Source: an optimization exercise on an open RTL-to-GDS flow (aim: small area, a short achievable clock period and few clock cycles per item). Production flows keep margins and buffers that such runs may drop.
At most, simulation tests tie the RTL to the original design; equivalence was not proved.
Not every run is shown, and edits may drop behaviour that the tests do not exercise.
Only the layout flow was run in runs 2 to 5; the RTL was not checked for function there.

<file path="run.sh">
#!/bin/bash
# synth_recipe.tcl (not shown) runs the flow's synth.tcl, then flattens the netlist and writes it again
# the make line also repeats each setting of config.mk as NAME=value (left out here)
make -C /OpenROAD-flow-scripts/flow DESIGN_CONFIG=/design/flow/config.mk WORK_HOME=/design/flow/orfs CLKGATE_MAP_FILE= SYNTH_SCRIPT=/design/flow/synth_recipe.tcl finish
</file>
<file path="config.mk">
export PLATFORM = sky130hd
export DESIGN_NAME = brick_sort
export DESIGN_NICKNAME = brick_sort
export VERILOG_FILES = /design/flow/design.v
export SDC_FILE = /design/flow/constraint.sdc
export NUM_CORES = 4
export LEC_CHECK = 0
export CAP_MARGIN = 20
export CORE_MARGIN = 2
export CORE_UTILIZATION = 40
export SLEW_MARGIN = 20
</file>
<file path="constraint.sdc">
create_clock -name core_clock -period 6.0 [get_ports {clk}]
set_input_delay 1.2000 -clock core_clock [delete_from_list [all_inputs] [get_ports {clk}]]
set_output_delay 1.2000 -clock core_clock [all_outputs]
set_load 0.01 [all_outputs]
</file>
<file path="design.v">
module brick_sort
   (
    clk,
    rst,
    src_tvalid,
    src_tready,
    src_tdata_raw,
    dest_tvalid,
    dest_tready,
    dest_tdata_raw
    );
   parameter NUM_ELEMS = 16;
   parameter DATA_WIDTH = 8;
   input   clk;
   input   rst;
   input   src_tvalid;
   output  src_tready;
   input [DATA_WIDTH*NUM_ELEMS-1:0] src_tdata_raw;
   output                 dest_tvalid;
   input                  dest_tready;
   output [DATA_WIDTH*NUM_ELEMS-1:0] dest_tdata_raw;
   wire [DATA_WIDTH-1:0]   src_tdata [NUM_ELEMS-1:0];
   wire [DATA_WIDTH-1:0]   dest_tdata [NUM_ELEMS-1:0];
   reg [DATA_WIDTH-1:0]    data_arr [NUM_ELEMS-1:0];
   localparam SM_INIT = 0;
   localparam SM_SORT = 1;
   localparam SM_EJECT = 2;
   reg 	[1:0]		   sm;
   reg 			   sort_even;
   reg [$clog2(NUM_ELEMS*2+1):0] cnter;
   genvar k;
   for(k = 0; k < NUM_ELEMS; k = k+1) begin
      assign dest_tdata_raw[(k+1)*DATA_WIDTH-1: k*DATA_WIDTH] = dest_tdata[k];
   end
   genvar j;
   for(j = 0; j < NUM_ELEMS; j = j+1) begin
      assign src_tdata[j] = src_tdata_raw[(j+1)*DATA_WIDTH-1: j*DATA_WIDTH];
   end
   genvar L;
   for(L = 0; L < NUM_ELEMS; L = L+1) begin
      assign dest_tdata[L] = data_arr[L];
   end
   assign dest_tvalid = (sm == SM_EJECT)?!rst:1'b0;
   assign src_tready = (sm == SM_INIT)?!rst:1'b0;
   integer i;
   always @(posedge clk) begin
      if (src_tvalid && src_tready) begin
	 for (i = 0; i < NUM_ELEMS; i = i + 1) begin
	   data_arr[i] <= src_tdata[i];
	 end
      end
      case (sm) 
	SM_INIT: sm <= (src_tvalid && src_tready)?SM_SORT:SM_INIT;
	SM_SORT: sm <= (cnter >= NUM_ELEMS-1)?SM_EJECT : SM_SORT;
	SM_EJECT: sm <= (dest_tvalid && dest_tready)?SM_INIT:SM_EJECT;
      endcase
      case (sm)
	SM_INIT: sort_even <= 1'b0;
	SM_SORT: sort_even <= !sort_even;
	SM_EJECT: sort_even <= 1'b0;
      endcase
      case (sm)
	SM_INIT: cnter <= 0;
	SM_SORT: cnter <= cnter + 1;
	SM_EJECT: cnter <= 0;
      endcase
      if (sm == SM_SORT) begin
	 if (sort_even) begin
	    for(i = 0; i < NUM_ELEMS - 1; i = i + 2) begin
	       if (data_arr[i] > data_arr[i + 1]) begin
		  data_arr[i + 1] <= data_arr[i];
		  data_arr[i] <= data_arr[i + 1];
	       end
	    end
	 end else begin
	    for(i = 1; i < NUM_ELEMS - 1; i = i + 2) begin
	       if (data_arr[i] > data_arr[i + 1]) begin
		  data_arr[i + 1] <= data_arr[i];
		  data_arr[i] <= data_arr[i + 1];
	       end
	    end
	 end
      end
      if (rst) begin
	 sm <= SM_INIT;
	 sort_even <= 1'b0;
	 cnter <= 0;
      end
   end
endmodule
</file>
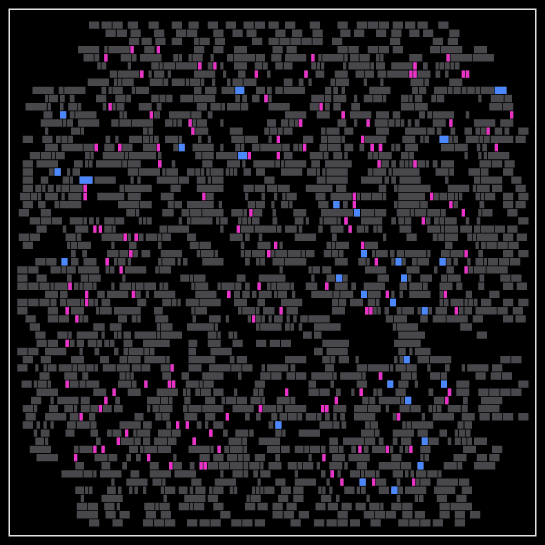
Fig. 1. Selected gate families (run 1).
Drawn at 3 px/um.
legend:
  inverters:
    colour: magenta
    cells: 126
    where: spread over the die
  AND and OR gates:
    colour: blue
    cells: 28
    where: spread over the die

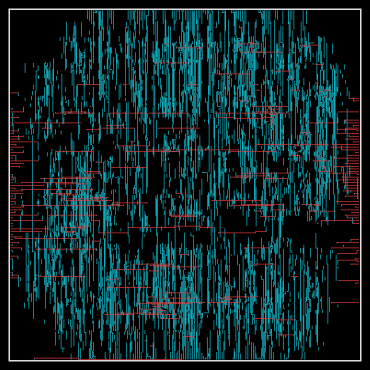
Fig. 2. Routed metal, one colour a layer (run 1).
Drawn at 2 px/um. Two of the layers only.
legend:
  metal 2:
    colour: cyan
    wire_length: 18400 um
  metal 3:
    colour: red
    wire_length: 2460 um
GRT Overall Usage: 26.2%
WL per Instance: 19.6 um
total number of vias: 12001
final WL: 41.1 mm

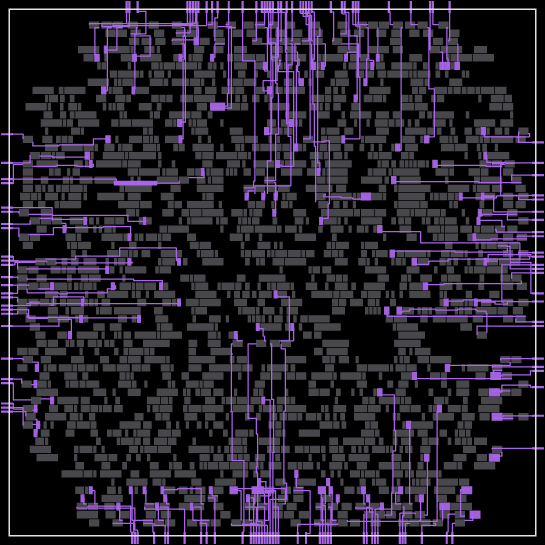
Fig. 3. Nets reached from selected ports (run 1).
Drawn at 3 px/um.
legend:
  `src_tdata_raw`:
    colour: purple
    bits: 128
    direction: input
    edge: 40 south, 39 north, 25 west, 24 east
    end_cells: 128
    buffers: 128
    wire: 4400 um

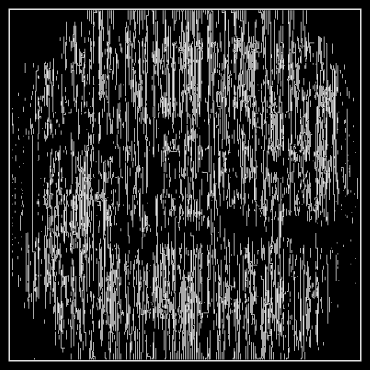
Fig. 4. M2 wires (run 1).
Drawn at 2 px/um.
longest straight run: 58.3 um
main direction: vertical
share of all routed wire: 45%
nets with wire on the layer: 1626

==> run 1: sequential cells by signal, indices dropped and copies added (netlist names) <==
| name | cells |
|---|---|
| sm | 2 |
| data_arr | 128 |
| cnter | 7 |
| sort_even | 1 |
==> run 1: cell families after synthesis <==
group           count (synthesis)
simple gates                  472
xor+xnor                        5
compound gates                422
buf+inv                       221
mux                           117
fa+ha+maj                     125
flops                         138
==> run 1: per-stage QoR <==
stage	setup slack, ns	cells	hold WS (ns)	cell area, sq um
floorplan	3.39	1500	0.469	11700
global placement	2.29	2064	0.489	14500
detailed placement	2.23	2065	0.503	14500
CTS	2.32	2096	0.515	15100
global route	2.30	2102	0.541	15100
finish	2.33	2102	0.518	15100
==> run 1: layer usage <==
metal  wire, um  share of wire (%)
met1      19600                 48
met2      18400                 45
met3       2460                6.0
met4        697                1.7
met5         12              0.029
==> flow_metrics.tcl, run 1 <==
set metrics [dict create \
    syn-cell-area_sq_um 11700 \
    top_usage_layer "met2" \
    ys_async_sr_fraction_pct 0 \
    antenna_found_initial 7 \
    timing.final.hold_violations 0 \
    clock_buffers 19 \
    synth_area_leader_cell "dfxtp_1" \
    hold_end "cnter[5]$_SDFFE_PP0P_" \
    synth_seq_cells 138 \
    seq_share_pct 18.3 \
    critical-path-max-stage-delay_ns 0.56 \
    skew_ns 0.0201 \
    ff2ff_setup_slack_ns 2.94 \
    whs_path_depth 2 \
    fin_setup_tns_ns 0 \
    numCtsBuffers 17 \
    netlist_instances 1500 \
    hold_buffers 0 \
    die_x_um 175 \
    timing.fmax_ghz 0.272 \
    hp-class "reg -> reg" \
    worst_hold_startpoint "cnter[5]$_SDFFE_PP0P_" \
    antenna_cells 6 \
    tightest_slew_ns 0.990 \
    clk_pin_slew_ns 0.07 \
    drt_first_pass_iters 5 \
    nets 1957 \
    nWellTaps 384 \
    die_h_um 175 \
    start_util_pct 40.7 \
    largestClassByArea "multi-input combinational cells" \
    layout_common_cells "clkdlybuf4s50_1 (261), nor2_1 (179), nand2_1 (170)" \
    synthTopCellsByCount "nor2_1 (179), nand2_1 (171), dfxtp_1 (138)" \
    drtIter0Drc 979 \
    worstSetupPathType "in -> out" \
    cp-startpoint "rst" \
    yosys-top-cells-area "dfxtp_1 (24%), ha_1 (13%), mux2i_1 (5.9%)" \
    synth-compound-area-share_pct 26.7 \
    htree_levels 4 \
    cp-end-kind "primary output" \
    crit_fanout 7 \
    seq_cell_count 138 \
    synth_mux_area_share_pct 10.5 \
    multi_input_area_sq_um 8040 \
    grt_overflow 0 \
    setup_violations 0 \
    port_buffers 261 \
    worstPathArrival_ns 2.47 \
    status "complete, no violations" \
    cts_tree "done" \
    worst-path-stages 3 \
    crit_chain "clkdlybuf4s50_1 -> nor2b_1 -> clkdlybuf4s50_1" \
    cts_root_buf "clkbuf_16" \
    reg2reg_from "sm[1]$_SDFFE_PP0P_" \
    grt_max_degree 112 \
    buffer_area_share_pct 18.1 \
    grtUsageMet3_pct 3.57 \
    clk_path_buf_depth 2 \
    layout-drive-gt1-share_pct 8.82 \
    fillers 2772 \
    drcViolationCount 0 \
    grt_pass1_wl_mm 64.2 \
    grt_pass1_vias 11386 \
    synth_edf_count 0 \
    cts_resized 0 \
    yosysSeqAreaShare_pct 23.6 \
    synth_top_family_by_area "compound AO/OA/AOI/OAI gates" \
    ys.flop_type "dfxtp_1" \
    yosysMostFrequentCell "nor2_1" \
    multi_input_area_share_pct 53.3 \
    avgViaCountPerCell 5.71 \
    avgSynthCellArea_sq_um 7.80 \
    synthAdderAreaFrac_pct 13.4 \
    die-area_sq_um 30600 \
    cp_top_family "buffers and inverters" \
    coreArea_sq_um 28800 \
    clk_share_pct 3.85 \
    finalCritPeriodShare_pct 61.2 \
    synth_top_area_share_pct 23.6 \
    clk_latency_ns 0.43 \
    cap_violations 0 \
    ys_types 61 \
    final_util_pct 52.4 \
    final_common_cell "clkdlybuf4s50_1" \
    synth_xor_area_share_pct 0.374 \
    signal_buffers 276 \
    cp.required_ns 4.80 \
    r2r_cells 7 \
    worst-path-buf-inv 2 \
    timing.rr.end "data_arr[2][6]$_DFF_P_" \
    fin_crit_ns 3.67 \
    drv_slew 0 \
    endpoint "src_tready" \
    timing.critical_path.mode_cell "clkdlybuf4s50_1" \
    start_kind "input pin" \
    routabilityCongestion 0.887 \
    multi_input_cells 1141 \
    synth_nets 1757 \
    inv_count 126 \
    gr-usage-met2_pct 40.0 \
    ant_nets 0 \
    rsz0062_at_grt "no" \
]
Testbench counts for the RTL of run 1, summed over its fixed seeds: cycles 17,280, items 960.
==> run 2: a larger rewrite; changed files in full <==
==> design.v <==
module brick_sort
   (
    clk,
    rst,
    src_tvalid,
    src_tready,
    src_tdata_raw,
    dest_tvalid,
    dest_tready,
    dest_tdata_raw
    );
   parameter NUM_ELEMS = 16;
   parameter DATA_WIDTH = 8;
   input   clk;
   input   rst;
   input   src_tvalid;
   output  src_tready;
   input [DATA_WIDTH*NUM_ELEMS-1:0] src_tdata_raw;
   output                 dest_tvalid;
   input                  dest_tready;
   output [DATA_WIDTH*NUM_ELEMS-1:0] dest_tdata_raw;
   reg [127:0] r1, r2, r3;
   reg [127:0] ro;
   wire [127:0] s0_0;
   wire s0_0_c0 = src_tdata_raw[7:0] > src_tdata_raw[111:104];
   assign s0_0[7:0] = s0_0_c0 ? src_tdata_raw[111:104] : src_tdata_raw[7:0];
   assign s0_0[111:104] = s0_0_c0 ? src_tdata_raw[7:0] : src_tdata_raw[111:104];
   wire s0_0_c1 = src_tdata_raw[15:8] > src_tdata_raw[103:96];
   assign s0_0[15:8] = s0_0_c1 ? src_tdata_raw[103:96] : src_tdata_raw[15:8];
   assign s0_0[103:96] = s0_0_c1 ? src_tdata_raw[15:8] : src_tdata_raw[103:96];
   wire s0_0_c2 = src_tdata_raw[23:16] > src_tdata_raw[127:120];
   assign s0_0[23:16] = s0_0_c2 ? src_tdata_raw[127:120] : src_tdata_raw[23:16];
   assign s0_0[127:120] = s0_0_c2 ? src_tdata_raw[23:16] : src_tdata_raw[127:120];
   wire s0_0_c3 = src_tdata_raw[31:24] > src_tdata_raw[119:112];
   assign s0_0[31:24] = s0_0_c3 ? src_tdata_raw[119:112] : src_tdata_raw[31:24];
   assign s0_0[119:112] = s0_0_c3 ? src_tdata_raw[31:24] : src_tdata_raw[119:112];
   wire s0_0_c4 = src_tdata_raw[39:32] > src_tdata_raw[71:64];
   assign s0_0[39:32] = s0_0_c4 ? src_tdata_raw[71:64] : src_tdata_raw[39:32];
   assign s0_0[71:64] = s0_0_c4 ? src_tdata_raw[39:32] : src_tdata_raw[71:64];
   wire s0_0_c5 = src_tdata_raw[47:40] > src_tdata_raw[55:48];
   assign s0_0[47:40] = s0_0_c5 ? src_tdata_raw[55:48] : src_tdata_raw[47:40];
   assign s0_0[55:48] = s0_0_c5 ? src_tdata_raw[47:40] : src_tdata_raw[55:48];
   wire s0_0_c7 = src_tdata_raw[63:56] > src_tdata_raw[95:88];
   assign s0_0[63:56] = s0_0_c7 ? src_tdata_raw[95:88] : src_tdata_raw[63:56];
   assign s0_0[95:88] = s0_0_c7 ? src_tdata_raw[63:56] : src_tdata_raw[95:88];
   wire s0_0_c9 = src_tdata_raw[79:72] > src_tdata_raw[87:80];
   assign s0_0[79:72] = s0_0_c9 ? src_tdata_raw[87:80] : src_tdata_raw[79:72];
   assign s0_0[87:80] = s0_0_c9 ? src_tdata_raw[79:72] : src_tdata_raw[87:80];
   wire [127:0] s1_0;
   wire s1_0_c0 = r1[7:0] > r1[47:40];
   assign s1_0[7:0] = s1_0_c0 ? r1[47:40] : r1[7:0];
   assign s1_0[47:40] = s1_0_c0 ? r1[7:0] : r1[47:40];
   wire s1_0_c1 = r1[15:8] > r1[63:56];
   assign s1_0[15:8] = s1_0_c1 ? r1[63:56] : r1[15:8];
   assign s1_0[63:56] = s1_0_c1 ? r1[15:8] : r1[63:56];
   wire s1_0_c2 = r1[23:16] > r1[79:72];
   assign s1_0[23:16] = s1_0_c2 ? r1[79:72] : r1[23:16];
   assign s1_0[79:72] = s1_0_c2 ? r1[23:16] : r1[79:72];
   wire s1_0_c3 = r1[31:24] > r1[39:32];
   assign s1_0[31:24] = s1_0_c3 ? r1[39:32] : r1[31:24];
   assign s1_0[39:32] = s1_0_c3 ? r1[31:24] : r1[39:32];
   wire s1_0_c6 = r1[55:48] > r1[111:104];
   assign s1_0[55:48] = s1_0_c6 ? r1[111:104] : r1[55:48];
   assign s1_0[111:104] = s1_0_c6 ? r1[55:48] : r1[111:104];
   wire s1_0_c8 = r1[71:64] > r1[119:112];
   assign s1_0[71:64] = s1_0_c8 ? r1[119:112] : r1[71:64];
   assign s1_0[119:112] = s1_0_c8 ? r1[71:64] : r1[119:112];
   wire s1_0_c10 = r1[87:80] > r1[127:120];
   assign s1_0[87:80] = s1_0_c10 ? r1[127:120] : r1[87:80];
   assign s1_0[127:120] = s1_0_c10 ? r1[87:80] : r1[127:120];
   wire s1_0_c11 = r1[95:88] > r1[103:96];
   assign s1_0[95:88] = s1_0_c11 ? r1[103:96] : r1[95:88];
   assign s1_0[103:96] = s1_0_c11 ? r1[95:88] : r1[103:96];
   wire [127:0] s1_1;
   wire s1_1_c0 = s1_0[7:0] > s1_0[15:8];
   assign s1_1[7:0] = s1_1_c0 ? s1_0[15:8] : s1_0[7:0];
   assign s1_1[15:8] = s1_1_c0 ? s1_0[7:0] : s1_0[15:8];
   wire s1_1_c2 = s1_0[23:16] > s1_0[31:24];
   assign s1_1[23:16] = s1_1_c2 ? s1_0[31:24] : s1_0[23:16];
   assign s1_1[31:24] = s1_1_c2 ? s1_0[23:16] : s1_0[31:24];
   wire s1_1_c4 = s1_0[39:32] > s1_0[47:40];
   assign s1_1[39:32] = s1_1_c4 ? s1_0[47:40] : s1_0[39:32];
   assign s1_1[47:40] = s1_1_c4 ? s1_0[39:32] : s1_0[47:40];
   wire s1_1_c6 = s1_0[55:48] > s1_0[71:64];
   assign s1_1[55:48] = s1_1_c6 ? s1_0[71:64] : s1_0[55:48];
   assign s1_1[71:64] = s1_1_c6 ? s1_0[55:48] : s1_0[71:64];
   wire s1_1_c7 = s1_0[63:56] > s1_0[79:72];
   assign s1_1[63:56] = s1_1_c7 ? s1_0[79:72] : s1_0[63:56];
   assign s1_1[79:72] = s1_1_c7 ? s1_0[63:56] : s1_0[79:72];
   wire s1_1_c10 = s1_0[87:80] > s1_0[95:88];
   assign s1_1[87:80] = s1_1_c10 ? s1_0[95:88] : s1_0[87:80];
   assign s1_1[95:88] = s1_1_c10 ? s1_0[87:80] : s1_0[95:88];
   wire s1_1_c12 = s1_0[103:96] > s1_0[111:104];
   assign s1_1[103:96] = s1_1_c12 ? s1_0[111:104] : s1_0[103:96];
   assign s1_1[111:104] = s1_1_c12 ? s1_0[103:96] : s1_0[111:104];
   wire s1_1_c14 = s1_0[119:112] > s1_0[127:120];
   assign s1_1[119:112] = s1_1_c14 ? s1_0[127:120] : s1_0[119:112];
   assign s1_1[127:120] = s1_1_c14 ? s1_0[119:112] : s1_0[127:120];
   wire [127:0] s1_2;
   wire s1_2_c0 = s1_1[7:0] > s1_1[23:16];
   assign s1_2[7:0] = s1_2_c0 ? s1_1[23:16] : s1_1[7:0];
   assign s1_2[23:16] = s1_2_c0 ? s1_1[7:0] : s1_1[23:16];
   wire s1_2_c1 = s1_1[15:8] > s1_1[31:24];
   assign s1_2[15:8] = s1_2_c1 ? s1_1[31:24] : s1_1[15:8];
   assign s1_2[31:24] = s1_2_c1 ? s1_1[15:8] : s1_1[31:24];
   wire s1_2_c4 = s1_1[39:32] > s1_1[87:80];
   assign s1_2[39:32] = s1_2_c4 ? s1_1[87:80] : s1_1[39:32];
   assign s1_2[87:80] = s1_2_c4 ? s1_1[39:32] : s1_1[87:80];
   wire s1_2_c5 = s1_1[47:40] > s1_1[95:88];
   assign s1_2[47:40] = s1_2_c5 ? s1_1[95:88] : s1_1[47:40];
   assign s1_2[95:88] = s1_2_c5 ? s1_1[47:40] : s1_1[95:88];
   wire s1_2_c6 = s1_1[55:48] > s1_1[63:56];
   assign s1_2[55:48] = s1_2_c6 ? s1_1[63:56] : s1_1[55:48];
   assign s1_2[63:56] = s1_2_c6 ? s1_1[55:48] : s1_1[63:56];
   wire s1_2_c8 = s1_1[71:64] > s1_1[79:72];
   assign s1_2[71:64] = s1_2_c8 ? s1_1[79:72] : s1_1[71:64];
   assign s1_2[79:72] = s1_2_c8 ? s1_1[71:64] : s1_1[79:72];
   wire s1_2_c12 = s1_1[103:96] > s1_1[119:112];
   assign s1_2[103:96] = s1_2_c12 ? s1_1[119:112] : s1_1[103:96];
   assign s1_2[119:112] = s1_2_c12 ? s1_1[103:96] : s1_1[119:112];
   wire s1_2_c13 = s1_1[111:104] > s1_1[127:120];
   assign s1_2[111:104] = s1_2_c13 ? s1_1[127:120] : s1_1[111:104];
   assign s1_2[127:120] = s1_2_c13 ? s1_1[111:104] : s1_1[127:120];
   wire [127:0] s2_0;
   wire s2_0_c1 = r2[15:8] > r2[23:16];
   assign s2_0[15:8] = s2_0_c1 ? r2[23:16] : r2[15:8];
   assign s2_0[23:16] = s2_0_c1 ? r2[15:8] : r2[23:16];
   wire s2_0_c3 = r2[31:24] > r2[103:96];
   assign s2_0[31:24] = s2_0_c3 ? r2[103:96] : r2[31:24];
   assign s2_0[103:96] = s2_0_c3 ? r2[31:24] : r2[103:96];
   wire s2_0_c4 = r2[39:32] > r2[55:48];
   assign s2_0[39:32] = s2_0_c4 ? r2[55:48] : r2[39:32];
   assign s2_0[55:48] = s2_0_c4 ? r2[39:32] : r2[55:48];
   wire s2_0_c5 = r2[47:40] > r2[63:56];
   assign s2_0[47:40] = s2_0_c5 ? r2[63:56] : r2[47:40];
   assign s2_0[63:56] = s2_0_c5 ? r2[47:40] : r2[63:56];
   wire s2_0_c8 = r2[71:64] > r2[87:80];
   assign s2_0[71:64] = s2_0_c8 ? r2[87:80] : r2[71:64];
   assign s2_0[87:80] = s2_0_c8 ? r2[71:64] : r2[87:80];
   wire s2_0_c9 = r2[79:72] > r2[95:88];
   assign s2_0[79:72] = s2_0_c9 ? r2[95:88] : r2[79:72];
   assign s2_0[95:88] = s2_0_c9 ? r2[79:72] : r2[95:88];
   wire s2_0_c13 = r2[111:104] > r2[119:112];
   assign s2_0[111:104] = s2_0_c13 ? r2[119:112] : r2[111:104];
   assign s2_0[119:112] = s2_0_c13 ? r2[111:104] : r2[119:112];
   assign s2_0[7:0] = r2[7:0];
   assign s2_0[127:120] = r2[127:120];
   wire [127:0] s2_1;
   wire s2_1_c1 = s2_0[15:8] > s2_0[39:32];
   assign s2_1[15:8] = s2_1_c1 ? s2_0[39:32] : s2_0[15:8];
   assign s2_1[39:32] = s2_1_c1 ? s2_0[15:8] : s2_0[39:32];
   wire s2_1_c2 = s2_0[23:16] > s2_0[55:48];
   assign s2_1[23:16] = s2_1_c2 ? s2_0[55:48] : s2_0[23:16];
   assign s2_1[55:48] = s2_1_c2 ? s2_0[23:16] : s2_0[55:48];
   wire s2_1_c5 = s2_0[47:40] > s2_0[71:64];
   assign s2_1[47:40] = s2_1_c5 ? s2_0[71:64] : s2_0[47:40];
   assign s2_1[71:64] = s2_1_c5 ? s2_0[47:40] : s2_0[71:64];
   wire s2_1_c7 = s2_0[63:56] > s2_0[87:80];
   assign s2_1[63:56] = s2_1_c7 ? s2_0[87:80] : s2_0[63:56];
   assign s2_1[87:80] = s2_1_c7 ? s2_0[63:56] : s2_0[87:80];
   wire s2_1_c9 = s2_0[79:72] > s2_0[111:104];
   assign s2_1[79:72] = s2_1_c9 ? s2_0[111:104] : s2_0[79:72];
   assign s2_1[111:104] = s2_1_c9 ? s2_0[79:72] : s2_0[111:104];
   wire s2_1_c11 = s2_0[95:88] > s2_0[119:112];
   assign s2_1[95:88] = s2_1_c11 ? s2_0[119:112] : s2_0[95:88];
   assign s2_1[119:112] = s2_1_c11 ? s2_0[95:88] : s2_0[119:112];
   assign s2_1[7:0] = s2_0[7:0];
   assign s2_1[31:24] = s2_0[31:24];
   assign s2_1[103:96] = s2_0[103:96];
   assign s2_1[127:120] = s2_0[127:120];
   wire [127:0] s2_2;
   wire s2_2_c2 = s2_1[23:16] > s2_1[39:32];
   assign s2_2[23:16] = s2_2_c2 ? s2_1[39:32] : s2_1[23:16];
   assign s2_2[39:32] = s2_2_c2 ? s2_1[23:16] : s2_1[39:32];
   wire s2_2_c3 = s2_1[31:24] > s2_1[55:48];
   assign s2_2[31:24] = s2_2_c3 ? s2_1[55:48] : s2_1[31:24];
   assign s2_2[55:48] = s2_2_c3 ? s2_1[31:24] : s2_1[55:48];
   wire s2_2_c9 = s2_1[79:72] > s2_1[103:96];
   assign s2_2[79:72] = s2_2_c9 ? s2_1[103:96] : s2_1[79:72];
   assign s2_2[103:96] = s2_2_c9 ? s2_1[79:72] : s2_1[103:96];
   wire s2_2_c11 = s2_1[95:88] > s2_1[111:104];
   assign s2_2[95:88] = s2_2_c11 ? s2_1[111:104] : s2_1[95:88];
   assign s2_2[111:104] = s2_2_c11 ? s2_1[95:88] : s2_1[111:104];
   assign s2_2[7:0] = s2_1[7:0];
   assign s2_2[15:8] = s2_1[15:8];
   assign s2_2[47:40] = s2_1[47:40];
   assign s2_2[63:56] = s2_1[63:56];
   assign s2_2[71:64] = s2_1[71:64];
   assign s2_2[87:80] = s2_1[87:80];
   assign s2_2[119:112] = s2_1[119:112];
   assign s2_2[127:120] = s2_1[127:120];
   wire [127:0] s3_0;
   wire s3_0_c3 = r3[31:24] > r3[47:40];
   assign s3_0[31:24] = s3_0_c3 ? r3[47:40] : r3[31:24];
   assign s3_0[47:40] = s3_0_c3 ? r3[31:24] : r3[47:40];
   wire s3_0_c6 = r3[55:48] > r3[71:64];
   assign s3_0[55:48] = s3_0_c6 ? r3[71:64] : r3[55:48];
   assign s3_0[71:64] = s3_0_c6 ? r3[55:48] : r3[71:64];
   wire s3_0_c7 = r3[63:56] > r3[79:72];
   assign s3_0[63:56] = s3_0_c7 ? r3[79:72] : r3[63:56];
   assign s3_0[79:72] = s3_0_c7 ? r3[63:56] : r3[79:72];
   wire s3_0_c10 = r3[87:80] > r3[103:96];
   assign s3_0[87:80] = s3_0_c10 ? r3[103:96] : r3[87:80];
   assign s3_0[103:96] = s3_0_c10 ? r3[87:80] : r3[103:96];
   assign s3_0[7:0] = r3[7:0];
   assign s3_0[15:8] = r3[15:8];
   assign s3_0[23:16] = r3[23:16];
   assign s3_0[39:32] = r3[39:32];
   assign s3_0[95:88] = r3[95:88];
   assign s3_0[111:104] = r3[111:104];
   assign s3_0[119:112] = r3[119:112];
   assign s3_0[127:120] = r3[127:120];
   wire [127:0] s3_1;
   wire s3_1_c3 = s3_0[31:24] > s3_0[39:32];
   assign s3_1[31:24] = s3_1_c3 ? s3_0[39:32] : s3_0[31:24];
   assign s3_1[39:32] = s3_1_c3 ? s3_0[31:24] : s3_0[39:32];
   wire s3_1_c5 = s3_0[47:40] > s3_0[55:48];
   assign s3_1[47:40] = s3_1_c5 ? s3_0[55:48] : s3_0[47:40];
   assign s3_1[55:48] = s3_1_c5 ? s3_0[47:40] : s3_0[55:48];
   wire s3_1_c7 = s3_0[63:56] > s3_0[71:64];
   assign s3_1[63:56] = s3_1_c7 ? s3_0[71:64] : s3_0[63:56];
   assign s3_1[71:64] = s3_1_c7 ? s3_0[63:56] : s3_0[71:64];
   wire s3_1_c9 = s3_0[79:72] > s3_0[87:80];
   assign s3_1[79:72] = s3_1_c9 ? s3_0[87:80] : s3_0[79:72];
   assign s3_1[87:80] = s3_1_c9 ? s3_0[79:72] : s3_0[87:80];
   wire s3_1_c11 = s3_0[95:88] > s3_0[103:96];
   assign s3_1[95:88] = s3_1_c11 ? s3_0[103:96] : s3_0[95:88];
   assign s3_1[103:96] = s3_1_c11 ? s3_0[95:88] : s3_0[103:96];
   assign s3_1[7:0] = s3_0[7:0];
   assign s3_1[15:8] = s3_0[15:8];
   assign s3_1[23:16] = s3_0[23:16];
   assign s3_1[111:104] = s3_0[111:104];
   assign s3_1[119:112] = s3_0[119:112];
   assign s3_1[127:120] = s3_0[127:120];
   wire [127:0] s3_2;
   wire s3_2_c6 = s3_1[55:48] > s3_1[63:56];
   assign s3_2[55:48] = s3_2_c6 ? s3_1[63:56] : s3_1[55:48];
   assign s3_2[63:56] = s3_2_c6 ? s3_1[55:48] : s3_1[63:56];
   wire s3_2_c8 = s3_1[71:64] > s3_1[79:72];
   assign s3_2[71:64] = s3_2_c8 ? s3_1[79:72] : s3_1[71:64];
   assign s3_2[79:72] = s3_2_c8 ? s3_1[71:64] : s3_1[79:72];
   assign s3_2[7:0] = s3_1[7:0];
   assign s3_2[15:8] = s3_1[15:8];
   assign s3_2[23:16] = s3_1[23:16];
   assign s3_2[31:24] = s3_1[31:24];
   assign s3_2[39:32] = s3_1[39:32];
   assign s3_2[47:40] = s3_1[47:40];
   assign s3_2[87:80] = s3_1[87:80];
   assign s3_2[95:88] = s3_1[95:88];
   assign s3_2[103:96] = s3_1[103:96];
   assign s3_2[111:104] = s3_1[111:104];
   assign s3_2[119:112] = s3_1[119:112];
   assign s3_2[127:120] = s3_1[127:120];
   wire [127:0] sorted = s3_2;
   reg v1, v2, v3;
   reg t1, t2, t3;
   reg rot;         
   reg ro_valid;
   wire front_v = v3;
   wire front_t = t3;
   wire ro_free = !ro_valid || dest_tready;
   wire exit_ok = front_v && (!rot || front_t) && ro_free;
   wire wrap = front_v && !exit_ok;
   assign src_tready = !rst && !rot && !wrap;
   assign dest_tvalid = !rst && ro_valid;
   assign dest_tdata_raw = ro;
   wire take = src_tvalid && src_tready;
   always @(posedge clk) begin
      r1 <= wrap ? sorted : s0_0;
      r2 <= s1_2;
      r3 <= s2_2;
      if (ro_free) ro <= sorted;
      t1 <= wrap && (!rot || front_t);
      t2 <= t1;
      t3 <= t2;
      if (rst) begin
         v1 <= 1'b0;
         v2 <= 1'b0;
         v3 <= 1'b0;
         rot <= 1'b0;
         ro_valid <= 1'b0;
      end else begin
         v1 <= wrap || take;
         v2 <= v1;
         v3 <= v2;
         rot <= rot ? !exit_ok : wrap;
         if (ro_free) ro_valid <= exit_ok;
      end
   end
endmodule
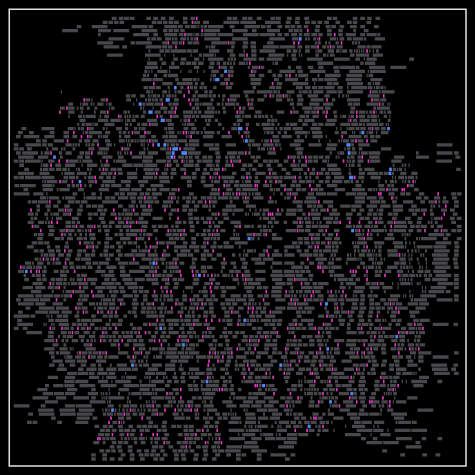
Fig. 5. Selected gate families (run 2).
Drawn at 1.5 px/um.
legend:
  inverters:
    colour: magenta
    cells: 488
    where: spread over the die
  AND and OR gates:
    colour: blue
    cells: 44

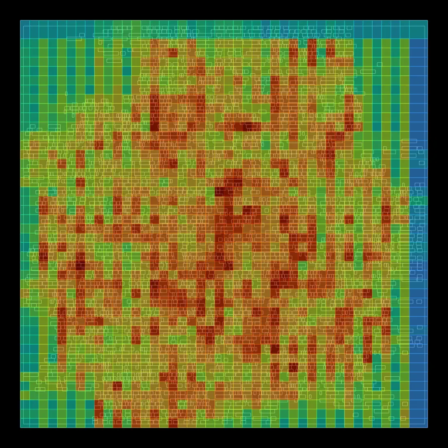
Fig. 6. Congestion heat map (run 2).
met1 GRT Util: 33.3%
GRT Overall Usage: 25.6%
M2 GR Usage: 43.3%

==> run 2 against run 1 <==
  * Count of clock-buffer cells in the layout grew 62
  * Setup slack lost 2.1 ns
  * Die area increased to 3.0 times the previous value
  * Wire length grew to 3.0 times the previous value
  * Still clean
  * Fmax decreased by 36%
  * First-iteration DRC count increased by 80%
==> flow_metrics.tcl, run 2 <==
set metrics [dict create \
    finalInstanceArea_sq_um 44600 \
    synthAdderAreaFrac_pct 16.6 \
    fillers 8168 \
    synth_xor_area_share_pct 0.0454 \
    reg2reg_from "r3[53]$_DFF_P_" \
    final_common_cell "mux2i_1" \
    clk_latency_ns 0.67 \
    layout-drive-gt1-share_pct 18.1 \
    crit_fanout 8 \
    coreArea_sq_um 88600 \
    worstSetupPathType "reg -> reg" \
    yosysMostFrequentCell "mux2i_1" \
    die_h_um 303 \
    port_buffers 261 \
    grt_overflow 0 \
    wl_per_cell_um 22.4 \
    worst-path-buf-inv 3 \
    whs_ns 0.318 \
    hold_end "t3$_DFF_P_" \
    die-area_sq_um 92100 \
    cap_violations 0 \
    dr.max_layer_used "met4" \
    drt_first_pass_iters 5 \
    r2r_cells 23 \
    grt_max_degree 90 \
    synth-compound-area-share_pct 11.9 \
    rsz0062_at_grt "yes" \
    synth_edf_count 128 \
    hold_buffers 0 \
    htree_levels 2 \
    nets 4799 \
    ys_async_sr_fraction_pct 0 \
    routed_wl_mm 121 \
    yosysSeqAreaShare_pct 32.6 \
    dp_slack_ns -0.224 \
    syn-cell-area_sq_um 35900 \
    cp-end-kind "register" \
    status "complete, no violations" \
    worst-path-stages 23 \
    endpoint "ro[67]$_DFFE_PN_" \
    route.vias.total 28760 \
    grt_pass1_vias 27584 \
    start_kind "register" \
    clk_path_buf_depth 3 \
    cts_root_buf "clkbuf_16" \
    worst_hold_startpoint "t2$_DFF_P_" \
    crit_chain "ha_1 -> a211oi_2 -> o21ai_1 -> or3_4 -> nand3_4 -> mux2_2 -> inv_1 -> ha_1 -> and4_1 -> a21oi_1 -> nand2_1 -> a31o_4 -> a31oi_4 -> o211a_4 -> buf_4 -> mux2_4 -> ha_1 -> nand3_2 -> a21oi_2 -> a211oi_2 -> a21oi_4 -> clkbuf_16 -> mux2_2" \
]
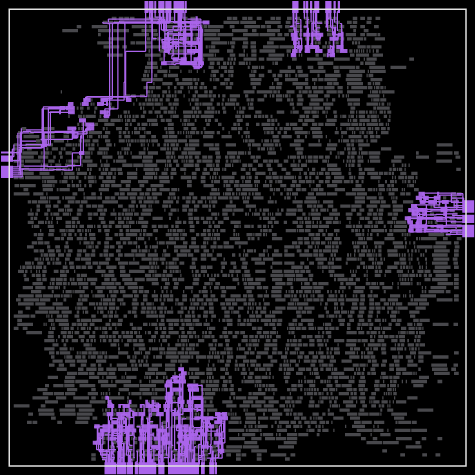
Fig. 7. Nets reached from selected ports (run 2).
Drawn at 1.5 px/um.
legend:
  `src_tdata_raw`:
    colour: purple
    bits: 128
    direction: input
    edge: 64 south, 38 north, 16 east, 10 west
    end_cells: 256
    buffers: 128
    wire: 6530 um

-- run 2: changes by cell type after synthesis, sizes merged, moves of 48 or more --
cell,previous run,this run
mux2i,69,605
inv,126,488
ha,125,475
dfxtp,138,392
mux2,48,244
o21ai,90,237
edfxtp,0,128
a21oi,89,183
nand3,13,92
a21o,9,85
o21a,0,57
nor2,180,127
nand2b,2,50
-- run 2: cell type report --
type                            count  area share, %
Clock buffer                       81           3.99
Timing Repair Buffer              521           10.7
Inverter                          488           4.11
Antenna cell                        1        0.00561
Clock inverter                     31          0.766
Tap cell                         1165           3.27
Multi-Input combinational cell   2602           50.9
Sequential cell                   520           26.3
-- run 2: timing repair --
action / CTS / global route
pin swaps: 0 / 15
endpoints found under the setup margin: 55 / 255
resized for setup: 8 / 170
gates cloned: 0 / 3
buffers inserted: 0 / 35
## Run 3: files that changed since run 2, shown whole
removed: run.sh
==> design.v <==
module brick_sort
   (
    clk,
    rst,
    src_tvalid,
    src_tready,
    src_tdata_raw,
    dest_tvalid,
    dest_tready,
    dest_tdata_raw
    );
   parameter NUM_ELEMS = 16;
   parameter DATA_WIDTH = 8;
   input   clk;
   input   rst;
   input   src_tvalid;
   output  src_tready;
   input [DATA_WIDTH*NUM_ELEMS-1:0] src_tdata_raw;
   output                 dest_tvalid;
   input                  dest_tready;
   output [DATA_WIDTH*NUM_ELEMS-1:0] dest_tdata_raw;
   function gt8;
      input [7:0] a;
      input [7:0] b;
      reg [3:0] g, p;
      reg g32, p32, g10, p10;
      integer i;
      begin
         for (i = 0; i < 4; i = i + 1) begin
            g[i] = (a[2*i+1] & ~b[2*i+1]) | ((((a[2*i+1] | ~b[2*i+1]) & a[2*i]) & ~b[2*i]));
            p[i] = (a[2*i+1] & ~b[2*i+1]) | ((((a[2*i+1] | ~b[2*i+1]) & a[2*i]) | ((a[2*i+1] | ~b[2*i+1]) & ~b[2*i])));
         end
         g10 = g[1] | (p[1] & g[0]);
         g32 = g[3] | (p[3] & g[2]); p32 = g[3] | (p[3] & p[2]);
         gt8 = g32 | (p32 & g10);
      end
   endfunction
   reg [127:0] r1, r2, r3, r4;
   reg [127:0] ro;
   wire [127:0] s0_0;
   wire s0_0_c0 = gt8(src_tdata_raw[7:0], src_tdata_raw[111:104]);
   assign s0_0[7:0] = s0_0_c0 ? src_tdata_raw[111:104] : src_tdata_raw[7:0];
   assign s0_0[111:104] = s0_0_c0 ? src_tdata_raw[7:0] : src_tdata_raw[111:104];
   wire s0_0_c1 = gt8(src_tdata_raw[15:8], src_tdata_raw[103:96]);
   assign s0_0[15:8] = s0_0_c1 ? src_tdata_raw[103:96] : src_tdata_raw[15:8];
   assign s0_0[103:96] = s0_0_c1 ? src_tdata_raw[15:8] : src_tdata_raw[103:96];
   wire s0_0_c2 = gt8(src_tdata_raw[23:16], src_tdata_raw[127:120]);
   assign s0_0[23:16] = s0_0_c2 ? src_tdata_raw[127:120] : src_tdata_raw[23:16];
   assign s0_0[127:120] = s0_0_c2 ? src_tdata_raw[23:16] : src_tdata_raw[127:120];
   wire s0_0_c3 = gt8(src_tdata_raw[31:24], src_tdata_raw[119:112]);
   assign s0_0[31:24] = s0_0_c3 ? src_tdata_raw[119:112] : src_tdata_raw[31:24];
   assign s0_0[119:112] = s0_0_c3 ? src_tdata_raw[31:24] : src_tdata_raw[119:112];
   wire s0_0_c4 = gt8(src_tdata_raw[39:32], src_tdata_raw[71:64]);
   assign s0_0[39:32] = s0_0_c4 ? src_tdata_raw[71:64] : src_tdata_raw[39:32];
   assign s0_0[71:64] = s0_0_c4 ? src_tdata_raw[39:32] : src_tdata_raw[71:64];
   wire s0_0_c5 = gt8(src_tdata_raw[47:40], src_tdata_raw[55:48]);
   assign s0_0[47:40] = s0_0_c5 ? src_tdata_raw[55:48] : src_tdata_raw[47:40];
   assign s0_0[55:48] = s0_0_c5 ? src_tdata_raw[47:40] : src_tdata_raw[55:48];
   wire s0_0_c7 = gt8(src_tdata_raw[63:56], src_tdata_raw[95:88]);
   assign s0_0[63:56] = s0_0_c7 ? src_tdata_raw[95:88] : src_tdata_raw[63:56];
   assign s0_0[95:88] = s0_0_c7 ? src_tdata_raw[63:56] : src_tdata_raw[95:88];
   wire s0_0_c9 = gt8(src_tdata_raw[79:72], src_tdata_raw[87:80]);
   assign s0_0[79:72] = s0_0_c9 ? src_tdata_raw[87:80] : src_tdata_raw[79:72];
   assign s0_0[87:80] = s0_0_c9 ? src_tdata_raw[79:72] : src_tdata_raw[87:80];
   wire [127:0] s0_1;
   wire s0_1_c0 = gt8(s0_0[7:0], s0_0[47:40]);
   assign s0_1[7:0] = s0_1_c0 ? s0_0[47:40] : s0_0[7:0];
   assign s0_1[47:40] = s0_1_c0 ? s0_0[7:0] : s0_0[47:40];
   wire s0_1_c1 = gt8(s0_0[15:8], s0_0[63:56]);
   assign s0_1[15:8] = s0_1_c1 ? s0_0[63:56] : s0_0[15:8];
   assign s0_1[63:56] = s0_1_c1 ? s0_0[15:8] : s0_0[63:56];
   wire s0_1_c2 = gt8(s0_0[23:16], s0_0[79:72]);
   assign s0_1[23:16] = s0_1_c2 ? s0_0[79:72] : s0_0[23:16];
   assign s0_1[79:72] = s0_1_c2 ? s0_0[23:16] : s0_0[79:72];
   wire s0_1_c3 = gt8(s0_0[31:24], s0_0[39:32]);
   assign s0_1[31:24] = s0_1_c3 ? s0_0[39:32] : s0_0[31:24];
   assign s0_1[39:32] = s0_1_c3 ? s0_0[31:24] : s0_0[39:32];
   wire s0_1_c6 = gt8(s0_0[55:48], s0_0[111:104]);
   assign s0_1[55:48] = s0_1_c6 ? s0_0[111:104] : s0_0[55:48];
   assign s0_1[111:104] = s0_1_c6 ? s0_0[55:48] : s0_0[111:104];
   wire s0_1_c8 = gt8(s0_0[71:64], s0_0[119:112]);
   assign s0_1[71:64] = s0_1_c8 ? s0_0[119:112] : s0_0[71:64];
   assign s0_1[119:112] = s0_1_c8 ? s0_0[71:64] : s0_0[119:112];
   wire s0_1_c10 = gt8(s0_0[87:80], s0_0[127:120]);
   assign s0_1[87:80] = s0_1_c10 ? s0_0[127:120] : s0_0[87:80];
   assign s0_1[127:120] = s0_1_c10 ? s0_0[87:80] : s0_0[127:120];
   wire s0_1_c11 = gt8(s0_0[95:88], s0_0[103:96]);
   assign s0_1[95:88] = s0_1_c11 ? s0_0[103:96] : s0_0[95:88];
   assign s0_1[103:96] = s0_1_c11 ? s0_0[95:88] : s0_0[103:96];
   wire [127:0] s1_0;
   wire s1_0_c0 = gt8(r1[7:0], r1[15:8]);
   assign s1_0[7:0] = s1_0_c0 ? r1[15:8] : r1[7:0];
   assign s1_0[15:8] = s1_0_c0 ? r1[7:0] : r1[15:8];
   wire s1_0_c2 = gt8(r1[23:16], r1[31:24]);
   assign s1_0[23:16] = s1_0_c2 ? r1[31:24] : r1[23:16];
   assign s1_0[31:24] = s1_0_c2 ? r1[23:16] : r1[31:24];
   wire s1_0_c4 = gt8(r1[39:32], r1[47:40]);
   assign s1_0[39:32] = s1_0_c4 ? r1[47:40] : r1[39:32];
   assign s1_0[47:40] = s1_0_c4 ? r1[39:32] : r1[47:40];
   wire s1_0_c6 = gt8(r1[55:48], r1[71:64]);
   assign s1_0[55:48] = s1_0_c6 ? r1[71:64] : r1[55:48];
   assign s1_0[71:64] = s1_0_c6 ? r1[55:48] : r1[71:64];
   wire s1_0_c7 = gt8(r1[63:56], r1[79:72]);
   assign s1_0[63:56] = s1_0_c7 ? r1[79:72] : r1[63:56];
   assign s1_0[79:72] = s1_0_c7 ? r1[63:56] : r1[79:72];
   wire s1_0_c10 = gt8(r1[87:80], r1[95:88]);
   assign s1_0[87:80] = s1_0_c10 ? r1[95:88] : r1[87:80];
   assign s1_0[95:88] = s1_0_c10 ? r1[87:80] : r1[95:88];
   wire s1_0_c12 = gt8(r1[103:96], r1[111:104]);
   assign s1_0[103:96] = s1_0_c12 ? r1[111:104] : r1[103:96];
   assign s1_0[111:104] = s1_0_c12 ? r1[103:96] : r1[111:104];
   wire s1_0_c14 = gt8(r1[119:112], r1[127:120]);
   assign s1_0[119:112] = s1_0_c14 ? r1[127:120] : r1[119:112];
   assign s1_0[127:120] = s1_0_c14 ? r1[119:112] : r1[127:120];
   wire [127:0] s1_1;
   wire s1_1_c0 = gt8(s1_0[7:0], s1_0[23:16]);
   assign s1_1[7:0] = s1_1_c0 ? s1_0[23:16] : s1_0[7:0];
   assign s1_1[23:16] = s1_1_c0 ? s1_0[7:0] : s1_0[23:16];
   wire s1_1_c1 = gt8(s1_0[15:8], s1_0[31:24]);
   assign s1_1[15:8] = s1_1_c1 ? s1_0[31:24] : s1_0[15:8];
   assign s1_1[31:24] = s1_1_c1 ? s1_0[15:8] : s1_0[31:24];
   wire s1_1_c4 = gt8(s1_0[39:32], s1_0[87:80]);
   assign s1_1[39:32] = s1_1_c4 ? s1_0[87:80] : s1_0[39:32];
   assign s1_1[87:80] = s1_1_c4 ? s1_0[39:32] : s1_0[87:80];
   wire s1_1_c5 = gt8(s1_0[47:40], s1_0[95:88]);
   assign s1_1[47:40] = s1_1_c5 ? s1_0[95:88] : s1_0[47:40];
   assign s1_1[95:88] = s1_1_c5 ? s1_0[47:40] : s1_0[95:88];
   wire s1_1_c6 = gt8(s1_0[55:48], s1_0[63:56]);
   assign s1_1[55:48] = s1_1_c6 ? s1_0[63:56] : s1_0[55:48];
   assign s1_1[63:56] = s1_1_c6 ? s1_0[55:48] : s1_0[63:56];
   wire s1_1_c8 = gt8(s1_0[71:64], s1_0[79:72]);
   assign s1_1[71:64] = s1_1_c8 ? s1_0[79:72] : s1_0[71:64];
   assign s1_1[79:72] = s1_1_c8 ? s1_0[71:64] : s1_0[79:72];
   wire s1_1_c12 = gt8(s1_0[103:96], s1_0[119:112]);
   assign s1_1[103:96] = s1_1_c12 ? s1_0[119:112] : s1_0[103:96];
   assign s1_1[119:112] = s1_1_c12 ? s1_0[103:96] : s1_0[119:112];
   wire s1_1_c13 = gt8(s1_0[111:104], s1_0[127:120]);
   assign s1_1[111:104] = s1_1_c13 ? s1_0[127:120] : s1_0[111:104];
   assign s1_1[127:120] = s1_1_c13 ? s1_0[111:104] : s1_0[127:120];
   wire [127:0] s2_0;
   wire s2_0_c1 = gt8(r2[15:8], r2[23:16]);
   assign s2_0[15:8] = s2_0_c1 ? r2[23:16] : r2[15:8];
   assign s2_0[23:16] = s2_0_c1 ? r2[15:8] : r2[23:16];
   wire s2_0_c3 = gt8(r2[31:24], r2[103:96]);
   assign s2_0[31:24] = s2_0_c3 ? r2[103:96] : r2[31:24];
   assign s2_0[103:96] = s2_0_c3 ? r2[31:24] : r2[103:96];
   wire s2_0_c4 = gt8(r2[39:32], r2[55:48]);
   assign s2_0[39:32] = s2_0_c4 ? r2[55:48] : r2[39:32];
   assign s2_0[55:48] = s2_0_c4 ? r2[39:32] : r2[55:48];
   wire s2_0_c5 = gt8(r2[47:40], r2[63:56]);
   assign s2_0[47:40] = s2_0_c5 ? r2[63:56] : r2[47:40];
   assign s2_0[63:56] = s2_0_c5 ? r2[47:40] : r2[63:56];
   wire s2_0_c8 = gt8(r2[71:64], r2[87:80]);
   assign s2_0[71:64] = s2_0_c8 ? r2[87:80] : r2[71:64];
   assign s2_0[87:80] = s2_0_c8 ? r2[71:64] : r2[87:80];
   wire s2_0_c9 = gt8(r2[79:72], r2[95:88]);
   assign s2_0[79:72] = s2_0_c9 ? r2[95:88] : r2[79:72];
   assign s2_0[95:88] = s2_0_c9 ? r2[79:72] : r2[95:88];
   wire s2_0_c13 = gt8(r2[111:104], r2[119:112]);
   assign s2_0[111:104] = s2_0_c13 ? r2[119:112] : r2[111:104];
   assign s2_0[119:112] = s2_0_c13 ? r2[111:104] : r2[119:112];
   assign s2_0[7:0] = r2[7:0];
   assign s2_0[127:120] = r2[127:120];
   wire [127:0] s2_1;
   wire s2_1_c1 = gt8(s2_0[15:8], s2_0[39:32]);
   assign s2_1[15:8] = s2_1_c1 ? s2_0[39:32] : s2_0[15:8];
   assign s2_1[39:32] = s2_1_c1 ? s2_0[15:8] : s2_0[39:32];
   wire s2_1_c2 = gt8(s2_0[23:16], s2_0[55:48]);
   assign s2_1[23:16] = s2_1_c2 ? s2_0[55:48] : s2_0[23:16];
   assign s2_1[55:48] = s2_1_c2 ? s2_0[23:16] : s2_0[55:48];
   wire s2_1_c5 = gt8(s2_0[47:40], s2_0[71:64]);
   assign s2_1[47:40] = s2_1_c5 ? s2_0[71:64] : s2_0[47:40];
   assign s2_1[71:64] = s2_1_c5 ? s2_0[47:40] : s2_0[71:64];
   wire s2_1_c7 = gt8(s2_0[63:56], s2_0[87:80]);
   assign s2_1[63:56] = s2_1_c7 ? s2_0[87:80] : s2_0[63:56];
   assign s2_1[87:80] = s2_1_c7 ? s2_0[63:56] : s2_0[87:80];
   wire s2_1_c9 = gt8(s2_0[79:72], s2_0[111:104]);
   assign s2_1[79:72] = s2_1_c9 ? s2_0[111:104] : s2_0[79:72];
   assign s2_1[111:104] = s2_1_c9 ? s2_0[79:72] : s2_0[111:104];
   wire s2_1_c11 = gt8(s2_0[95:88], s2_0[119:112]);
   assign s2_1[95:88] = s2_1_c11 ? s2_0[119:112] : s2_0[95:88];
   assign s2_1[119:112] = s2_1_c11 ? s2_0[95:88] : s2_0[119:112];
   assign s2_1[7:0] = s2_0[7:0];
   assign s2_1[31:24] = s2_0[31:24];
   assign s2_1[103:96] = s2_0[103:96];
   assign s2_1[127:120] = s2_0[127:120];
   wire [127:0] s3_0;
   wire s3_0_c2 = gt8(r3[23:16], r3[39:32]);
   assign s3_0[23:16] = s3_0_c2 ? r3[39:32] : r3[23:16];
   assign s3_0[39:32] = s3_0_c2 ? r3[23:16] : r3[39:32];
   wire s3_0_c3 = gt8(r3[31:24], r3[55:48]);
   assign s3_0[31:24] = s3_0_c3 ? r3[55:48] : r3[31:24];
   assign s3_0[55:48] = s3_0_c3 ? r3[31:24] : r3[55:48];
   wire s3_0_c9 = gt8(r3[79:72], r3[103:96]);
   assign s3_0[79:72] = s3_0_c9 ? r3[103:96] : r3[79:72];
   assign s3_0[103:96] = s3_0_c9 ? r3[79:72] : r3[103:96];
   wire s3_0_c11 = gt8(r3[95:88], r3[111:104]);
   assign s3_0[95:88] = s3_0_c11 ? r3[111:104] : r3[95:88];
   assign s3_0[111:104] = s3_0_c11 ? r3[95:88] : r3[111:104];
   assign s3_0[7:0] = r3[7:0];
   assign s3_0[15:8] = r3[15:8];
   assign s3_0[47:40] = r3[47:40];
   assign s3_0[63:56] = r3[63:56];
   assign s3_0[71:64] = r3[71:64];
   assign s3_0[87:80] = r3[87:80];
   assign s3_0[119:112] = r3[119:112];
   assign s3_0[127:120] = r3[127:120];
   wire [127:0] s3_1;
   wire s3_1_c3 = gt8(s3_0[31:24], s3_0[47:40]);
   assign s3_1[31:24] = s3_1_c3 ? s3_0[47:40] : s3_0[31:24];
   assign s3_1[47:40] = s3_1_c3 ? s3_0[31:24] : s3_0[47:40];
   wire s3_1_c6 = gt8(s3_0[55:48], s3_0[71:64]);
   assign s3_1[55:48] = s3_1_c6 ? s3_0[71:64] : s3_0[55:48];
   assign s3_1[71:64] = s3_1_c6 ? s3_0[55:48] : s3_0[71:64];
   wire s3_1_c7 = gt8(s3_0[63:56], s3_0[79:72]);
   assign s3_1[63:56] = s3_1_c7 ? s3_0[79:72] : s3_0[63:56];
   assign s3_1[79:72] = s3_1_c7 ? s3_0[63:56] : s3_0[79:72];
   wire s3_1_c10 = gt8(s3_0[87:80], s3_0[103:96]);
   assign s3_1[87:80] = s3_1_c10 ? s3_0[103:96] : s3_0[87:80];
   assign s3_1[103:96] = s3_1_c10 ? s3_0[87:80] : s3_0[103:96];
   assign s3_1[7:0] = s3_0[7:0];
   assign s3_1[15:8] = s3_0[15:8];
   assign s3_1[23:16] = s3_0[23:16];
   assign s3_1[39:32] = s3_0[39:32];
   assign s3_1[95:88] = s3_0[95:88];
   assign s3_1[111:104] = s3_0[111:104];
   assign s3_1[119:112] = s3_0[119:112];
   assign s3_1[127:120] = s3_0[127:120];
   wire [127:0] s4_0;
   wire s4_0_c3 = gt8(r4[31:24], r4[39:32]);
   assign s4_0[31:24] = s4_0_c3 ? r4[39:32] : r4[31:24];
   assign s4_0[39:32] = s4_0_c3 ? r4[31:24] : r4[39:32];
   wire s4_0_c5 = gt8(r4[47:40], r4[55:48]);
   assign s4_0[47:40] = s4_0_c5 ? r4[55:48] : r4[47:40];
   assign s4_0[55:48] = s4_0_c5 ? r4[47:40] : r4[55:48];
   wire s4_0_c7 = gt8(r4[63:56], r4[71:64]);
   assign s4_0[63:56] = s4_0_c7 ? r4[71:64] : r4[63:56];
   assign s4_0[71:64] = s4_0_c7 ? r4[63:56] : r4[71:64];
   wire s4_0_c9 = gt8(r4[79:72], r4[87:80]);
   assign s4_0[79:72] = s4_0_c9 ? r4[87:80] : r4[79:72];
   assign s4_0[87:80] = s4_0_c9 ? r4[79:72] : r4[87:80];
   wire s4_0_c11 = gt8(r4[95:88], r4[103:96]);
   assign s4_0[95:88] = s4_0_c11 ? r4[103:96] : r4[95:88];
   assign s4_0[103:96] = s4_0_c11 ? r4[95:88] : r4[103:96];
   assign s4_0[7:0] = r4[7:0];
   assign s4_0[15:8] = r4[15:8];
   assign s4_0[23:16] = r4[23:16];
   assign s4_0[111:104] = r4[111:104];
   assign s4_0[119:112] = r4[119:112];
   assign s4_0[127:120] = r4[127:120];
   wire [127:0] s4_1;
   wire s4_1_c6 = gt8(s4_0[55:48], s4_0[63:56]);
   assign s4_1[55:48] = s4_1_c6 ? s4_0[63:56] : s4_0[55:48];
   assign s4_1[63:56] = s4_1_c6 ? s4_0[55:48] : s4_0[63:56];
   wire s4_1_c8 = gt8(s4_0[71:64], s4_0[79:72]);
   assign s4_1[71:64] = s4_1_c8 ? s4_0[79:72] : s4_0[71:64];
   assign s4_1[79:72] = s4_1_c8 ? s4_0[71:64] : s4_0[79:72];
   assign s4_1[7:0] = s4_0[7:0];
   assign s4_1[15:8] = s4_0[15:8];
   assign s4_1[23:16] = s4_0[23:16];
   assign s4_1[31:24] = s4_0[31:24];
   assign s4_1[39:32] = s4_0[39:32];
   assign s4_1[47:40] = s4_0[47:40];
   assign s4_1[87:80] = s4_0[87:80];
   assign s4_1[95:88] = s4_0[95:88];
   assign s4_1[103:96] = s4_0[103:96];
   assign s4_1[111:104] = s4_0[111:104];
   assign s4_1[119:112] = s4_0[119:112];
   assign s4_1[127:120] = s4_0[127:120];
   wire [127:0] sorted = s4_1;
   reg v1, v2, v3, v4;
   reg t1, t2, t3, t4;
   reg rot;         
   reg ro_valid;
   wire front_v = v4;
   wire front_t = t4;
   wire ro_free = !ro_valid || dest_tready;
   wire exit_ok = front_v && (!rot || front_t) && ro_free;
   wire wrap = front_v && !exit_ok;
   wire rot_n = rot ? !exit_ok : wrap;
   wire ro_valid_n = ro_free ? exit_ok : ro_valid;
   reg rdy_free, rdy_tr;
   assign src_tready = !rst && (rdy_free || (rdy_tr && dest_tready));
   assign dest_tvalid = !rst && ro_valid;
   assign dest_tdata_raw = ro;
   wire take = src_tvalid && src_tready;
   always @(posedge clk) begin
      r1 <= wrap ? r4 : s0_1;
      r2 <= s1_1;
      r3 <= s2_1;
      r4 <= s3_1;
      if (ro_free) ro <= sorted;
      t1 <= wrap && (!rot || front_t);
      t2 <= t1;
      t3 <= t2;
      t4 <= t3;
      if (rst) begin
         v1 <= 1'b0;
         v2 <= 1'b0;
         v3 <= 1'b0;
         v4 <= 1'b0;
         rot <= 1'b0;
         ro_valid <= 1'b0;
         rdy_free <= 1'b1;
         rdy_tr <= 1'b1;
      end else begin
         v1 <= wrap || take;
         v2 <= v1;
         v3 <= v2;
         v4 <= v3;
         rot <= rot_n;
         ro_valid <= ro_valid_n;
         rdy_free <= !rot_n && !(v3 && ro_valid_n);
         rdy_tr <= !rot_n;
      end
   end
endmodule
==> flow/run.sh <==
#!/bin/bash
# Layout flow: the standard flow (standard.sh), except that the
# synthesis step maps the logic with the delay-driven ABC script in
# flow/abc_speed.script instead of ORFS's abc_speed.script.  Synthesis is
# otherwise ORFS's, run by standard.sh with the standard flow's synthesis script, so the
# registers (names, count, cell types) are those of the standard synthesis.
set -euo pipefail
here=$(pwd)
rm -rf "$here/scripts_abc"
cp -r "$FLOW_HOME/scripts" "$here/scripts_abc"
cp "$here/flow/abc_speed.script" "$here/scripts_abc/abc_speed.script"
bash standard.sh SCRIPTS_DIR="$here/scripts_abc" synth > "$here/synth.log" 2>&1
bash standard.sh > "$here/layout.log" 2>&1
==> flow/abc_speed.script <==
strash
dch -f
map -D 1500
topo
buffer -p
upsize -D 1500
dnsize -D 1500
stime -p
==> standard.sh <==
#!/bin/bash
# synth_recipe.tcl (not shown) runs the flow's synth.tcl, then flattens the netlist and writes it again
# the make line also repeats each setting of config.mk as NAME=value (left out here)
make -C /OpenROAD-flow-scripts/flow DESIGN_CONFIG=/design/flow/config.mk WORK_HOME=/design/flow/orfs CLKGATE_MAP_FILE= SYNTH_SCRIPT=/design/flow/synth_recipe.tcl "${@:-finish}"
==> config.mk <==
export PLATFORM = sky130hd
export DESIGN_NAME = brick_sort
export DESIGN_NICKNAME = brick_sort
export VERILOG_FILES = /design/flow/design.v
export SDC_FILE = /design/flow/constraint.sdc
export NUM_CORES = 4
export LEC_CHECK = 0
export CAP_MARGIN = 20
export CORE_MARGIN = 2
export CORE_UTILIZATION = 40
export CTS_BUF_LIST = sky130_fd_sc_hd__clkbuf_8
export SETUP_SLACK_MARGIN = 2.9
export SLEW_MARGIN = 20
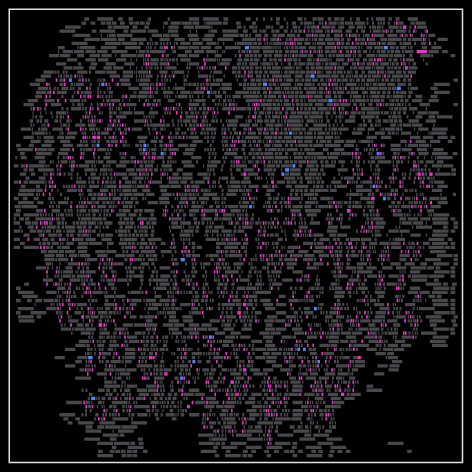
Fig. 8. Selected gate families (run 3).
Drawn at 1.5 px/um.
legend:
  AND and OR gates:
    colour: blue
    cells: 31
    where: spread over the die
  inverters:
    colour: magenta
    cells: 742
    where: spread over the die
leading cell type in the layout, fill and taps excluded: nand2_1
final non-filler cell total: 6798

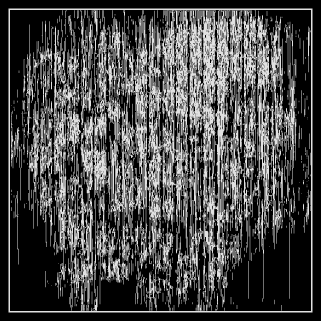
Fig. 9. M2 wires (run 3).
Drawn at 1 px/um.
nets with wire on the layer: 4752
share of all routed wire: 44%
wire length on this layer: 64.8 mm
final WL: 146 mm
M2 GR Usage: 45.5%
total number of vias: 38915

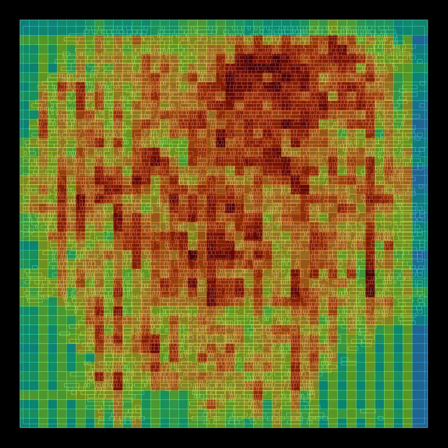
Fig. 10. Congestion heat map (run 3).
WL per Instance: 21.5 um
final core occ: 55.8%
busiest grt layer: met2

==> run 3 against run 2 <==
  * Highest routed layer is now met5
  * First-iteration DRC count grew 150%
  * Critical endpoint is now r1[127]$_DFF_P_
  * Synthesized area down 1.5%
  * Register-to-register slack improved by 2.6 ns
==> flow_metrics.tcl, run 3 <==
set metrics [dict create \
    multi_input_area_sq_um 21900 \
    die_h_um 301 \
    synth_mux_area_share_pct 0 \
    status "complete, no violations" \
    whs_path_depth 0 \
    drt_first_pass_iters 6 \
    synthAdderAreaFrac_pct 0 \
    synthTopCellsByCount "nand2_1 (1035), o21ai_0 (786), inv_1 (728)" \
    yosysSeqAreaShare_pct 40.6 \
    drv_slew 0 \
    clk_latency_ns 0.78 \
    synth_seq_cells 652 \
    htree_levels 3 \
    endpoint "r1[127]$_DFF_P_" \
    grt_max_degree 115 \
    signal_buffers 615 \
    coreArea_sq_um 87200 \
    ys.flop_type "dfxtp_1" \
    clk_path_buf_depth 3 \
    netlist_instances 4925 \
    synth_edf_count 128 \
    rsz0062_at_grt "yes" \
    synth_top_family_by_area "compound AO/OA/AOI/OAI gates" \
    fillers 7951 \
    fin_setup_tns_ns 0 \
    gr-usage-met1_pct 38.6 \
    worst_hold_startpoint "r3[123]$_DFF_P_" \
    wl_met2_mm 64.8 \
    routabilityCongestion 0.983 \
    largestClassByArea "multi-input combinational cells" \
    clk_share_pct 5.43 \
    clk_pin_slew_ns 0.07 \
    cts_tree "done" \
    timing.rr.end "r2[31]$_DFF_P_" \
    timing.final.hold_violations 0 \
    cp-startpoint "src_tdata_raw[22]" \
    dr.max_layer_used "met5" \
    inv_count 742 \
    finalInstanceArea_sq_um 48700 \
    worstSetupPathType "in -> reg" \
    hold_end "r4[123]$_DFF_P_" \
    cp.required_ns 6.67 \
    avgSynthCellArea_sq_um 7.17 \
    nWellTaps 1155 \
    nets 5671 \
    synth_top_area_share_pct 29.7 \
    worstPathArrival_ns 4.21 \
    avgViaCountPerCell 5.72 \
    drcViolationCount 0 \
    cp-end-kind "register" \
    buffer_area_share_pct 11.2 \
    antenna_found_initial 20 \
    crit_fanout 7 \
    multi_input_cells 3417 \
    hp-class "reg -> reg" \
    whs_ns 0.320 \
    drtIter0Drc 4406 \
    synth-compound-area-share_pct 28.5 \
    ant_nets 0 \
    skew_ns 0.0493 \
    multi_input_area_share_pct 44.9 \
    finalCritPeriodShare_pct 58.9 \
    layout-drive-gt1-share_pct 24.1 \
    dpl_cell_area_sq_um 38500 \
    wl_met3_mm 12.9 \
    antenna_cells 9 \
    cts_setup_buffers 178 \
    synth_nets 5057 \
    layout_common_cells "nand2_1 (954), inv_1 (690), o21ai_0 (519)" \
    cts_root_buf "clkbuf_8" \
    die_x_um 301 \
    timing.fmax_ghz 0.283 \
    yosysMostFrequentCell "nand2_1" \
    seq_share_pct 29.5 \
    tightest_slew_ns 0.917 \
    cap_violations 0 \
    seq_cell_count 652 \
    yosys-top-cells-area "dfxtp_1 (30%), o21ai_0 (11%), nand2_1 (11%)" \
    yosysWarnings 1 \
    grt_overflow 0 \
    numCtsBuffers 111 \
    ff2ff_setup_slack_ns 2.89 \
    start_kind "input pin" \
    clock_buffers 138 \
    start_util_pct 40.5 \
]
run 3: cell types whose count changed in the layout (fill, tap and decap cells not counted), sizes merged, moves of 128 or more:
cell	change
nand2	+870
o21ai	+783
mux2i	-605
ha	-475
inv	+264
nand3	+249
mux2	-244
dfxtp	+132
clkdlybuf4s50	-128
run 3: critical path, cell delays in order:
cell             delay [ns]
clkdlybuf4s15_1        0.28
nand2_1                0.11
a21oi_1                0.53
a41o_4                 0.31
a21oi_4                0.07
buf_6                  0.14
o21ai_4                0.24
nor2_4                 0.07
o21ai_4                0.23
nand4_4                0.23
buf_6                  0.19
nor2_4                 0.20
buf_6                  0.15
o21bai_1               0.07
nand3_1                0.09
nand2_1                0.08
run 3: per-stage QoR:
stage / utilization, % / std cells / worst slack [ns]
floorplan: - / 4925 / 1.80
global placement: 44.2 / 6163 / 0.899
detailed placement: 44.2 / 6163 / 0.818
CTS: 51.9 / 6603 / 2.85
global route: 55.8 / 6794 / 2.41
finish: 55.8 / 6798 / 2.46
==> run 4: a larger rewrite; changed files in full <==
removed: flow/run.sh
removed: flow/abc_speed.script
removed: standard.sh
==> design.v <==
module brick_sort
   (
    clk,
    rst,
    src_tvalid,
    src_tready,
    src_tdata_raw,
    dest_tvalid,
    dest_tready,
    dest_tdata_raw
    );
   parameter NUM_ELEMS = 16;
   parameter DATA_WIDTH = 8;
   input   clk;
   input   rst;
   input   src_tvalid;
   output  src_tready;
   input [DATA_WIDTH*NUM_ELEMS-1:0] src_tdata_raw;
   output                 dest_tvalid;
   input                  dest_tready;
   output [DATA_WIDTH*NUM_ELEMS-1:0] dest_tdata_raw;
   function gt8;
      input [7:0] a;
      input [7:0] b;
      reg [7:0] g, p;
      reg g10, p10, g32, p32, g54, p54, g76, p76, g30, p30, g74, p74;
      begin
         g = a & ~b;           
         p = a | ~b;           
         g10 = g[1] | (p[1] & g[0]); p10 = g[1] | (p[1] & p[0]);
         g32 = g[3] | (p[3] & g[2]); p32 = g[3] | (p[3] & p[2]);
         g54 = g[5] | (p[5] & g[4]); p54 = g[5] | (p[5] & p[4]);
         g76 = g[7] | (p[7] & g[6]); p76 = g[7] | (p[7] & p[6]);
         g30 = g32 | (p32 & g10);
         g74 = g76 | (p76 & g54); p74 = g76 | (p76 & p54);
         gt8 = g74 | (p74 & g30);
      end
   endfunction
   reg [127:0] r1, r2, r3, r4, r5, r6, r7, r8, r9, r10;
   reg [127:0] ro;
   wire [127:0] s1_0;
   wire s1_0_c0 = gt8(r1[7:0], r1[111:104]);
   assign s1_0[7:0] = s1_0_c0 ? r1[111:104] : r1[7:0];
   assign s1_0[111:104] = s1_0_c0 ? r1[7:0] : r1[111:104];
   wire s1_0_c1 = gt8(r1[15:8], r1[103:96]);
   assign s1_0[15:8] = s1_0_c1 ? r1[103:96] : r1[15:8];
   assign s1_0[103:96] = s1_0_c1 ? r1[15:8] : r1[103:96];
   wire s1_0_c2 = gt8(r1[23:16], r1[127:120]);
   assign s1_0[23:16] = s1_0_c2 ? r1[127:120] : r1[23:16];
   assign s1_0[127:120] = s1_0_c2 ? r1[23:16] : r1[127:120];
   wire s1_0_c3 = gt8(r1[31:24], r1[119:112]);
   assign s1_0[31:24] = s1_0_c3 ? r1[119:112] : r1[31:24];
   assign s1_0[119:112] = s1_0_c3 ? r1[31:24] : r1[119:112];
   wire s1_0_c4 = gt8(r1[39:32], r1[71:64]);
   assign s1_0[39:32] = s1_0_c4 ? r1[71:64] : r1[39:32];
   assign s1_0[71:64] = s1_0_c4 ? r1[39:32] : r1[71:64];
   wire s1_0_c5 = gt8(r1[47:40], r1[55:48]);
   assign s1_0[47:40] = s1_0_c5 ? r1[55:48] : r1[47:40];
   assign s1_0[55:48] = s1_0_c5 ? r1[47:40] : r1[55:48];
   wire s1_0_c7 = gt8(r1[63:56], r1[95:88]);
   assign s1_0[63:56] = s1_0_c7 ? r1[95:88] : r1[63:56];
   assign s1_0[95:88] = s1_0_c7 ? r1[63:56] : r1[95:88];
   wire s1_0_c9 = gt8(r1[79:72], r1[87:80]);
   assign s1_0[79:72] = s1_0_c9 ? r1[87:80] : r1[79:72];
   assign s1_0[87:80] = s1_0_c9 ? r1[79:72] : r1[87:80];
   wire [127:0] s2_0;
   wire s2_0_c0 = gt8(r2[7:0], r2[47:40]);
   assign s2_0[7:0] = s2_0_c0 ? r2[47:40] : r2[7:0];
   assign s2_0[47:40] = s2_0_c0 ? r2[7:0] : r2[47:40];
   wire s2_0_c1 = gt8(r2[15:8], r2[63:56]);
   assign s2_0[15:8] = s2_0_c1 ? r2[63:56] : r2[15:8];
   assign s2_0[63:56] = s2_0_c1 ? r2[15:8] : r2[63:56];
   wire s2_0_c2 = gt8(r2[23:16], r2[79:72]);
   assign s2_0[23:16] = s2_0_c2 ? r2[79:72] : r2[23:16];
   assign s2_0[79:72] = s2_0_c2 ? r2[23:16] : r2[79:72];
   wire s2_0_c3 = gt8(r2[31:24], r2[39:32]);
   assign s2_0[31:24] = s2_0_c3 ? r2[39:32] : r2[31:24];
   assign s2_0[39:32] = s2_0_c3 ? r2[31:24] : r2[39:32];
   wire s2_0_c6 = gt8(r2[55:48], r2[111:104]);
   assign s2_0[55:48] = s2_0_c6 ? r2[111:104] : r2[55:48];
   assign s2_0[111:104] = s2_0_c6 ? r2[55:48] : r2[111:104];
   wire s2_0_c8 = gt8(r2[71:64], r2[119:112]);
   assign s2_0[71:64] = s2_0_c8 ? r2[119:112] : r2[71:64];
   assign s2_0[119:112] = s2_0_c8 ? r2[71:64] : r2[119:112];
   wire s2_0_c10 = gt8(r2[87:80], r2[127:120]);
   assign s2_0[87:80] = s2_0_c10 ? r2[127:120] : r2[87:80];
   assign s2_0[127:120] = s2_0_c10 ? r2[87:80] : r2[127:120];
   wire s2_0_c11 = gt8(r2[95:88], r2[103:96]);
   assign s2_0[95:88] = s2_0_c11 ? r2[103:96] : r2[95:88];
   assign s2_0[103:96] = s2_0_c11 ? r2[95:88] : r2[103:96];
   wire [127:0] s3_0;
   wire s3_0_c0 = gt8(r3[7:0], r3[15:8]);
   assign s3_0[7:0] = s3_0_c0 ? r3[15:8] : r3[7:0];
   assign s3_0[15:8] = s3_0_c0 ? r3[7:0] : r3[15:8];
   wire s3_0_c2 = gt8(r3[23:16], r3[31:24]);
   assign s3_0[23:16] = s3_0_c2 ? r3[31:24] : r3[23:16];
   assign s3_0[31:24] = s3_0_c2 ? r3[23:16] : r3[31:24];
   wire s3_0_c4 = gt8(r3[39:32], r3[47:40]);
   assign s3_0[39:32] = s3_0_c4 ? r3[47:40] : r3[39:32];
   assign s3_0[47:40] = s3_0_c4 ? r3[39:32] : r3[47:40];
   wire s3_0_c6 = gt8(r3[55:48], r3[71:64]);
   assign s3_0[55:48] = s3_0_c6 ? r3[71:64] : r3[55:48];
   assign s3_0[71:64] = s3_0_c6 ? r3[55:48] : r3[71:64];
   wire s3_0_c7 = gt8(r3[63:56], r3[79:72]);
   assign s3_0[63:56] = s3_0_c7 ? r3[79:72] : r3[63:56];
   assign s3_0[79:72] = s3_0_c7 ? r3[63:56] : r3[79:72];
   wire s3_0_c10 = gt8(r3[87:80], r3[95:88]);
   assign s3_0[87:80] = s3_0_c10 ? r3[95:88] : r3[87:80];
   assign s3_0[95:88] = s3_0_c10 ? r3[87:80] : r3[95:88];
   wire s3_0_c12 = gt8(r3[103:96], r3[111:104]);
   assign s3_0[103:96] = s3_0_c12 ? r3[111:104] : r3[103:96];
   assign s3_0[111:104] = s3_0_c12 ? r3[103:96] : r3[111:104];
   wire s3_0_c14 = gt8(r3[119:112], r3[127:120]);
   assign s3_0[119:112] = s3_0_c14 ? r3[127:120] : r3[119:112];
   assign s3_0[127:120] = s3_0_c14 ? r3[119:112] : r3[127:120];
   wire [127:0] s4_0;
   wire s4_0_c0 = gt8(r4[7:0], r4[23:16]);
   assign s4_0[7:0] = s4_0_c0 ? r4[23:16] : r4[7:0];
   assign s4_0[23:16] = s4_0_c0 ? r4[7:0] : r4[23:16];
   wire s4_0_c1 = gt8(r4[15:8], r4[31:24]);
   assign s4_0[15:8] = s4_0_c1 ? r4[31:24] : r4[15:8];
   assign s4_0[31:24] = s4_0_c1 ? r4[15:8] : r4[31:24];
   wire s4_0_c4 = gt8(r4[39:32], r4[87:80]);
   assign s4_0[39:32] = s4_0_c4 ? r4[87:80] : r4[39:32];
   assign s4_0[87:80] = s4_0_c4 ? r4[39:32] : r4[87:80];
   wire s4_0_c5 = gt8(r4[47:40], r4[95:88]);
   assign s4_0[47:40] = s4_0_c5 ? r4[95:88] : r4[47:40];
   assign s4_0[95:88] = s4_0_c5 ? r4[47:40] : r4[95:88];
   wire s4_0_c6 = gt8(r4[55:48], r4[63:56]);
   assign s4_0[55:48] = s4_0_c6 ? r4[63:56] : r4[55:48];
   assign s4_0[63:56] = s4_0_c6 ? r4[55:48] : r4[63:56];
   wire s4_0_c8 = gt8(r4[71:64], r4[79:72]);
   assign s4_0[71:64] = s4_0_c8 ? r4[79:72] : r4[71:64];
   assign s4_0[79:72] = s4_0_c8 ? r4[71:64] : r4[79:72];
   wire s4_0_c12 = gt8(r4[103:96], r4[119:112]);
   assign s4_0[103:96] = s4_0_c12 ? r4[119:112] : r4[103:96];
   assign s4_0[119:112] = s4_0_c12 ? r4[103:96] : r4[119:112];
   wire s4_0_c13 = gt8(r4[111:104], r4[127:120]);
   assign s4_0[111:104] = s4_0_c13 ? r4[127:120] : r4[111:104];
   assign s4_0[127:120] = s4_0_c13 ? r4[111:104] : r4[127:120];
   wire [127:0] s5_0;
   wire s5_0_c1 = gt8(r5[15:8], r5[23:16]);
   assign s5_0[15:8] = s5_0_c1 ? r5[23:16] : r5[15:8];
   assign s5_0[23:16] = s5_0_c1 ? r5[15:8] : r5[23:16];
   wire s5_0_c3 = gt8(r5[31:24], r5[103:96]);
   assign s5_0[31:24] = s5_0_c3 ? r5[103:96] : r5[31:24];
   assign s5_0[103:96] = s5_0_c3 ? r5[31:24] : r5[103:96];
   wire s5_0_c4 = gt8(r5[39:32], r5[55:48]);
   assign s5_0[39:32] = s5_0_c4 ? r5[55:48] : r5[39:32];
   assign s5_0[55:48] = s5_0_c4 ? r5[39:32] : r5[55:48];
   wire s5_0_c5 = gt8(r5[47:40], r5[63:56]);
   assign s5_0[47:40] = s5_0_c5 ? r5[63:56] : r5[47:40];
   assign s5_0[63:56] = s5_0_c5 ? r5[47:40] : r5[63:56];
   wire s5_0_c8 = gt8(r5[71:64], r5[87:80]);
   assign s5_0[71:64] = s5_0_c8 ? r5[87:80] : r5[71:64];
   assign s5_0[87:80] = s5_0_c8 ? r5[71:64] : r5[87:80];
   wire s5_0_c9 = gt8(r5[79:72], r5[95:88]);
   assign s5_0[79:72] = s5_0_c9 ? r5[95:88] : r5[79:72];
   assign s5_0[95:88] = s5_0_c9 ? r5[79:72] : r5[95:88];
   wire s5_0_c13 = gt8(r5[111:104], r5[119:112]);
   assign s5_0[111:104] = s5_0_c13 ? r5[119:112] : r5[111:104];
   assign s5_0[119:112] = s5_0_c13 ? r5[111:104] : r5[119:112];
   assign s5_0[7:0] = r5[7:0];
   assign s5_0[127:120] = r5[127:120];
   wire [127:0] s6_0;
   wire s6_0_c1 = gt8(r6[15:8], r6[39:32]);
   assign s6_0[15:8] = s6_0_c1 ? r6[39:32] : r6[15:8];
   assign s6_0[39:32] = s6_0_c1 ? r6[15:8] : r6[39:32];
   wire s6_0_c2 = gt8(r6[23:16], r6[55:48]);
   assign s6_0[23:16] = s6_0_c2 ? r6[55:48] : r6[23:16];
   assign s6_0[55:48] = s6_0_c2 ? r6[23:16] : r6[55:48];
   wire s6_0_c5 = gt8(r6[47:40], r6[71:64]);
   assign s6_0[47:40] = s6_0_c5 ? r6[71:64] : r6[47:40];
   assign s6_0[71:64] = s6_0_c5 ? r6[47:40] : r6[71:64];
   wire s6_0_c7 = gt8(r6[63:56], r6[87:80]);
   assign s6_0[63:56] = s6_0_c7 ? r6[87:80] : r6[63:56];
   assign s6_0[87:80] = s6_0_c7 ? r6[63:56] : r6[87:80];
   wire s6_0_c9 = gt8(r6[79:72], r6[111:104]);
   assign s6_0[79:72] = s6_0_c9 ? r6[111:104] : r6[79:72];
   assign s6_0[111:104] = s6_0_c9 ? r6[79:72] : r6[111:104];
   wire s6_0_c11 = gt8(r6[95:88], r6[119:112]);
   assign s6_0[95:88] = s6_0_c11 ? r6[119:112] : r6[95:88];
   assign s6_0[119:112] = s6_0_c11 ? r6[95:88] : r6[119:112];
   assign s6_0[7:0] = r6[7:0];
   assign s6_0[31:24] = r6[31:24];
   assign s6_0[103:96] = r6[103:96];
   assign s6_0[127:120] = r6[127:120];
   wire [127:0] s7_0;
   wire s7_0_c2 = gt8(r7[23:16], r7[39:32]);
   assign s7_0[23:16] = s7_0_c2 ? r7[39:32] : r7[23:16];
   assign s7_0[39:32] = s7_0_c2 ? r7[23:16] : r7[39:32];
   wire s7_0_c3 = gt8(r7[31:24], r7[55:48]);
   assign s7_0[31:24] = s7_0_c3 ? r7[55:48] : r7[31:24];
   assign s7_0[55:48] = s7_0_c3 ? r7[31:24] : r7[55:48];
   wire s7_0_c9 = gt8(r7[79:72], r7[103:96]);
   assign s7_0[79:72] = s7_0_c9 ? r7[103:96] : r7[79:72];
   assign s7_0[103:96] = s7_0_c9 ? r7[79:72] : r7[103:96];
   wire s7_0_c11 = gt8(r7[95:88], r7[111:104]);
   assign s7_0[95:88] = s7_0_c11 ? r7[111:104] : r7[95:88];
   assign s7_0[111:104] = s7_0_c11 ? r7[95:88] : r7[111:104];
   assign s7_0[7:0] = r7[7:0];
   assign s7_0[15:8] = r7[15:8];
   assign s7_0[47:40] = r7[47:40];
   assign s7_0[63:56] = r7[63:56];
   assign s7_0[71:64] = r7[71:64];
   assign s7_0[87:80] = r7[87:80];
   assign s7_0[119:112] = r7[119:112];
   assign s7_0[127:120] = r7[127:120];
   wire [127:0] s8_0;
   wire s8_0_c3 = gt8(r8[31:24], r8[47:40]);
   assign s8_0[31:24] = s8_0_c3 ? r8[47:40] : r8[31:24];
   assign s8_0[47:40] = s8_0_c3 ? r8[31:24] : r8[47:40];
   wire s8_0_c6 = gt8(r8[55:48], r8[71:64]);
   assign s8_0[55:48] = s8_0_c6 ? r8[71:64] : r8[55:48];
   assign s8_0[71:64] = s8_0_c6 ? r8[55:48] : r8[71:64];
   wire s8_0_c7 = gt8(r8[63:56], r8[79:72]);
   assign s8_0[63:56] = s8_0_c7 ? r8[79:72] : r8[63:56];
   assign s8_0[79:72] = s8_0_c7 ? r8[63:56] : r8[79:72];
   wire s8_0_c10 = gt8(r8[87:80], r8[103:96]);
   assign s8_0[87:80] = s8_0_c10 ? r8[103:96] : r8[87:80];
   assign s8_0[103:96] = s8_0_c10 ? r8[87:80] : r8[103:96];
   assign s8_0[7:0] = r8[7:0];
   assign s8_0[15:8] = r8[15:8];
   assign s8_0[23:16] = r8[23:16];
   assign s8_0[39:32] = r8[39:32];
   assign s8_0[95:88] = r8[95:88];
   assign s8_0[111:104] = r8[111:104];
   assign s8_0[119:112] = r8[119:112];
   assign s8_0[127:120] = r8[127:120];
   wire [127:0] s9_0;
   wire s9_0_c3 = gt8(r9[31:24], r9[39:32]);
   assign s9_0[31:24] = s9_0_c3 ? r9[39:32] : r9[31:24];
   assign s9_0[39:32] = s9_0_c3 ? r9[31:24] : r9[39:32];
   wire s9_0_c5 = gt8(r9[47:40], r9[55:48]);
   assign s9_0[47:40] = s9_0_c5 ? r9[55:48] : r9[47:40];
   assign s9_0[55:48] = s9_0_c5 ? r9[47:40] : r9[55:48];
   wire s9_0_c7 = gt8(r9[63:56], r9[71:64]);
   assign s9_0[63:56] = s9_0_c7 ? r9[71:64] : r9[63:56];
   assign s9_0[71:64] = s9_0_c7 ? r9[63:56] : r9[71:64];
   wire s9_0_c9 = gt8(r9[79:72], r9[87:80]);
   assign s9_0[79:72] = s9_0_c9 ? r9[87:80] : r9[79:72];
   assign s9_0[87:80] = s9_0_c9 ? r9[79:72] : r9[87:80];
   wire s9_0_c11 = gt8(r9[95:88], r9[103:96]);
   assign s9_0[95:88] = s9_0_c11 ? r9[103:96] : r9[95:88];
   assign s9_0[103:96] = s9_0_c11 ? r9[95:88] : r9[103:96];
   assign s9_0[7:0] = r9[7:0];
   assign s9_0[15:8] = r9[15:8];
   assign s9_0[23:16] = r9[23:16];
   assign s9_0[111:104] = r9[111:104];
   assign s9_0[119:112] = r9[119:112];
   assign s9_0[127:120] = r9[127:120];
   wire [127:0] s10_0;
   wire s10_0_c6 = gt8(r10[55:48], r10[63:56]);
   assign s10_0[55:48] = s10_0_c6 ? r10[63:56] : r10[55:48];
   assign s10_0[63:56] = s10_0_c6 ? r10[55:48] : r10[63:56];
   wire s10_0_c8 = gt8(r10[71:64], r10[79:72]);
   assign s10_0[71:64] = s10_0_c8 ? r10[79:72] : r10[71:64];
   assign s10_0[79:72] = s10_0_c8 ? r10[71:64] : r10[79:72];
   assign s10_0[7:0] = r10[7:0];
   assign s10_0[15:8] = r10[15:8];
   assign s10_0[23:16] = r10[23:16];
   assign s10_0[31:24] = r10[31:24];
   assign s10_0[39:32] = r10[39:32];
   assign s10_0[47:40] = r10[47:40];
   assign s10_0[87:80] = r10[87:80];
   assign s10_0[95:88] = r10[95:88];
   assign s10_0[103:96] = r10[103:96];
   assign s10_0[111:104] = r10[111:104];
   assign s10_0[119:112] = r10[119:112];
   assign s10_0[127:120] = r10[127:120];
   wire [127:0] sorted = s10_0;
   reg v1, v2, v3, v4, v5, v6, v7, v8, v9, v10;
   reg t1, t2, t3, t4, t5, t6, t7, t8, t9, t10;
   reg rot;         
   reg ro_valid;
   wire front_v = v10;
   wire front_t = t10;
   wire ro_free = !ro_valid || dest_tready;
   wire exit_ok = front_v && (!rot || front_t) && ro_free;
   wire wrap = front_v && !exit_ok;
   assign src_tready = !rst && !rot && !wrap;
   assign dest_tvalid = !rst && ro_valid;
   assign dest_tdata_raw = ro;
   wire take = src_tvalid && src_tready;
   always @(posedge clk) begin
      r1 <= wrap ? sorted : src_tdata_raw;
      r2 <= s1_0;
      r3 <= s2_0;
      r4 <= s3_0;
      r5 <= s4_0;
      r6 <= s5_0;
      r7 <= s6_0;
      r8 <= s7_0;
      r9 <= s8_0;
      r10 <= s9_0;
      if (ro_free) ro <= sorted;
      t1 <= wrap && (!rot || front_t);
      t2 <= t1;
      t3 <= t2;
      t4 <= t3;
      t5 <= t4;
      t6 <= t5;
      t7 <= t6;
      t8 <= t7;
      t9 <= t8;
      t10 <= t9;
      if (rst) begin
         v1 <= 1'b0;
         v2 <= 1'b0;
         v3 <= 1'b0;
         v4 <= 1'b0;
         v5 <= 1'b0;
         v6 <= 1'b0;
         v7 <= 1'b0;
         v8 <= 1'b0;
         v9 <= 1'b0;
         v10 <= 1'b0;
         rot <= 1'b0;
         ro_valid <= 1'b0;
      end else begin
         v1 <= wrap || take;
         v2 <= v1;
         v3 <= v2;
         v4 <= v3;
         v5 <= v4;
         v6 <= v5;
         v7 <= v6;
         v8 <= v7;
         v9 <= v8;
         v10 <= v9;
         rot <= rot ? !exit_ok : wrap;
         if (ro_free) ro_valid <= exit_ok;
      end
   end
endmodule
==> run.sh <==
#!/bin/bash
# synth_recipe.tcl (not shown) runs the flow's synth.tcl, then flattens the netlist and writes it again
# the make line also repeats each setting of config.mk as NAME=value (left out here)
make -C /OpenROAD-flow-scripts/flow DESIGN_CONFIG=/design/flow/config.mk WORK_HOME=/design/flow/orfs CLKGATE_MAP_FILE= SYNTH_SCRIPT=/design/flow/synth_recipe.tcl finish
==> config.mk <==
export PLATFORM = sky130hd
export DESIGN_NAME = brick_sort
export DESIGN_NICKNAME = brick_sort
export VERILOG_FILES = /design/flow/design.v
export SDC_FILE = /design/flow/constraint.sdc
export NUM_CORES = 4
export LEC_CHECK = 0
export CAP_MARGIN = 20
export CORE_MARGIN = 2
export CORE_UTILIZATION = 40
export SETUP_SLACK_MARGIN = 3.4
export SLEW_MARGIN = 20
==> run 4 against run 3 <==
  * Cell count is 3.0% lower
  * First-iteration DRC count is 46% lower
  * Wire length down 3.0%
  * Hold slack got worse by 0.0029 ns
==> flow_metrics.tcl, run 4 <==
set metrics [dict create \
    cp.required_ns 4.80 \
    fillers 11384 \
    endpoint "src_tready" \
    worstSetupPathType "in -> out" \
    cp_slowest_cell "a21oi_4" \
    crit_chain "buf_8 -> nand2b_4 -> a21oi_4 -> nor3_4 -> buf_2" \
    die_h_um 362 \
    synth_xor_area_share_pct 0 \
    whs_path_depth 0 \
    synth_top_family_by_area "multiplexers" \
    routed_wl_mm 142 \
    fin_setup_tns_ns 0 \
    worstPathArrival_ns 1.79 \
    hp-class "reg -> reg" \
    nets 4939 \
    cts_root_buf "clkbuf_16" \
    cts_tree "done" \
    tightest_slew_ns 0.900 \
    clk_path_buf_depth 3 \
    status "complete, no violations" \
    setup_violations 0 \
    grt_max_degree 76 \
    grtUsageMet3_pct 3.26 \
    synth_seq_cells 1430 \
    start_util_pct 40.3 \
    synth_nets 4558 \
    yosysWarnings 1 \
    yosysMostFrequentCell "dfxtp_1" \
    critical-path-max-stage-delay_ns 0.15 \
    yosys-top-cells-area "dfxtp_1 (51%), mux2_1 (13%), edfxtp_1 (7.5%)" \
    avgViaCountPerCell 4.94 \
    antenna_found_initial 14 \
    route.vias.total 32560 \
    worst-path-buf-inv 2 \
    synthAdderAreaFrac_pct 4.63 \
    hold_end "r9[33]$_DFF_P_" \
    yosysSeqAreaShare_pct 58.3 \
    syn-cell-area_sq_um 51300 \
    numCtsBuffers 142 \
    htree_levels 4 \
    ys_types 55 \
    final_common_cell "dfxtp_1" \
    drcViolationCount 0 \
    drtIter0Drc 2373 \
    ant_nets 0 \
]
## run 4: cell types whose count changed after synthesis, moves of 227 or more
cell	before	now
dfxtp_1	524	1302
o21ai_0	786	74
nand2_1	1035	394
mux2_1	0	578
nand3_1	342	34
inv_1	728	462
maj3_1	0	227
## run 4: cell families after synthesis
family | count (synthesis)
adders and majority gates | 236
and+or+nand+nor | 900
AOI/OAI and AO/OA | 596
buffers and inverters | 530
muxes | 734
DFF | 1430
## run 4: cell type report
type,instances,share of cell area (%)
tap,1662,3.44
antenna,5,0.0207
multi-input combinational,2467,32.0
timing repair buffer,300,3.85
sequential,1430,49.5
inverter,466,2.97
clock buffer,185,6.56
clock inverter,78,1.63
## run 4: through the flow
step / hold WS, ns / cells
after floorplan: 0.310 / 4426
after global placement: 0.310 / 6321
after detailed placement: 0.312 / 6321
after CTS: 0.318 / 6588
after global routing: 0.316 / 6588
final: 0.317 / 6593
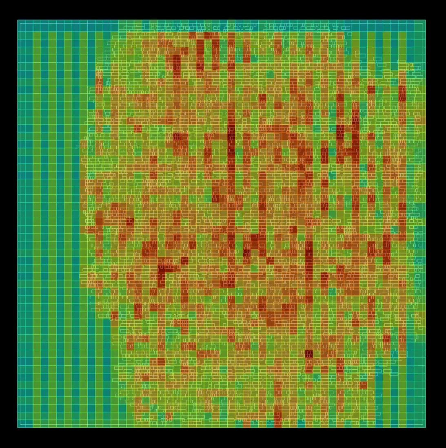
Fig. 11. Congestion heat map (run 4).
met1 GRT Util: 28.7%
final core occ: 47.4%
WL per Instance: 21.5 um

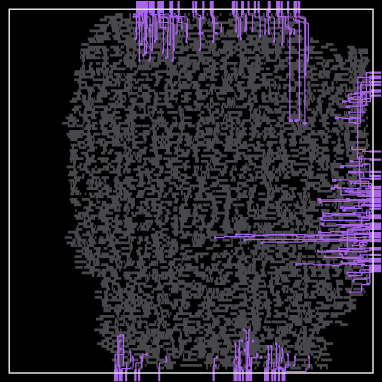
Fig. 12. Nets reached from selected ports (run 4).
Drawn at 1 px/um.
legend:
  `src_tdata_raw`:
    colour: purple
    bits: 128
    direction: input
    edge: 51 east, 48 north, 29 south
    end_cells: 128
    buffers: 128
    wire: 5490 um
# IOs: 262
number of I/O port buffers: 261

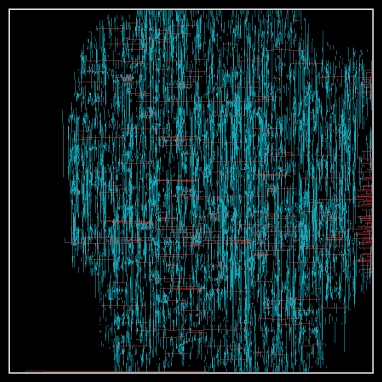
Fig. 13. Routed metal, one colour a layer (run 4).
Drawn at 1 px/um. Two of the layers only.
legend:
  metal 3:
    colour: red
    wire_length: 6400 um
  metal 2:
    colour: cyan
    wire_length: 65.5 mm

==> run 5: changes to the inputs <==
--- a/config.mk
+++ b/config.mk
@@ -9,4 +9,3 @@
 export CORE_MARGIN = 2
 export CORE_UTILIZATION = 40
-export SETUP_SLACK_MARGIN = 3.4
 export SLEW_MARGIN = 20
==> run 5 against run 4 <==
  * Clock skew grew 0.0025 ns
  * Cell count decreased by 0.17%
  * Utilization increased by 0.34 points
  * Sequential cell count unchanged
  * Highest routed layer unchanged
==> flow_metrics.tcl, run 5 <==
set metrics [dict create \
    status "complete, no violations" \
    multi_input_area_sq_um 19200 \
    fillers 11334 \
    cp-end-kind "primary output" \
    setup_slack_ns 2.02 \
    multi_input_cells 2466 \
    finalInstanceArea_sq_um 60800 \
    synth_area_leader_cell "dfxtp_1" \
    seq_share_pct 49.2 \
    io-pin-count 262 \
    yosysSeqAreaShare_pct 58.3 \
    timing.critical_path.mode_cell "clkdlybuf4s50_1" \
    grt_pass1_wl_mm 207 \
    clk_latency_ns 0.77 \
    synth_top_family_by_area "multiplexers" \
    timing.final.hold_violations 0 \
    multi_input_area_share_pct 31.6 \
    worst-path-buf-inv 2 \
    top_usage_layer "met2" \
    cts_tree "done" \
    ys_types 55 \
    cts_setup_buffers 0 \
    avgViaCountPerCell 4.93 \
    whs_path_depth 0 \
    clk_pin_slew_ns 0.06 \
    port_buffers 261 \
    endpoint "src_tready" \
    clk_share_pct 8.07 \
    htree_levels 4 \
    skew_ns 0.0246 \
    wl_met2_mm 66.0 \
    routed_wl_mm 143 \
    ys_async_sr_fraction_pct 0 \
    cp_slowest_cell "clkdlybuf4s50_1" \
    synthAdderAreaFrac_pct 4.63 \
    die_h_um 362 \
    drcViolationCount 0 \
    buffer_area_share_pct 4.75 \
    die_x_um 362 \
    cts_resized 0 \
    grt_pass1_vias 31840 \
    ff2ff_setup_slack_ns 3.10 \
    worst_hold_startpoint "r8[7]$_DFF_P_" \
    avgSynthCellArea_sq_um 11.6 \
    worstPathArrival_ns 2.78 \
    synth_mux_area_share_pct 16.1 \
    coreArea_sq_um 127000 \
    hold_buffers 0 \
    drt_first_pass_iters 8 \
]
-- run 5: cell counts after synthesis --
No cell type changed its count.
-- run 5: cell families (layout without fill, tap and decap cells) --
kind of cell	after synthesis	after routing
flip-flops	1430	1430
adder cells (fa/ha/maj)	236	236
buffers and inverters	530	1020
AO/OA/AOI/OAI	596	596
multiplexers	734	734
other	0	4
AND/OR/NAND/NOR	900	900
-- run 5: through the flow --
stage | util [%] | std cells
4_1_cts | 47.7 | 6578
2_1_floorplan | - | 4426
5_1_grt | 47.7 | 6578
6_report | 47.7 | 6582
3_5_place_dp | 43.9 | 6320
3_3_place_gp | 43.9 | 6320
-- run 5: worst register-to-register path: stages (launching register included) --
cell and delay (ns):
dfxtp_1 0.37, nor2b_1 0.19, maj3_1 0.19, a21oi_1 0.08, o21ai_1 0.75, nand2_1 0.55
mux2_1 0.51
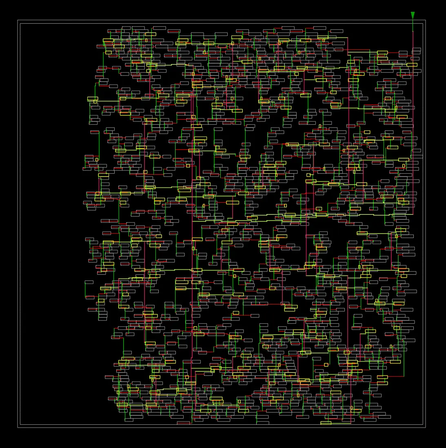
Fig. 14. Clock wiring as the flow saved it (run 5).
final-layout clock buffer total: 206

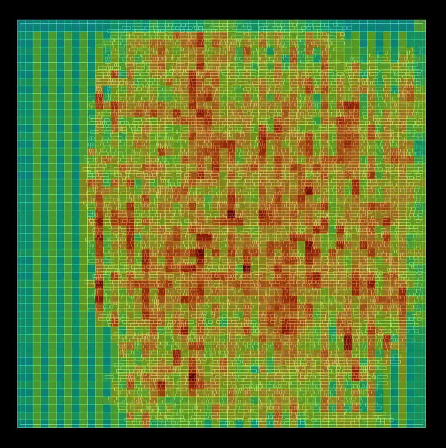
Fig. 15. Congestion heat map (run 5).
met3 Track Usage GR: 3.59%
WL per Instance: 21.7 um
final core occ: 47.7%
M2 GR Usage: 34.8%

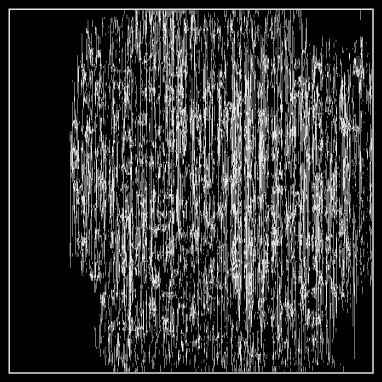
Fig. 16. M2 wires (run 5).
Drawn at 1 px/um.
longest straight run: 209 um
share of all routed wire: 46%
wire length on this layer: 66.0 mm

Fig. 17: run 5, routed metal, one colour a layer
Drawn at 1 px/um. Two of the layers only.
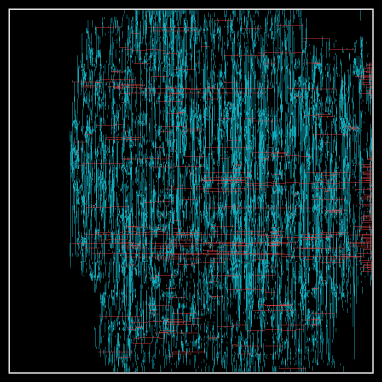

==> run 6: changes to the inputs <==
--- a/design.v
+++ b/design.v
@@ -279,5 +279,8 @@
    wire exit_ok = front_v && (!rot || front_t) && ro_free;
    wire wrap = front_v && !exit_ok;
-   assign src_tready = !rst && !rot && !wrap;
+   wire rot_n = rot ? !exit_ok : wrap;
+   wire ro_valid_n = ro_free ? exit_ok : ro_valid;
+   reg rdy_free, rdy_tr;
+   assign src_tready = !rst && (rdy_free || (rdy_tr && dest_tready));
    assign dest_tvalid = !rst && ro_valid;
    assign dest_tdata_raw = ro;
@@ -318,4 +321,6 @@
          rot <= 1'b0;
          ro_valid <= 1'b0;
+         rdy_free <= 1'b1;
+         rdy_tr <= 1'b1;
       end else begin
          v1 <= wrap || take;
@@ -329,6 +334,8 @@
          v9 <= v8;
          v10 <= v9;
-         rot <= rot ? !exit_ok : wrap;
-         if (ro_free) ro_valid <= exit_ok;
+         rot <= rot_n;
+         ro_valid <= ro_valid_n;
+         rdy_free <= !rot_n && !(v9 && ro_valid_n);
+         rdy_tr <= !rot_n;
       end
    end
--- a/config.mk
+++ b/config.mk
@@ -6,6 +6,8 @@
 export NUM_CORES = 4
 export LEC_CHECK = 0
+export ABC_AREA = 1
 export CAP_MARGIN = 20
 export CORE_MARGIN = 2
 export CORE_UTILIZATION = 40
+export SETUP_SLACK_MARGIN = 3.3
 export SLEW_MARGIN = 20
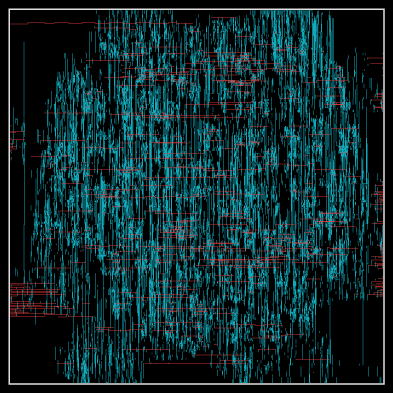
Fig. 18. Routed metal, one colour a layer (run 6).
Drawn at 1 px/um. Two of the layers only.
legend:
  metal 2:
    colour: cyan
    wire_length: 71.9 mm
  metal 3:
    colour: red
    wire_length: 8590 um

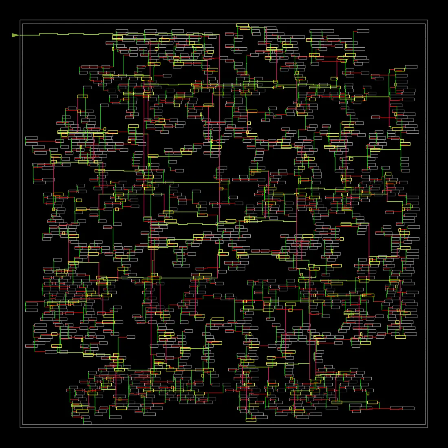
Fig. 19. Clock wiring as the flow saved it (run 6).
Worst Skew: 0.0328 ns
TritonCTS buffer count: 149
total clock sinks: 1432
num sequential: 1432
worst skew pair latency: 0.79 ns

==> run 6 against run 5 <==
  * Sequential cell count rose by 2
  * Cell count rose by 38%
  * Die area rose by 6.3%
  * Hold slack got worse by 0.016 ns
  * Clock skew rose by 0.0082 ns
  * Design area rose by 3.8%
  * Critical path depth fell by 1
  * Still clean on timing, DRC and antenna
  * Register-to-register slack improved by 0.58 ns
  * Critical path type unchanged
==> flow_metrics.tcl, run 6 <==
set metrics [dict create \
    yosysMostFrequentCell "nand2_1" \
    finalCritPeriodShare_pct 47.0 \
    routabilityCongestion 0.923 \
    avgSynthCellArea_sq_um 7.81 \
    cts_root_buf "clkbuf_16" \
    drv_slew 0 \
    start_kind "input pin" \
    start_util_pct 40.3 \
    clk_pin_slew_ns 0.06 \
    ff2ff_setup_slack_ns 3.68 \
    dpl_cell_area_sq_um 58100 \
    yosysSeqAreaShare_pct 54.9 \
    ant_nets 0 \
    finalInstanceArea_sq_um 63100 \
    signal_buffers 269 \
    fin_cells 9109 \
    cp.required_ns 4.80 \
    whs_ns 0.296 \
    fin_setup_tns_ns 0 \
    synth_nets 7117 \
    coreArea_sq_um 135000 \
    wl_per_cell_um 17.7 \
    die_x_um 373 \
    cts_tree "done" \
    routed_wl_mm 161 \
    die-area_sq_um 139000 \
    fin_crit_ns 2.82 \
    clk_share_pct 8.09 \
    ys_async_sr_fraction_pct 0 \
    status "complete, no violations" \
    ys_types 26 \
    grt_max_degree 131 \
    multi_input_area_share_pct 33.1 \
    synth_top_area_share_pct 47.8 \
    layout-drive-gt1-share_pct 8.04 \
    hp-class "reg -> reg" \
    syn-cell-area_sq_um 54600 \
    clk_path_buf_depth 3 \
    layout_common_cells "nand2_1 (2776), dfxtp_1 (1304), nand3_1 (944)" \
    timing.final.hold_violations 0 \
    grt_pass1_vias 40195 \
    synth_area_leader_cell "dfxtp_1" \
    reg2reg_from "r1[118]$_DFF_P_" \
    synthTopCellsByCount "nand2_1 (2777), dfxtp_1 (1304), nand3_1 (944)" \
    rsz0062_at_grt "yes" \
    drtIter0Drc 3800 \
    htree_levels 4 \
    grt.total_usage_pct 22.5 \
    synth_seq_cells 1432 \
    timing.rr.end "r2[116]$_DFF_P_" \
    critical-path-max-stage-delay_ns 0.14 \
]
Testbench counts for the RTL of run 6, summed over its fixed seeds: cycles 1,048, items 960.
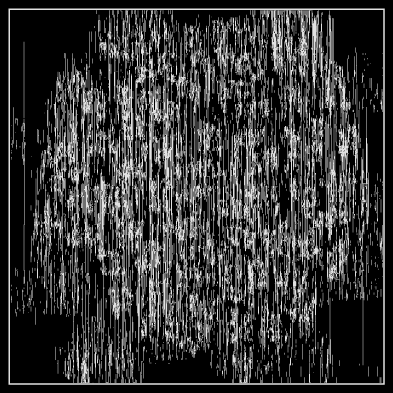
Fig. 20. M2 wires (run 6).
Drawn at 1 px/um.
share of all routed wire: 45%
nets with wire on the layer: 5598
longest straight run: 231 um
wire length on this layer: 71.9 mm

==> run 6: cell families after synthesis <==
logic type      synth area share (%)
flops                           54.9
simple gates                    32.5
buf+inv                         6.85
compound gates                  5.78
==> run 6: repair_timing <==
action,CTS,global route
gates resized for setup,191,18
buffers inserted,2,1
setup endpoints to repair,130,15
pin swaps,2,2
==> run 6: metal layers <==
layer | up-vias | global-route usage [%] | part of all wire [%] | wire (um)
met3 | 235 | 3.88 | 5.3 | 8590
met4 | 6 | 9.61 | 4.2 | 6810
met1 | 20288 | 30.4 | 46 | 73400
met2 | 1157 | 35.5 | 45 | 71900
li1 | 22432 | - | - | -
met5 | - | 0 | 0.025 | 40
==> run 6: worst max-delay path by stage <==
stage | start | endpoint | slack, ns | cells after the start
2_1_floorplan | dest_tready | r1[48]$_DFF_P_ | 1.96 | 8
3_3_place_gp | rst | src_tready | 2.19 | 3
3_5_place_dp | rst | src_tready | 2.12 | 3
4_1_cts | dest_tready | src_tready | 3.12 | 4
5_1_grt | dest_tready | src_tready | 3.16 | 4
6_report | dest_tready | src_tready | 3.18 | 4
==> run 7: changes to the inputs <==
--- a/config.mk
+++ b/config.mk
@@ -6,5 +6,4 @@
 export NUM_CORES = 4
 export LEC_CHECK = 0
-export ABC_AREA = 1
 export CAP_MARGIN = 20
 export CORE_MARGIN = 2
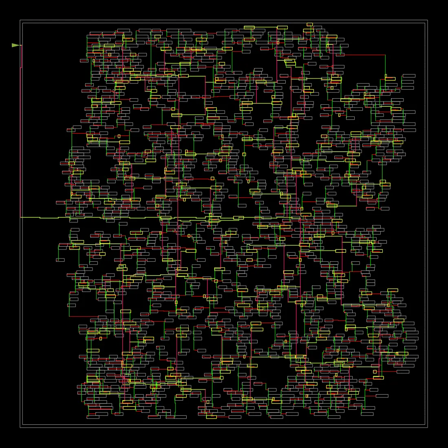
Fig. 21. Clock wiring as the flow saved it (run 7).
Worst Skew: 0.0239 ns
final-layout clock buffer total: 205
worst skew pair latency: 0.76 ns

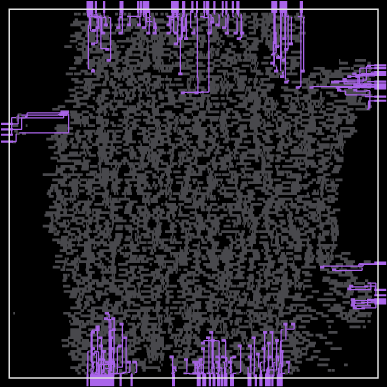
Fig. 22. Nets reached from selected ports (run 7).
Drawn at 1 px/um.
legend:
  `src_tdata_raw`:
    colour: purple
    bits: 128
    direction: input
    edge: 56 south, 48 north, 20 east, 4 west
    end_cells: 128
    buffers: 128
    wire: 4900 um

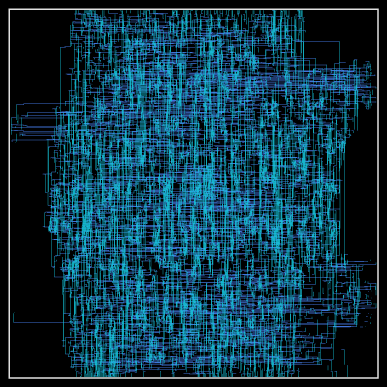
Fig. 23. Routed metal, one colour a layer (run 7).
Drawn at 1 px/um. Two of the layers only.
legend:
  metal 1:
    colour: blue
    wire_length: 59.2 mm
  metal 2:
    colour: cyan
    wire_length: 64.2 mm

==> run 7 against run 6 <==
  * Clock skew is 0.0088 ns lower
  * Count of clock-buffer cells in the layout is 7 higher
  * Critical path depth stayed put
  * Design area is 1.9% lower
  * Critical path type unchanged
==> flow_metrics.tcl, run 7 <==
set metrics [dict create \
    status "complete, no violations" \
    cp_slowest_cell "a21oi_4" \
    synth_xor_area_share_pct 0 \
    tightest_slew_ns 0.941 \
    grt_overflow 0 \
    grt_pass1_wl_mm 193 \
    routabilityCongestion 0.882 \
    synth-compound-area-share_pct 7.48 \
    die_h_um 367 \
    timing.critical_path.mode_cell "buf_6" \
    reg2reg_from "r1[116]$_DFF_P_" \
    drv_slew 0 \
    route.vias.total 30010 \
    netlist_instances 4160 \
    top_usage_layer "met2" \
    wl_per_cell_um 20.8 \
    synth_top_area_share_pct 49.5 \
    ys_async_sr_fraction_pct 0 \
    crit_chain "buf_6 -> a21oi_4 -> nor2_4 -> buf_6" \
    worstSetupPathType "in -> out" \
    worst_hold_startpoint "t2$_DFF_P_" \
    finalCritPeriodShare_pct 46.6 \
    yosysSeqAreaShare_pct 56.8 \
    synth_top_family_by_area "multiplexers" \
    nets 4651 \
    critical-path-max-stage-delay_ns 0.14 \
    ant_nets 0 \
    clk_pin_slew_ns 0.06 \
    whs_path_depth 0 \
    grtUsageMet3_pct 2.85 \
    syn-cell-area_sq_um 52800 \
    endpoint "src_tready" \
    grt_pass1_vias 30067 \
    wl_met1_mm 59.2 \
    r2r_cells 6 \
    htree_levels 4 \
    yosys-top-cells-area "dfxtp_1 (49%), mux2_2 (11%), edfxtp_1 (7.3%)" \
    timing.final.hold_violations 0 \
    ff2ff_setup_slack_ns 3.36 \
    cts_root_buf "clkbuf_16" \
    synth_area_leader_cell "dfxtp_1" \
    drcViolationCount 0 \
    ys_types 43 \
    wl_met3_mm 4.52 \
    hp-class "reg -> reg" \
    cp-startpoint "dest_tready" \
    avgViaCountPerCell 4.69 \
    synthTopCellsByCount "dfxtp_1 (1304), mux2_2 (492), inv_1 (441)" \
    drt_first_pass_iters 6 \
    final_common_cell "dfxtp_1" \
    setup_violations 0 \
    wl_met2_mm 64.2 \
    cp-end-kind "primary output" \
    cts.sinks 1432 \
    timing.rr.end "r2[28]$_DFF_P_" \
    whs_ns 0.313 \
    antenna_found_initial 12 \
    gr-usage-met1_pct 24.5 \
    port_buffers 261 \
    yosysMostFrequentCell "dfxtp_1" \
    grt.total_usage_pct 19.4 \
    synth_edf_count 128 \
    drtIter0Drc 1751 \
    cts_tree "done" \
    worstPathArrival_ns 1.60 \
    ys.flop_type "dfxtp_1" \
    start_util_pct 40.2 \
    synth_nets 4292 \
    synth_seq_cells 1432 \
    grt_max_degree 67 \
    crit_fanout 2 \
    io-pin-count 262 \
    dr.max_layer_used "met4" \
    numCtsBuffers 144 \
    die-area_sq_um 135000 \
    gr-usage-met2_pct 33.1 \
    routed_wl_mm 133 \
    fin_setup_tns_ns 0 \
    synthAdderAreaFrac_pct 5.42 \
    clk_path_buf_depth 3 \
    cp.required_ns 4.80 \
    yosysWarnings 1 \
    start_kind "input pin" \
    hold_buffers 0 \
    synth-simple-area-share_pct 5.67 \
    coreArea_sq_um 131000 \
    hold_end "t3$_DFF_P_" \
]
==> run 7: cell type report <==
cell class	count	area [sq um]
Sequential cell	1432	29900
Clock buffer	205	4350
Timing Repair Buffer	270	2610
Inverter	441	1660
Tap cell	1755	2200
Antenna cell	4	10.0
Fill cell	11837	69200
Clock inverter	59	798
Multi-Input combinational cell	2230	20400
==> run 7: metrics by stage <==
stage | util, % | instance area [sq um] | worst slack (ns) | std cells
after floorplan | - | 52800 | 2.38 | 4160
after global placement | 43.4 | 56900 | 2.15 | 6124
after detailed placement | 43.4 | 56900 | 2.15 | 6124
after CTS | 47.2 | 61900 | 3.12 | 6390
after global routing | 47.2 | 61900 | 3.19 | 6392
final | 47.2 | 62000 | 3.20 | 6396
==> run 7: critical path, delay by kind of cell <==
| family | cells | cell delay (ns) |
|---|---|---|
| AO/OA/AOI/OAI | 1 | 0.14 |
| buffers and inverters | 2 | 0.21 |
| AND/OR/NAND/NOR | 1 | 0.04 |
==> run 7: repair_timing <==
item,CTS,global route
setup endpoints to repair,130,9
gates cloned,0,0
buffers inserted,2,2
pin swaps,1,1
resized for setup,203,5
## Run 8: large edit since run 7, in outline
design.v: 342 -> 338 lines; modules unchanged: 0
  brick_sort: edited, 342 -> 338 lines
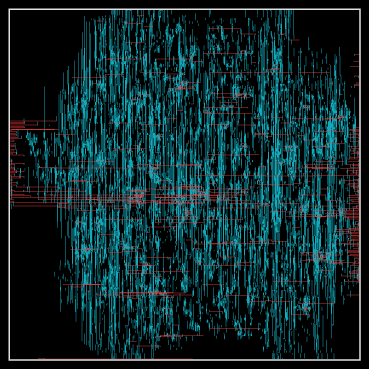
Fig. 24. Routed metal, one colour a layer (run 8).
Drawn at 1 px/um. Two of the layers only.
legend:
  metal 3:
    colour: red
    wire_length: 7800 um
  metal 2:
    colour: cyan
    wire_length: 60.8 mm
total number of vias: 31440
WL per Instance: 22.7 um
GRT Overall Usage: 22.4%

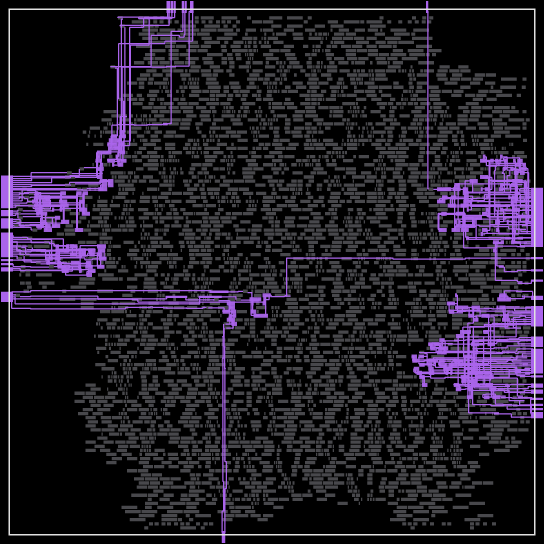
Fig. 25. Nets reached from selected ports (run 8).
Drawn at 1.5 px/um.
legend:
  `src_tdata_raw`:
    colour: purple
    bits: 128
    direction: input
    edge: 72 east, 45 west, 9 north, 2 south
    end_cells: 302
    buffers: 128
    wire: 10900 um

==> run 8 against run 7 <==
  * Count of clock-buffer cells in the layout fell by 29
  * Still clean
  * Utilization rose by 1.4 points
  * Critical path type unchanged
  * Clock skew rose by 0.0067 ns
==> flow_metrics.tcl, run 8 <==
set metrics [dict create \
    status "complete, no violations" \
    whs_path_depth 0 \
    yosysMostFrequentCell "dfxtp_1" \
    synth_seq_cells 1302 \
    clk_path_buf_depth 3 \
    cts_resized 182 \
    yosysSeqAreaShare_pct 57.3 \
    port_buffers 261 \
    hold_buffers 0 \
    cp_top_family "buffers and inverters" \
    cp_slowest_cell "a21oi_4" \
    drcViolationCount 0 \
    start_kind "input pin" \
    rsz0062_at_grt "yes" \
    die_x_um 349 \
    whs_ns 0.300 \
    synthTopCellsByCount "dfxtp_1 (1174), mux2_2 (627), inv_1 (416)" \
    final_common_cell "dfxtp_1" \
    hold_end "r9[11]$_DFF_P_" \
    antenna_found_initial 14 \
    r2r_cells 7 \
    clk_latency_ns 0.75 \
    synth_area_leader_cell "dfxtp_1" \
    cap_violations 0 \
    cp.required_ns 4.80 \
    routabilityCongestion 0.910 \
    cts_root_buf "clkbuf_16" \
    drt_first_pass_iters 6 \
    worst-path-stages 4 \
    worst_hold_startpoint "r8[11]$_DFF_P_" \
    routed_wl_mm 139 \
    dp_slack_ns 2.19 \
    grt_pass1_wl_mm 200 \
    finalInstanceArea_sq_um 57500 \
    dpl_cell_area_sq_um 52300 \
    skew_ns 0.0307 \
    yosys-top-cells-area "dfxtp_1 (49%), mux2_2 (15%), edfxtp_1 (8.1%)" \
    final_util_pct 48.6 \
    drv_slew 0 \
    cp-startpoint "dest_tready" \
    layout-drive-gt1-share_pct 24.1 \
    worstPathArrival_ns 1.60 \
    grt_overflow 0 \
    yosysWarnings 1 \
    grt_pass1_vias 30001 \
    layout_common_cells "dfxtp_1 (1168), mux2_2 (565), inv_1 (415)" \
    die_h_um 349 \
    netlist_instances 4141 \
    ys_types 49 \
    tightest_slew_ns 1.19 \
    htree_levels 4 \
    finalCritPeriodShare_pct 46.7 \
    worstSetupPathType "in -> out" \
    crit_chain "buf_8 -> a21oi_4 -> nor2_4 -> buf_6" \
    synth_top_area_share_pct 49.3 \
    numCtsBuffers 134 \
    avgViaCountPerCell 5.12 \
    endpoint "src_tready" \
    hp-class "reg -> reg" \
    coreArea_sq_um 118000 \
    cts_tree "done" \
    critical-path-max-stage-delay_ns 0.14 \
    avgSynthCellArea_sq_um 11.5 \
    io-pin-count 262 \
    crit_fanout 2 \
    start_util_pct 40.3 \
    fillers 10581 \
    ff2ff_setup_slack_ns 3.30 \
    cts.sinks 1302 \
    drtIter0Drc 2351 \
    clk_pin_slew_ns 0.06 \
    fin_setup_tns_ns 0 \
    setup_violations 0 \
    timing.final.hold_violations 0 \
    synth_nets 4273 \
    grt_max_degree 130 \
    cp-end-kind "primary output" \
    ys.flop_type "dfxtp_1" \
    ant_nets 0 \
    setup_slack_ns 3.20 \
    syn-cell-area_sq_um 47700 \
    fin_cells 6139 \
    ys_async_sr_fraction_pct 0 \
    die-area_sq_um 122000 \
    fin_crit_ns 2.80 \
    reg2reg_from "r1[40]$_DFF_P_" \
    timing.rr.end "r2[45]$_DFF_P_" \
]
Testbench counts for the RTL of run 8, summed over its fixed seeds: cycles 1,040, items 960.
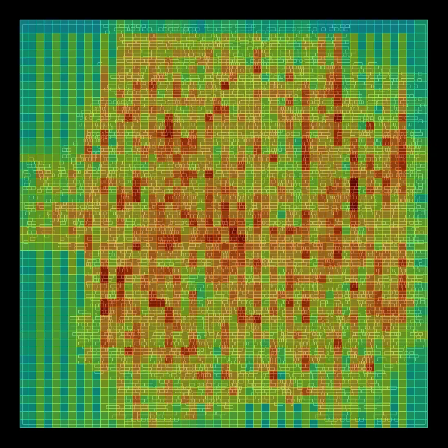
Fig. 26. Congestion heat map (run 8).
M2 GR Usage: 34.5%
met1 GRT Util: 31.8%

## run 8: changes by cell type after synthesis, moves of 82 or more
cell,delta
a221oi_1,+82
dfxtp_1,-130
maj3_2,-93
mux2_2,+135
mux2_4,-198
nand2_1,+121
o21ai_0,+139
## run 8: cell families (layout without fill, tap and decap cells)
logic type | count (synthesis) | after routing | share of synthesized area [%]
buffers and inverters | 512 | 962 | 4.28
muxes | 734 | 734 | 17.4
and+or+nand+nor | 671 | 671 | 7.17
other | 0 | 6 | 0
DFF | 1302 | 1302 | 57.3
adders and majority gates | 158 | 158 | 3.36
AOI/OAI and AO/OA | 764 | 770 | 10.5
## run 8: layer usage
metal | vias up | wire length [um] | global-route usage [%]
li1 | 15220 | - | -
met3 | 200 | 7800 | 4.00
met2 | 894 | 60800 | 34.5
met5 | - | 61 | 0
met1 | 15116 | 66700 | 31.8
met4 | 10 | 4120 | 7.25
## run 8: final cells by class
cell class	instances	area, sq um	share of cell area (%)
Inverter	416	1570	2.72
Clock buffer	176	3780	6.57
Sequential cell	1302	27400	47.6
Timing Repair Buffer	298	2890	5.03
Tap cell	1536	1920	3.34
Multi-Input combinational cell	2333	19100	33.1
Clock inverter	72	910	1.58
Antenna cell	6	15.0	0.0261

==> gallery <==
Nets reached from selected ports.
image #1
Drawn at 1 px/um.
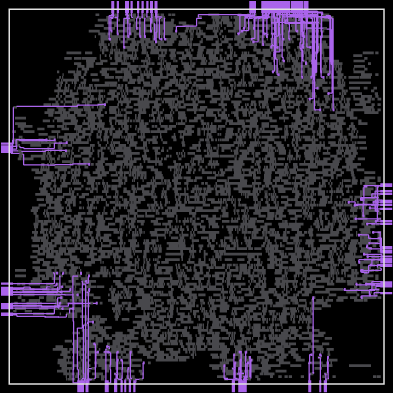
image #2
Drawn at 1 px/um.
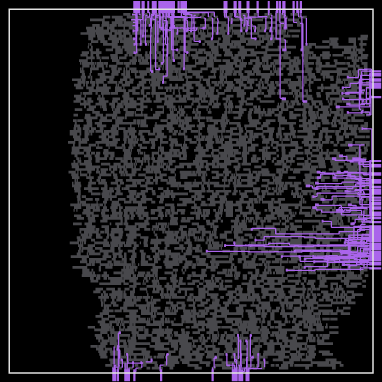
image #3
Drawn at 1.5 px/um.
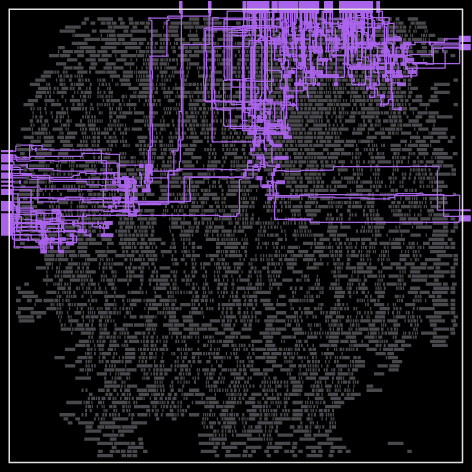
- smallest die: image #3
- most cells: image #1
Image #2 comes from run 5.
Image #3 comes from run 3.
Image #1 comes from run 6.

Key to image #2:
legend:
  `src_tdata_raw`:
    colour: purple
    bits: 128
    direction: input
    edge: 61 east, 47 north, 20 south
    end_cells: 128
    buffers: 128
    wire: 6310 um


## Gallery

Congestion heat map.
shot_01.png
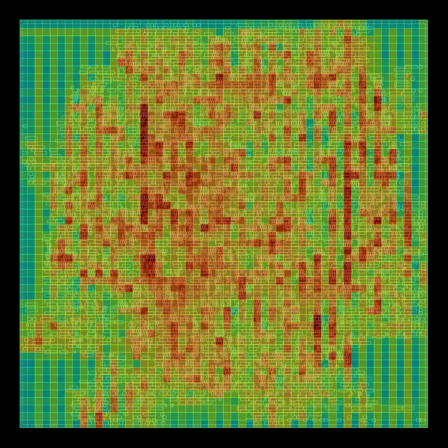
shot_02.png
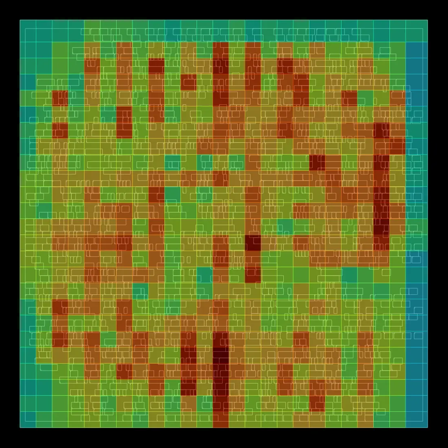
shot_03.png
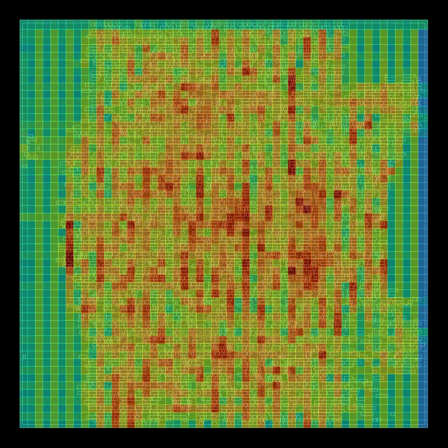
shot_02.png: run 1
shot_03.png: run 7
shot_01.png: run 6

==> what the ideal ports hide <==
The results above use ideal ports. As a check the final layouts listed here were re-extracted and re-timed, cells and wires unchanged.
Step 1: set_driving_cell puts a clkbuf_16 on clk and a buf_2 on each other input, an assumption about the parent block.
Step 2 adds t to the input delays and takes it off the output delays; t is the mean of the earliest and latest rising clock arrival at the registers after step 1. Input paths then give back, and output paths get back, about the clock's delay inside the block.
Three values: ideal ports, drivers, drivers and shift; two values: the first two.
run | t (ns) | setup WS [ns] | worst setup path at the end | worst register clock-pin slew, ns | pins driven straight from the clock port
run 1 | 0.467 | 2.326 / 2.306 / 2.202 | input to register | 0.07 / 0.07 | 1
run 2 | 0.713 | 0.244 / 0.244 / 0.244 | register to register | 0.07 / 0.07 | 1
run 3 | 0.825 | 2.463 / 2.500 / 1.675 | input to register | 0.08 / 0.08 | 1
run 4 | 0.833 | 3.013 / 2.964 / 2.838 | input to register | 0.07 / 0.07 | 1
run 5 | 0.839 | 2.025 / 1.988 / 1.930 | input to register | 0.07 / 0.07 | 1
run 6 | 0.855 | 3.178 / 3.140 / 3.101 | input to register | 0.07 / 0.07 | 1
run 7 | 0.815 | 3.203 / 3.171 / 2.995 | input to register | 0.07 / 0.07 | 1
run 8 | 0.801 | 3.196 / 3.155 / 2.509 | input to register | 0.07 / 0.07 | 1
After both steps every run listed still meets setup and hold. For run 3, which loses most, drivers alone change the setup slack by +0.037 ns; drivers and shift together by -0.788 ns.
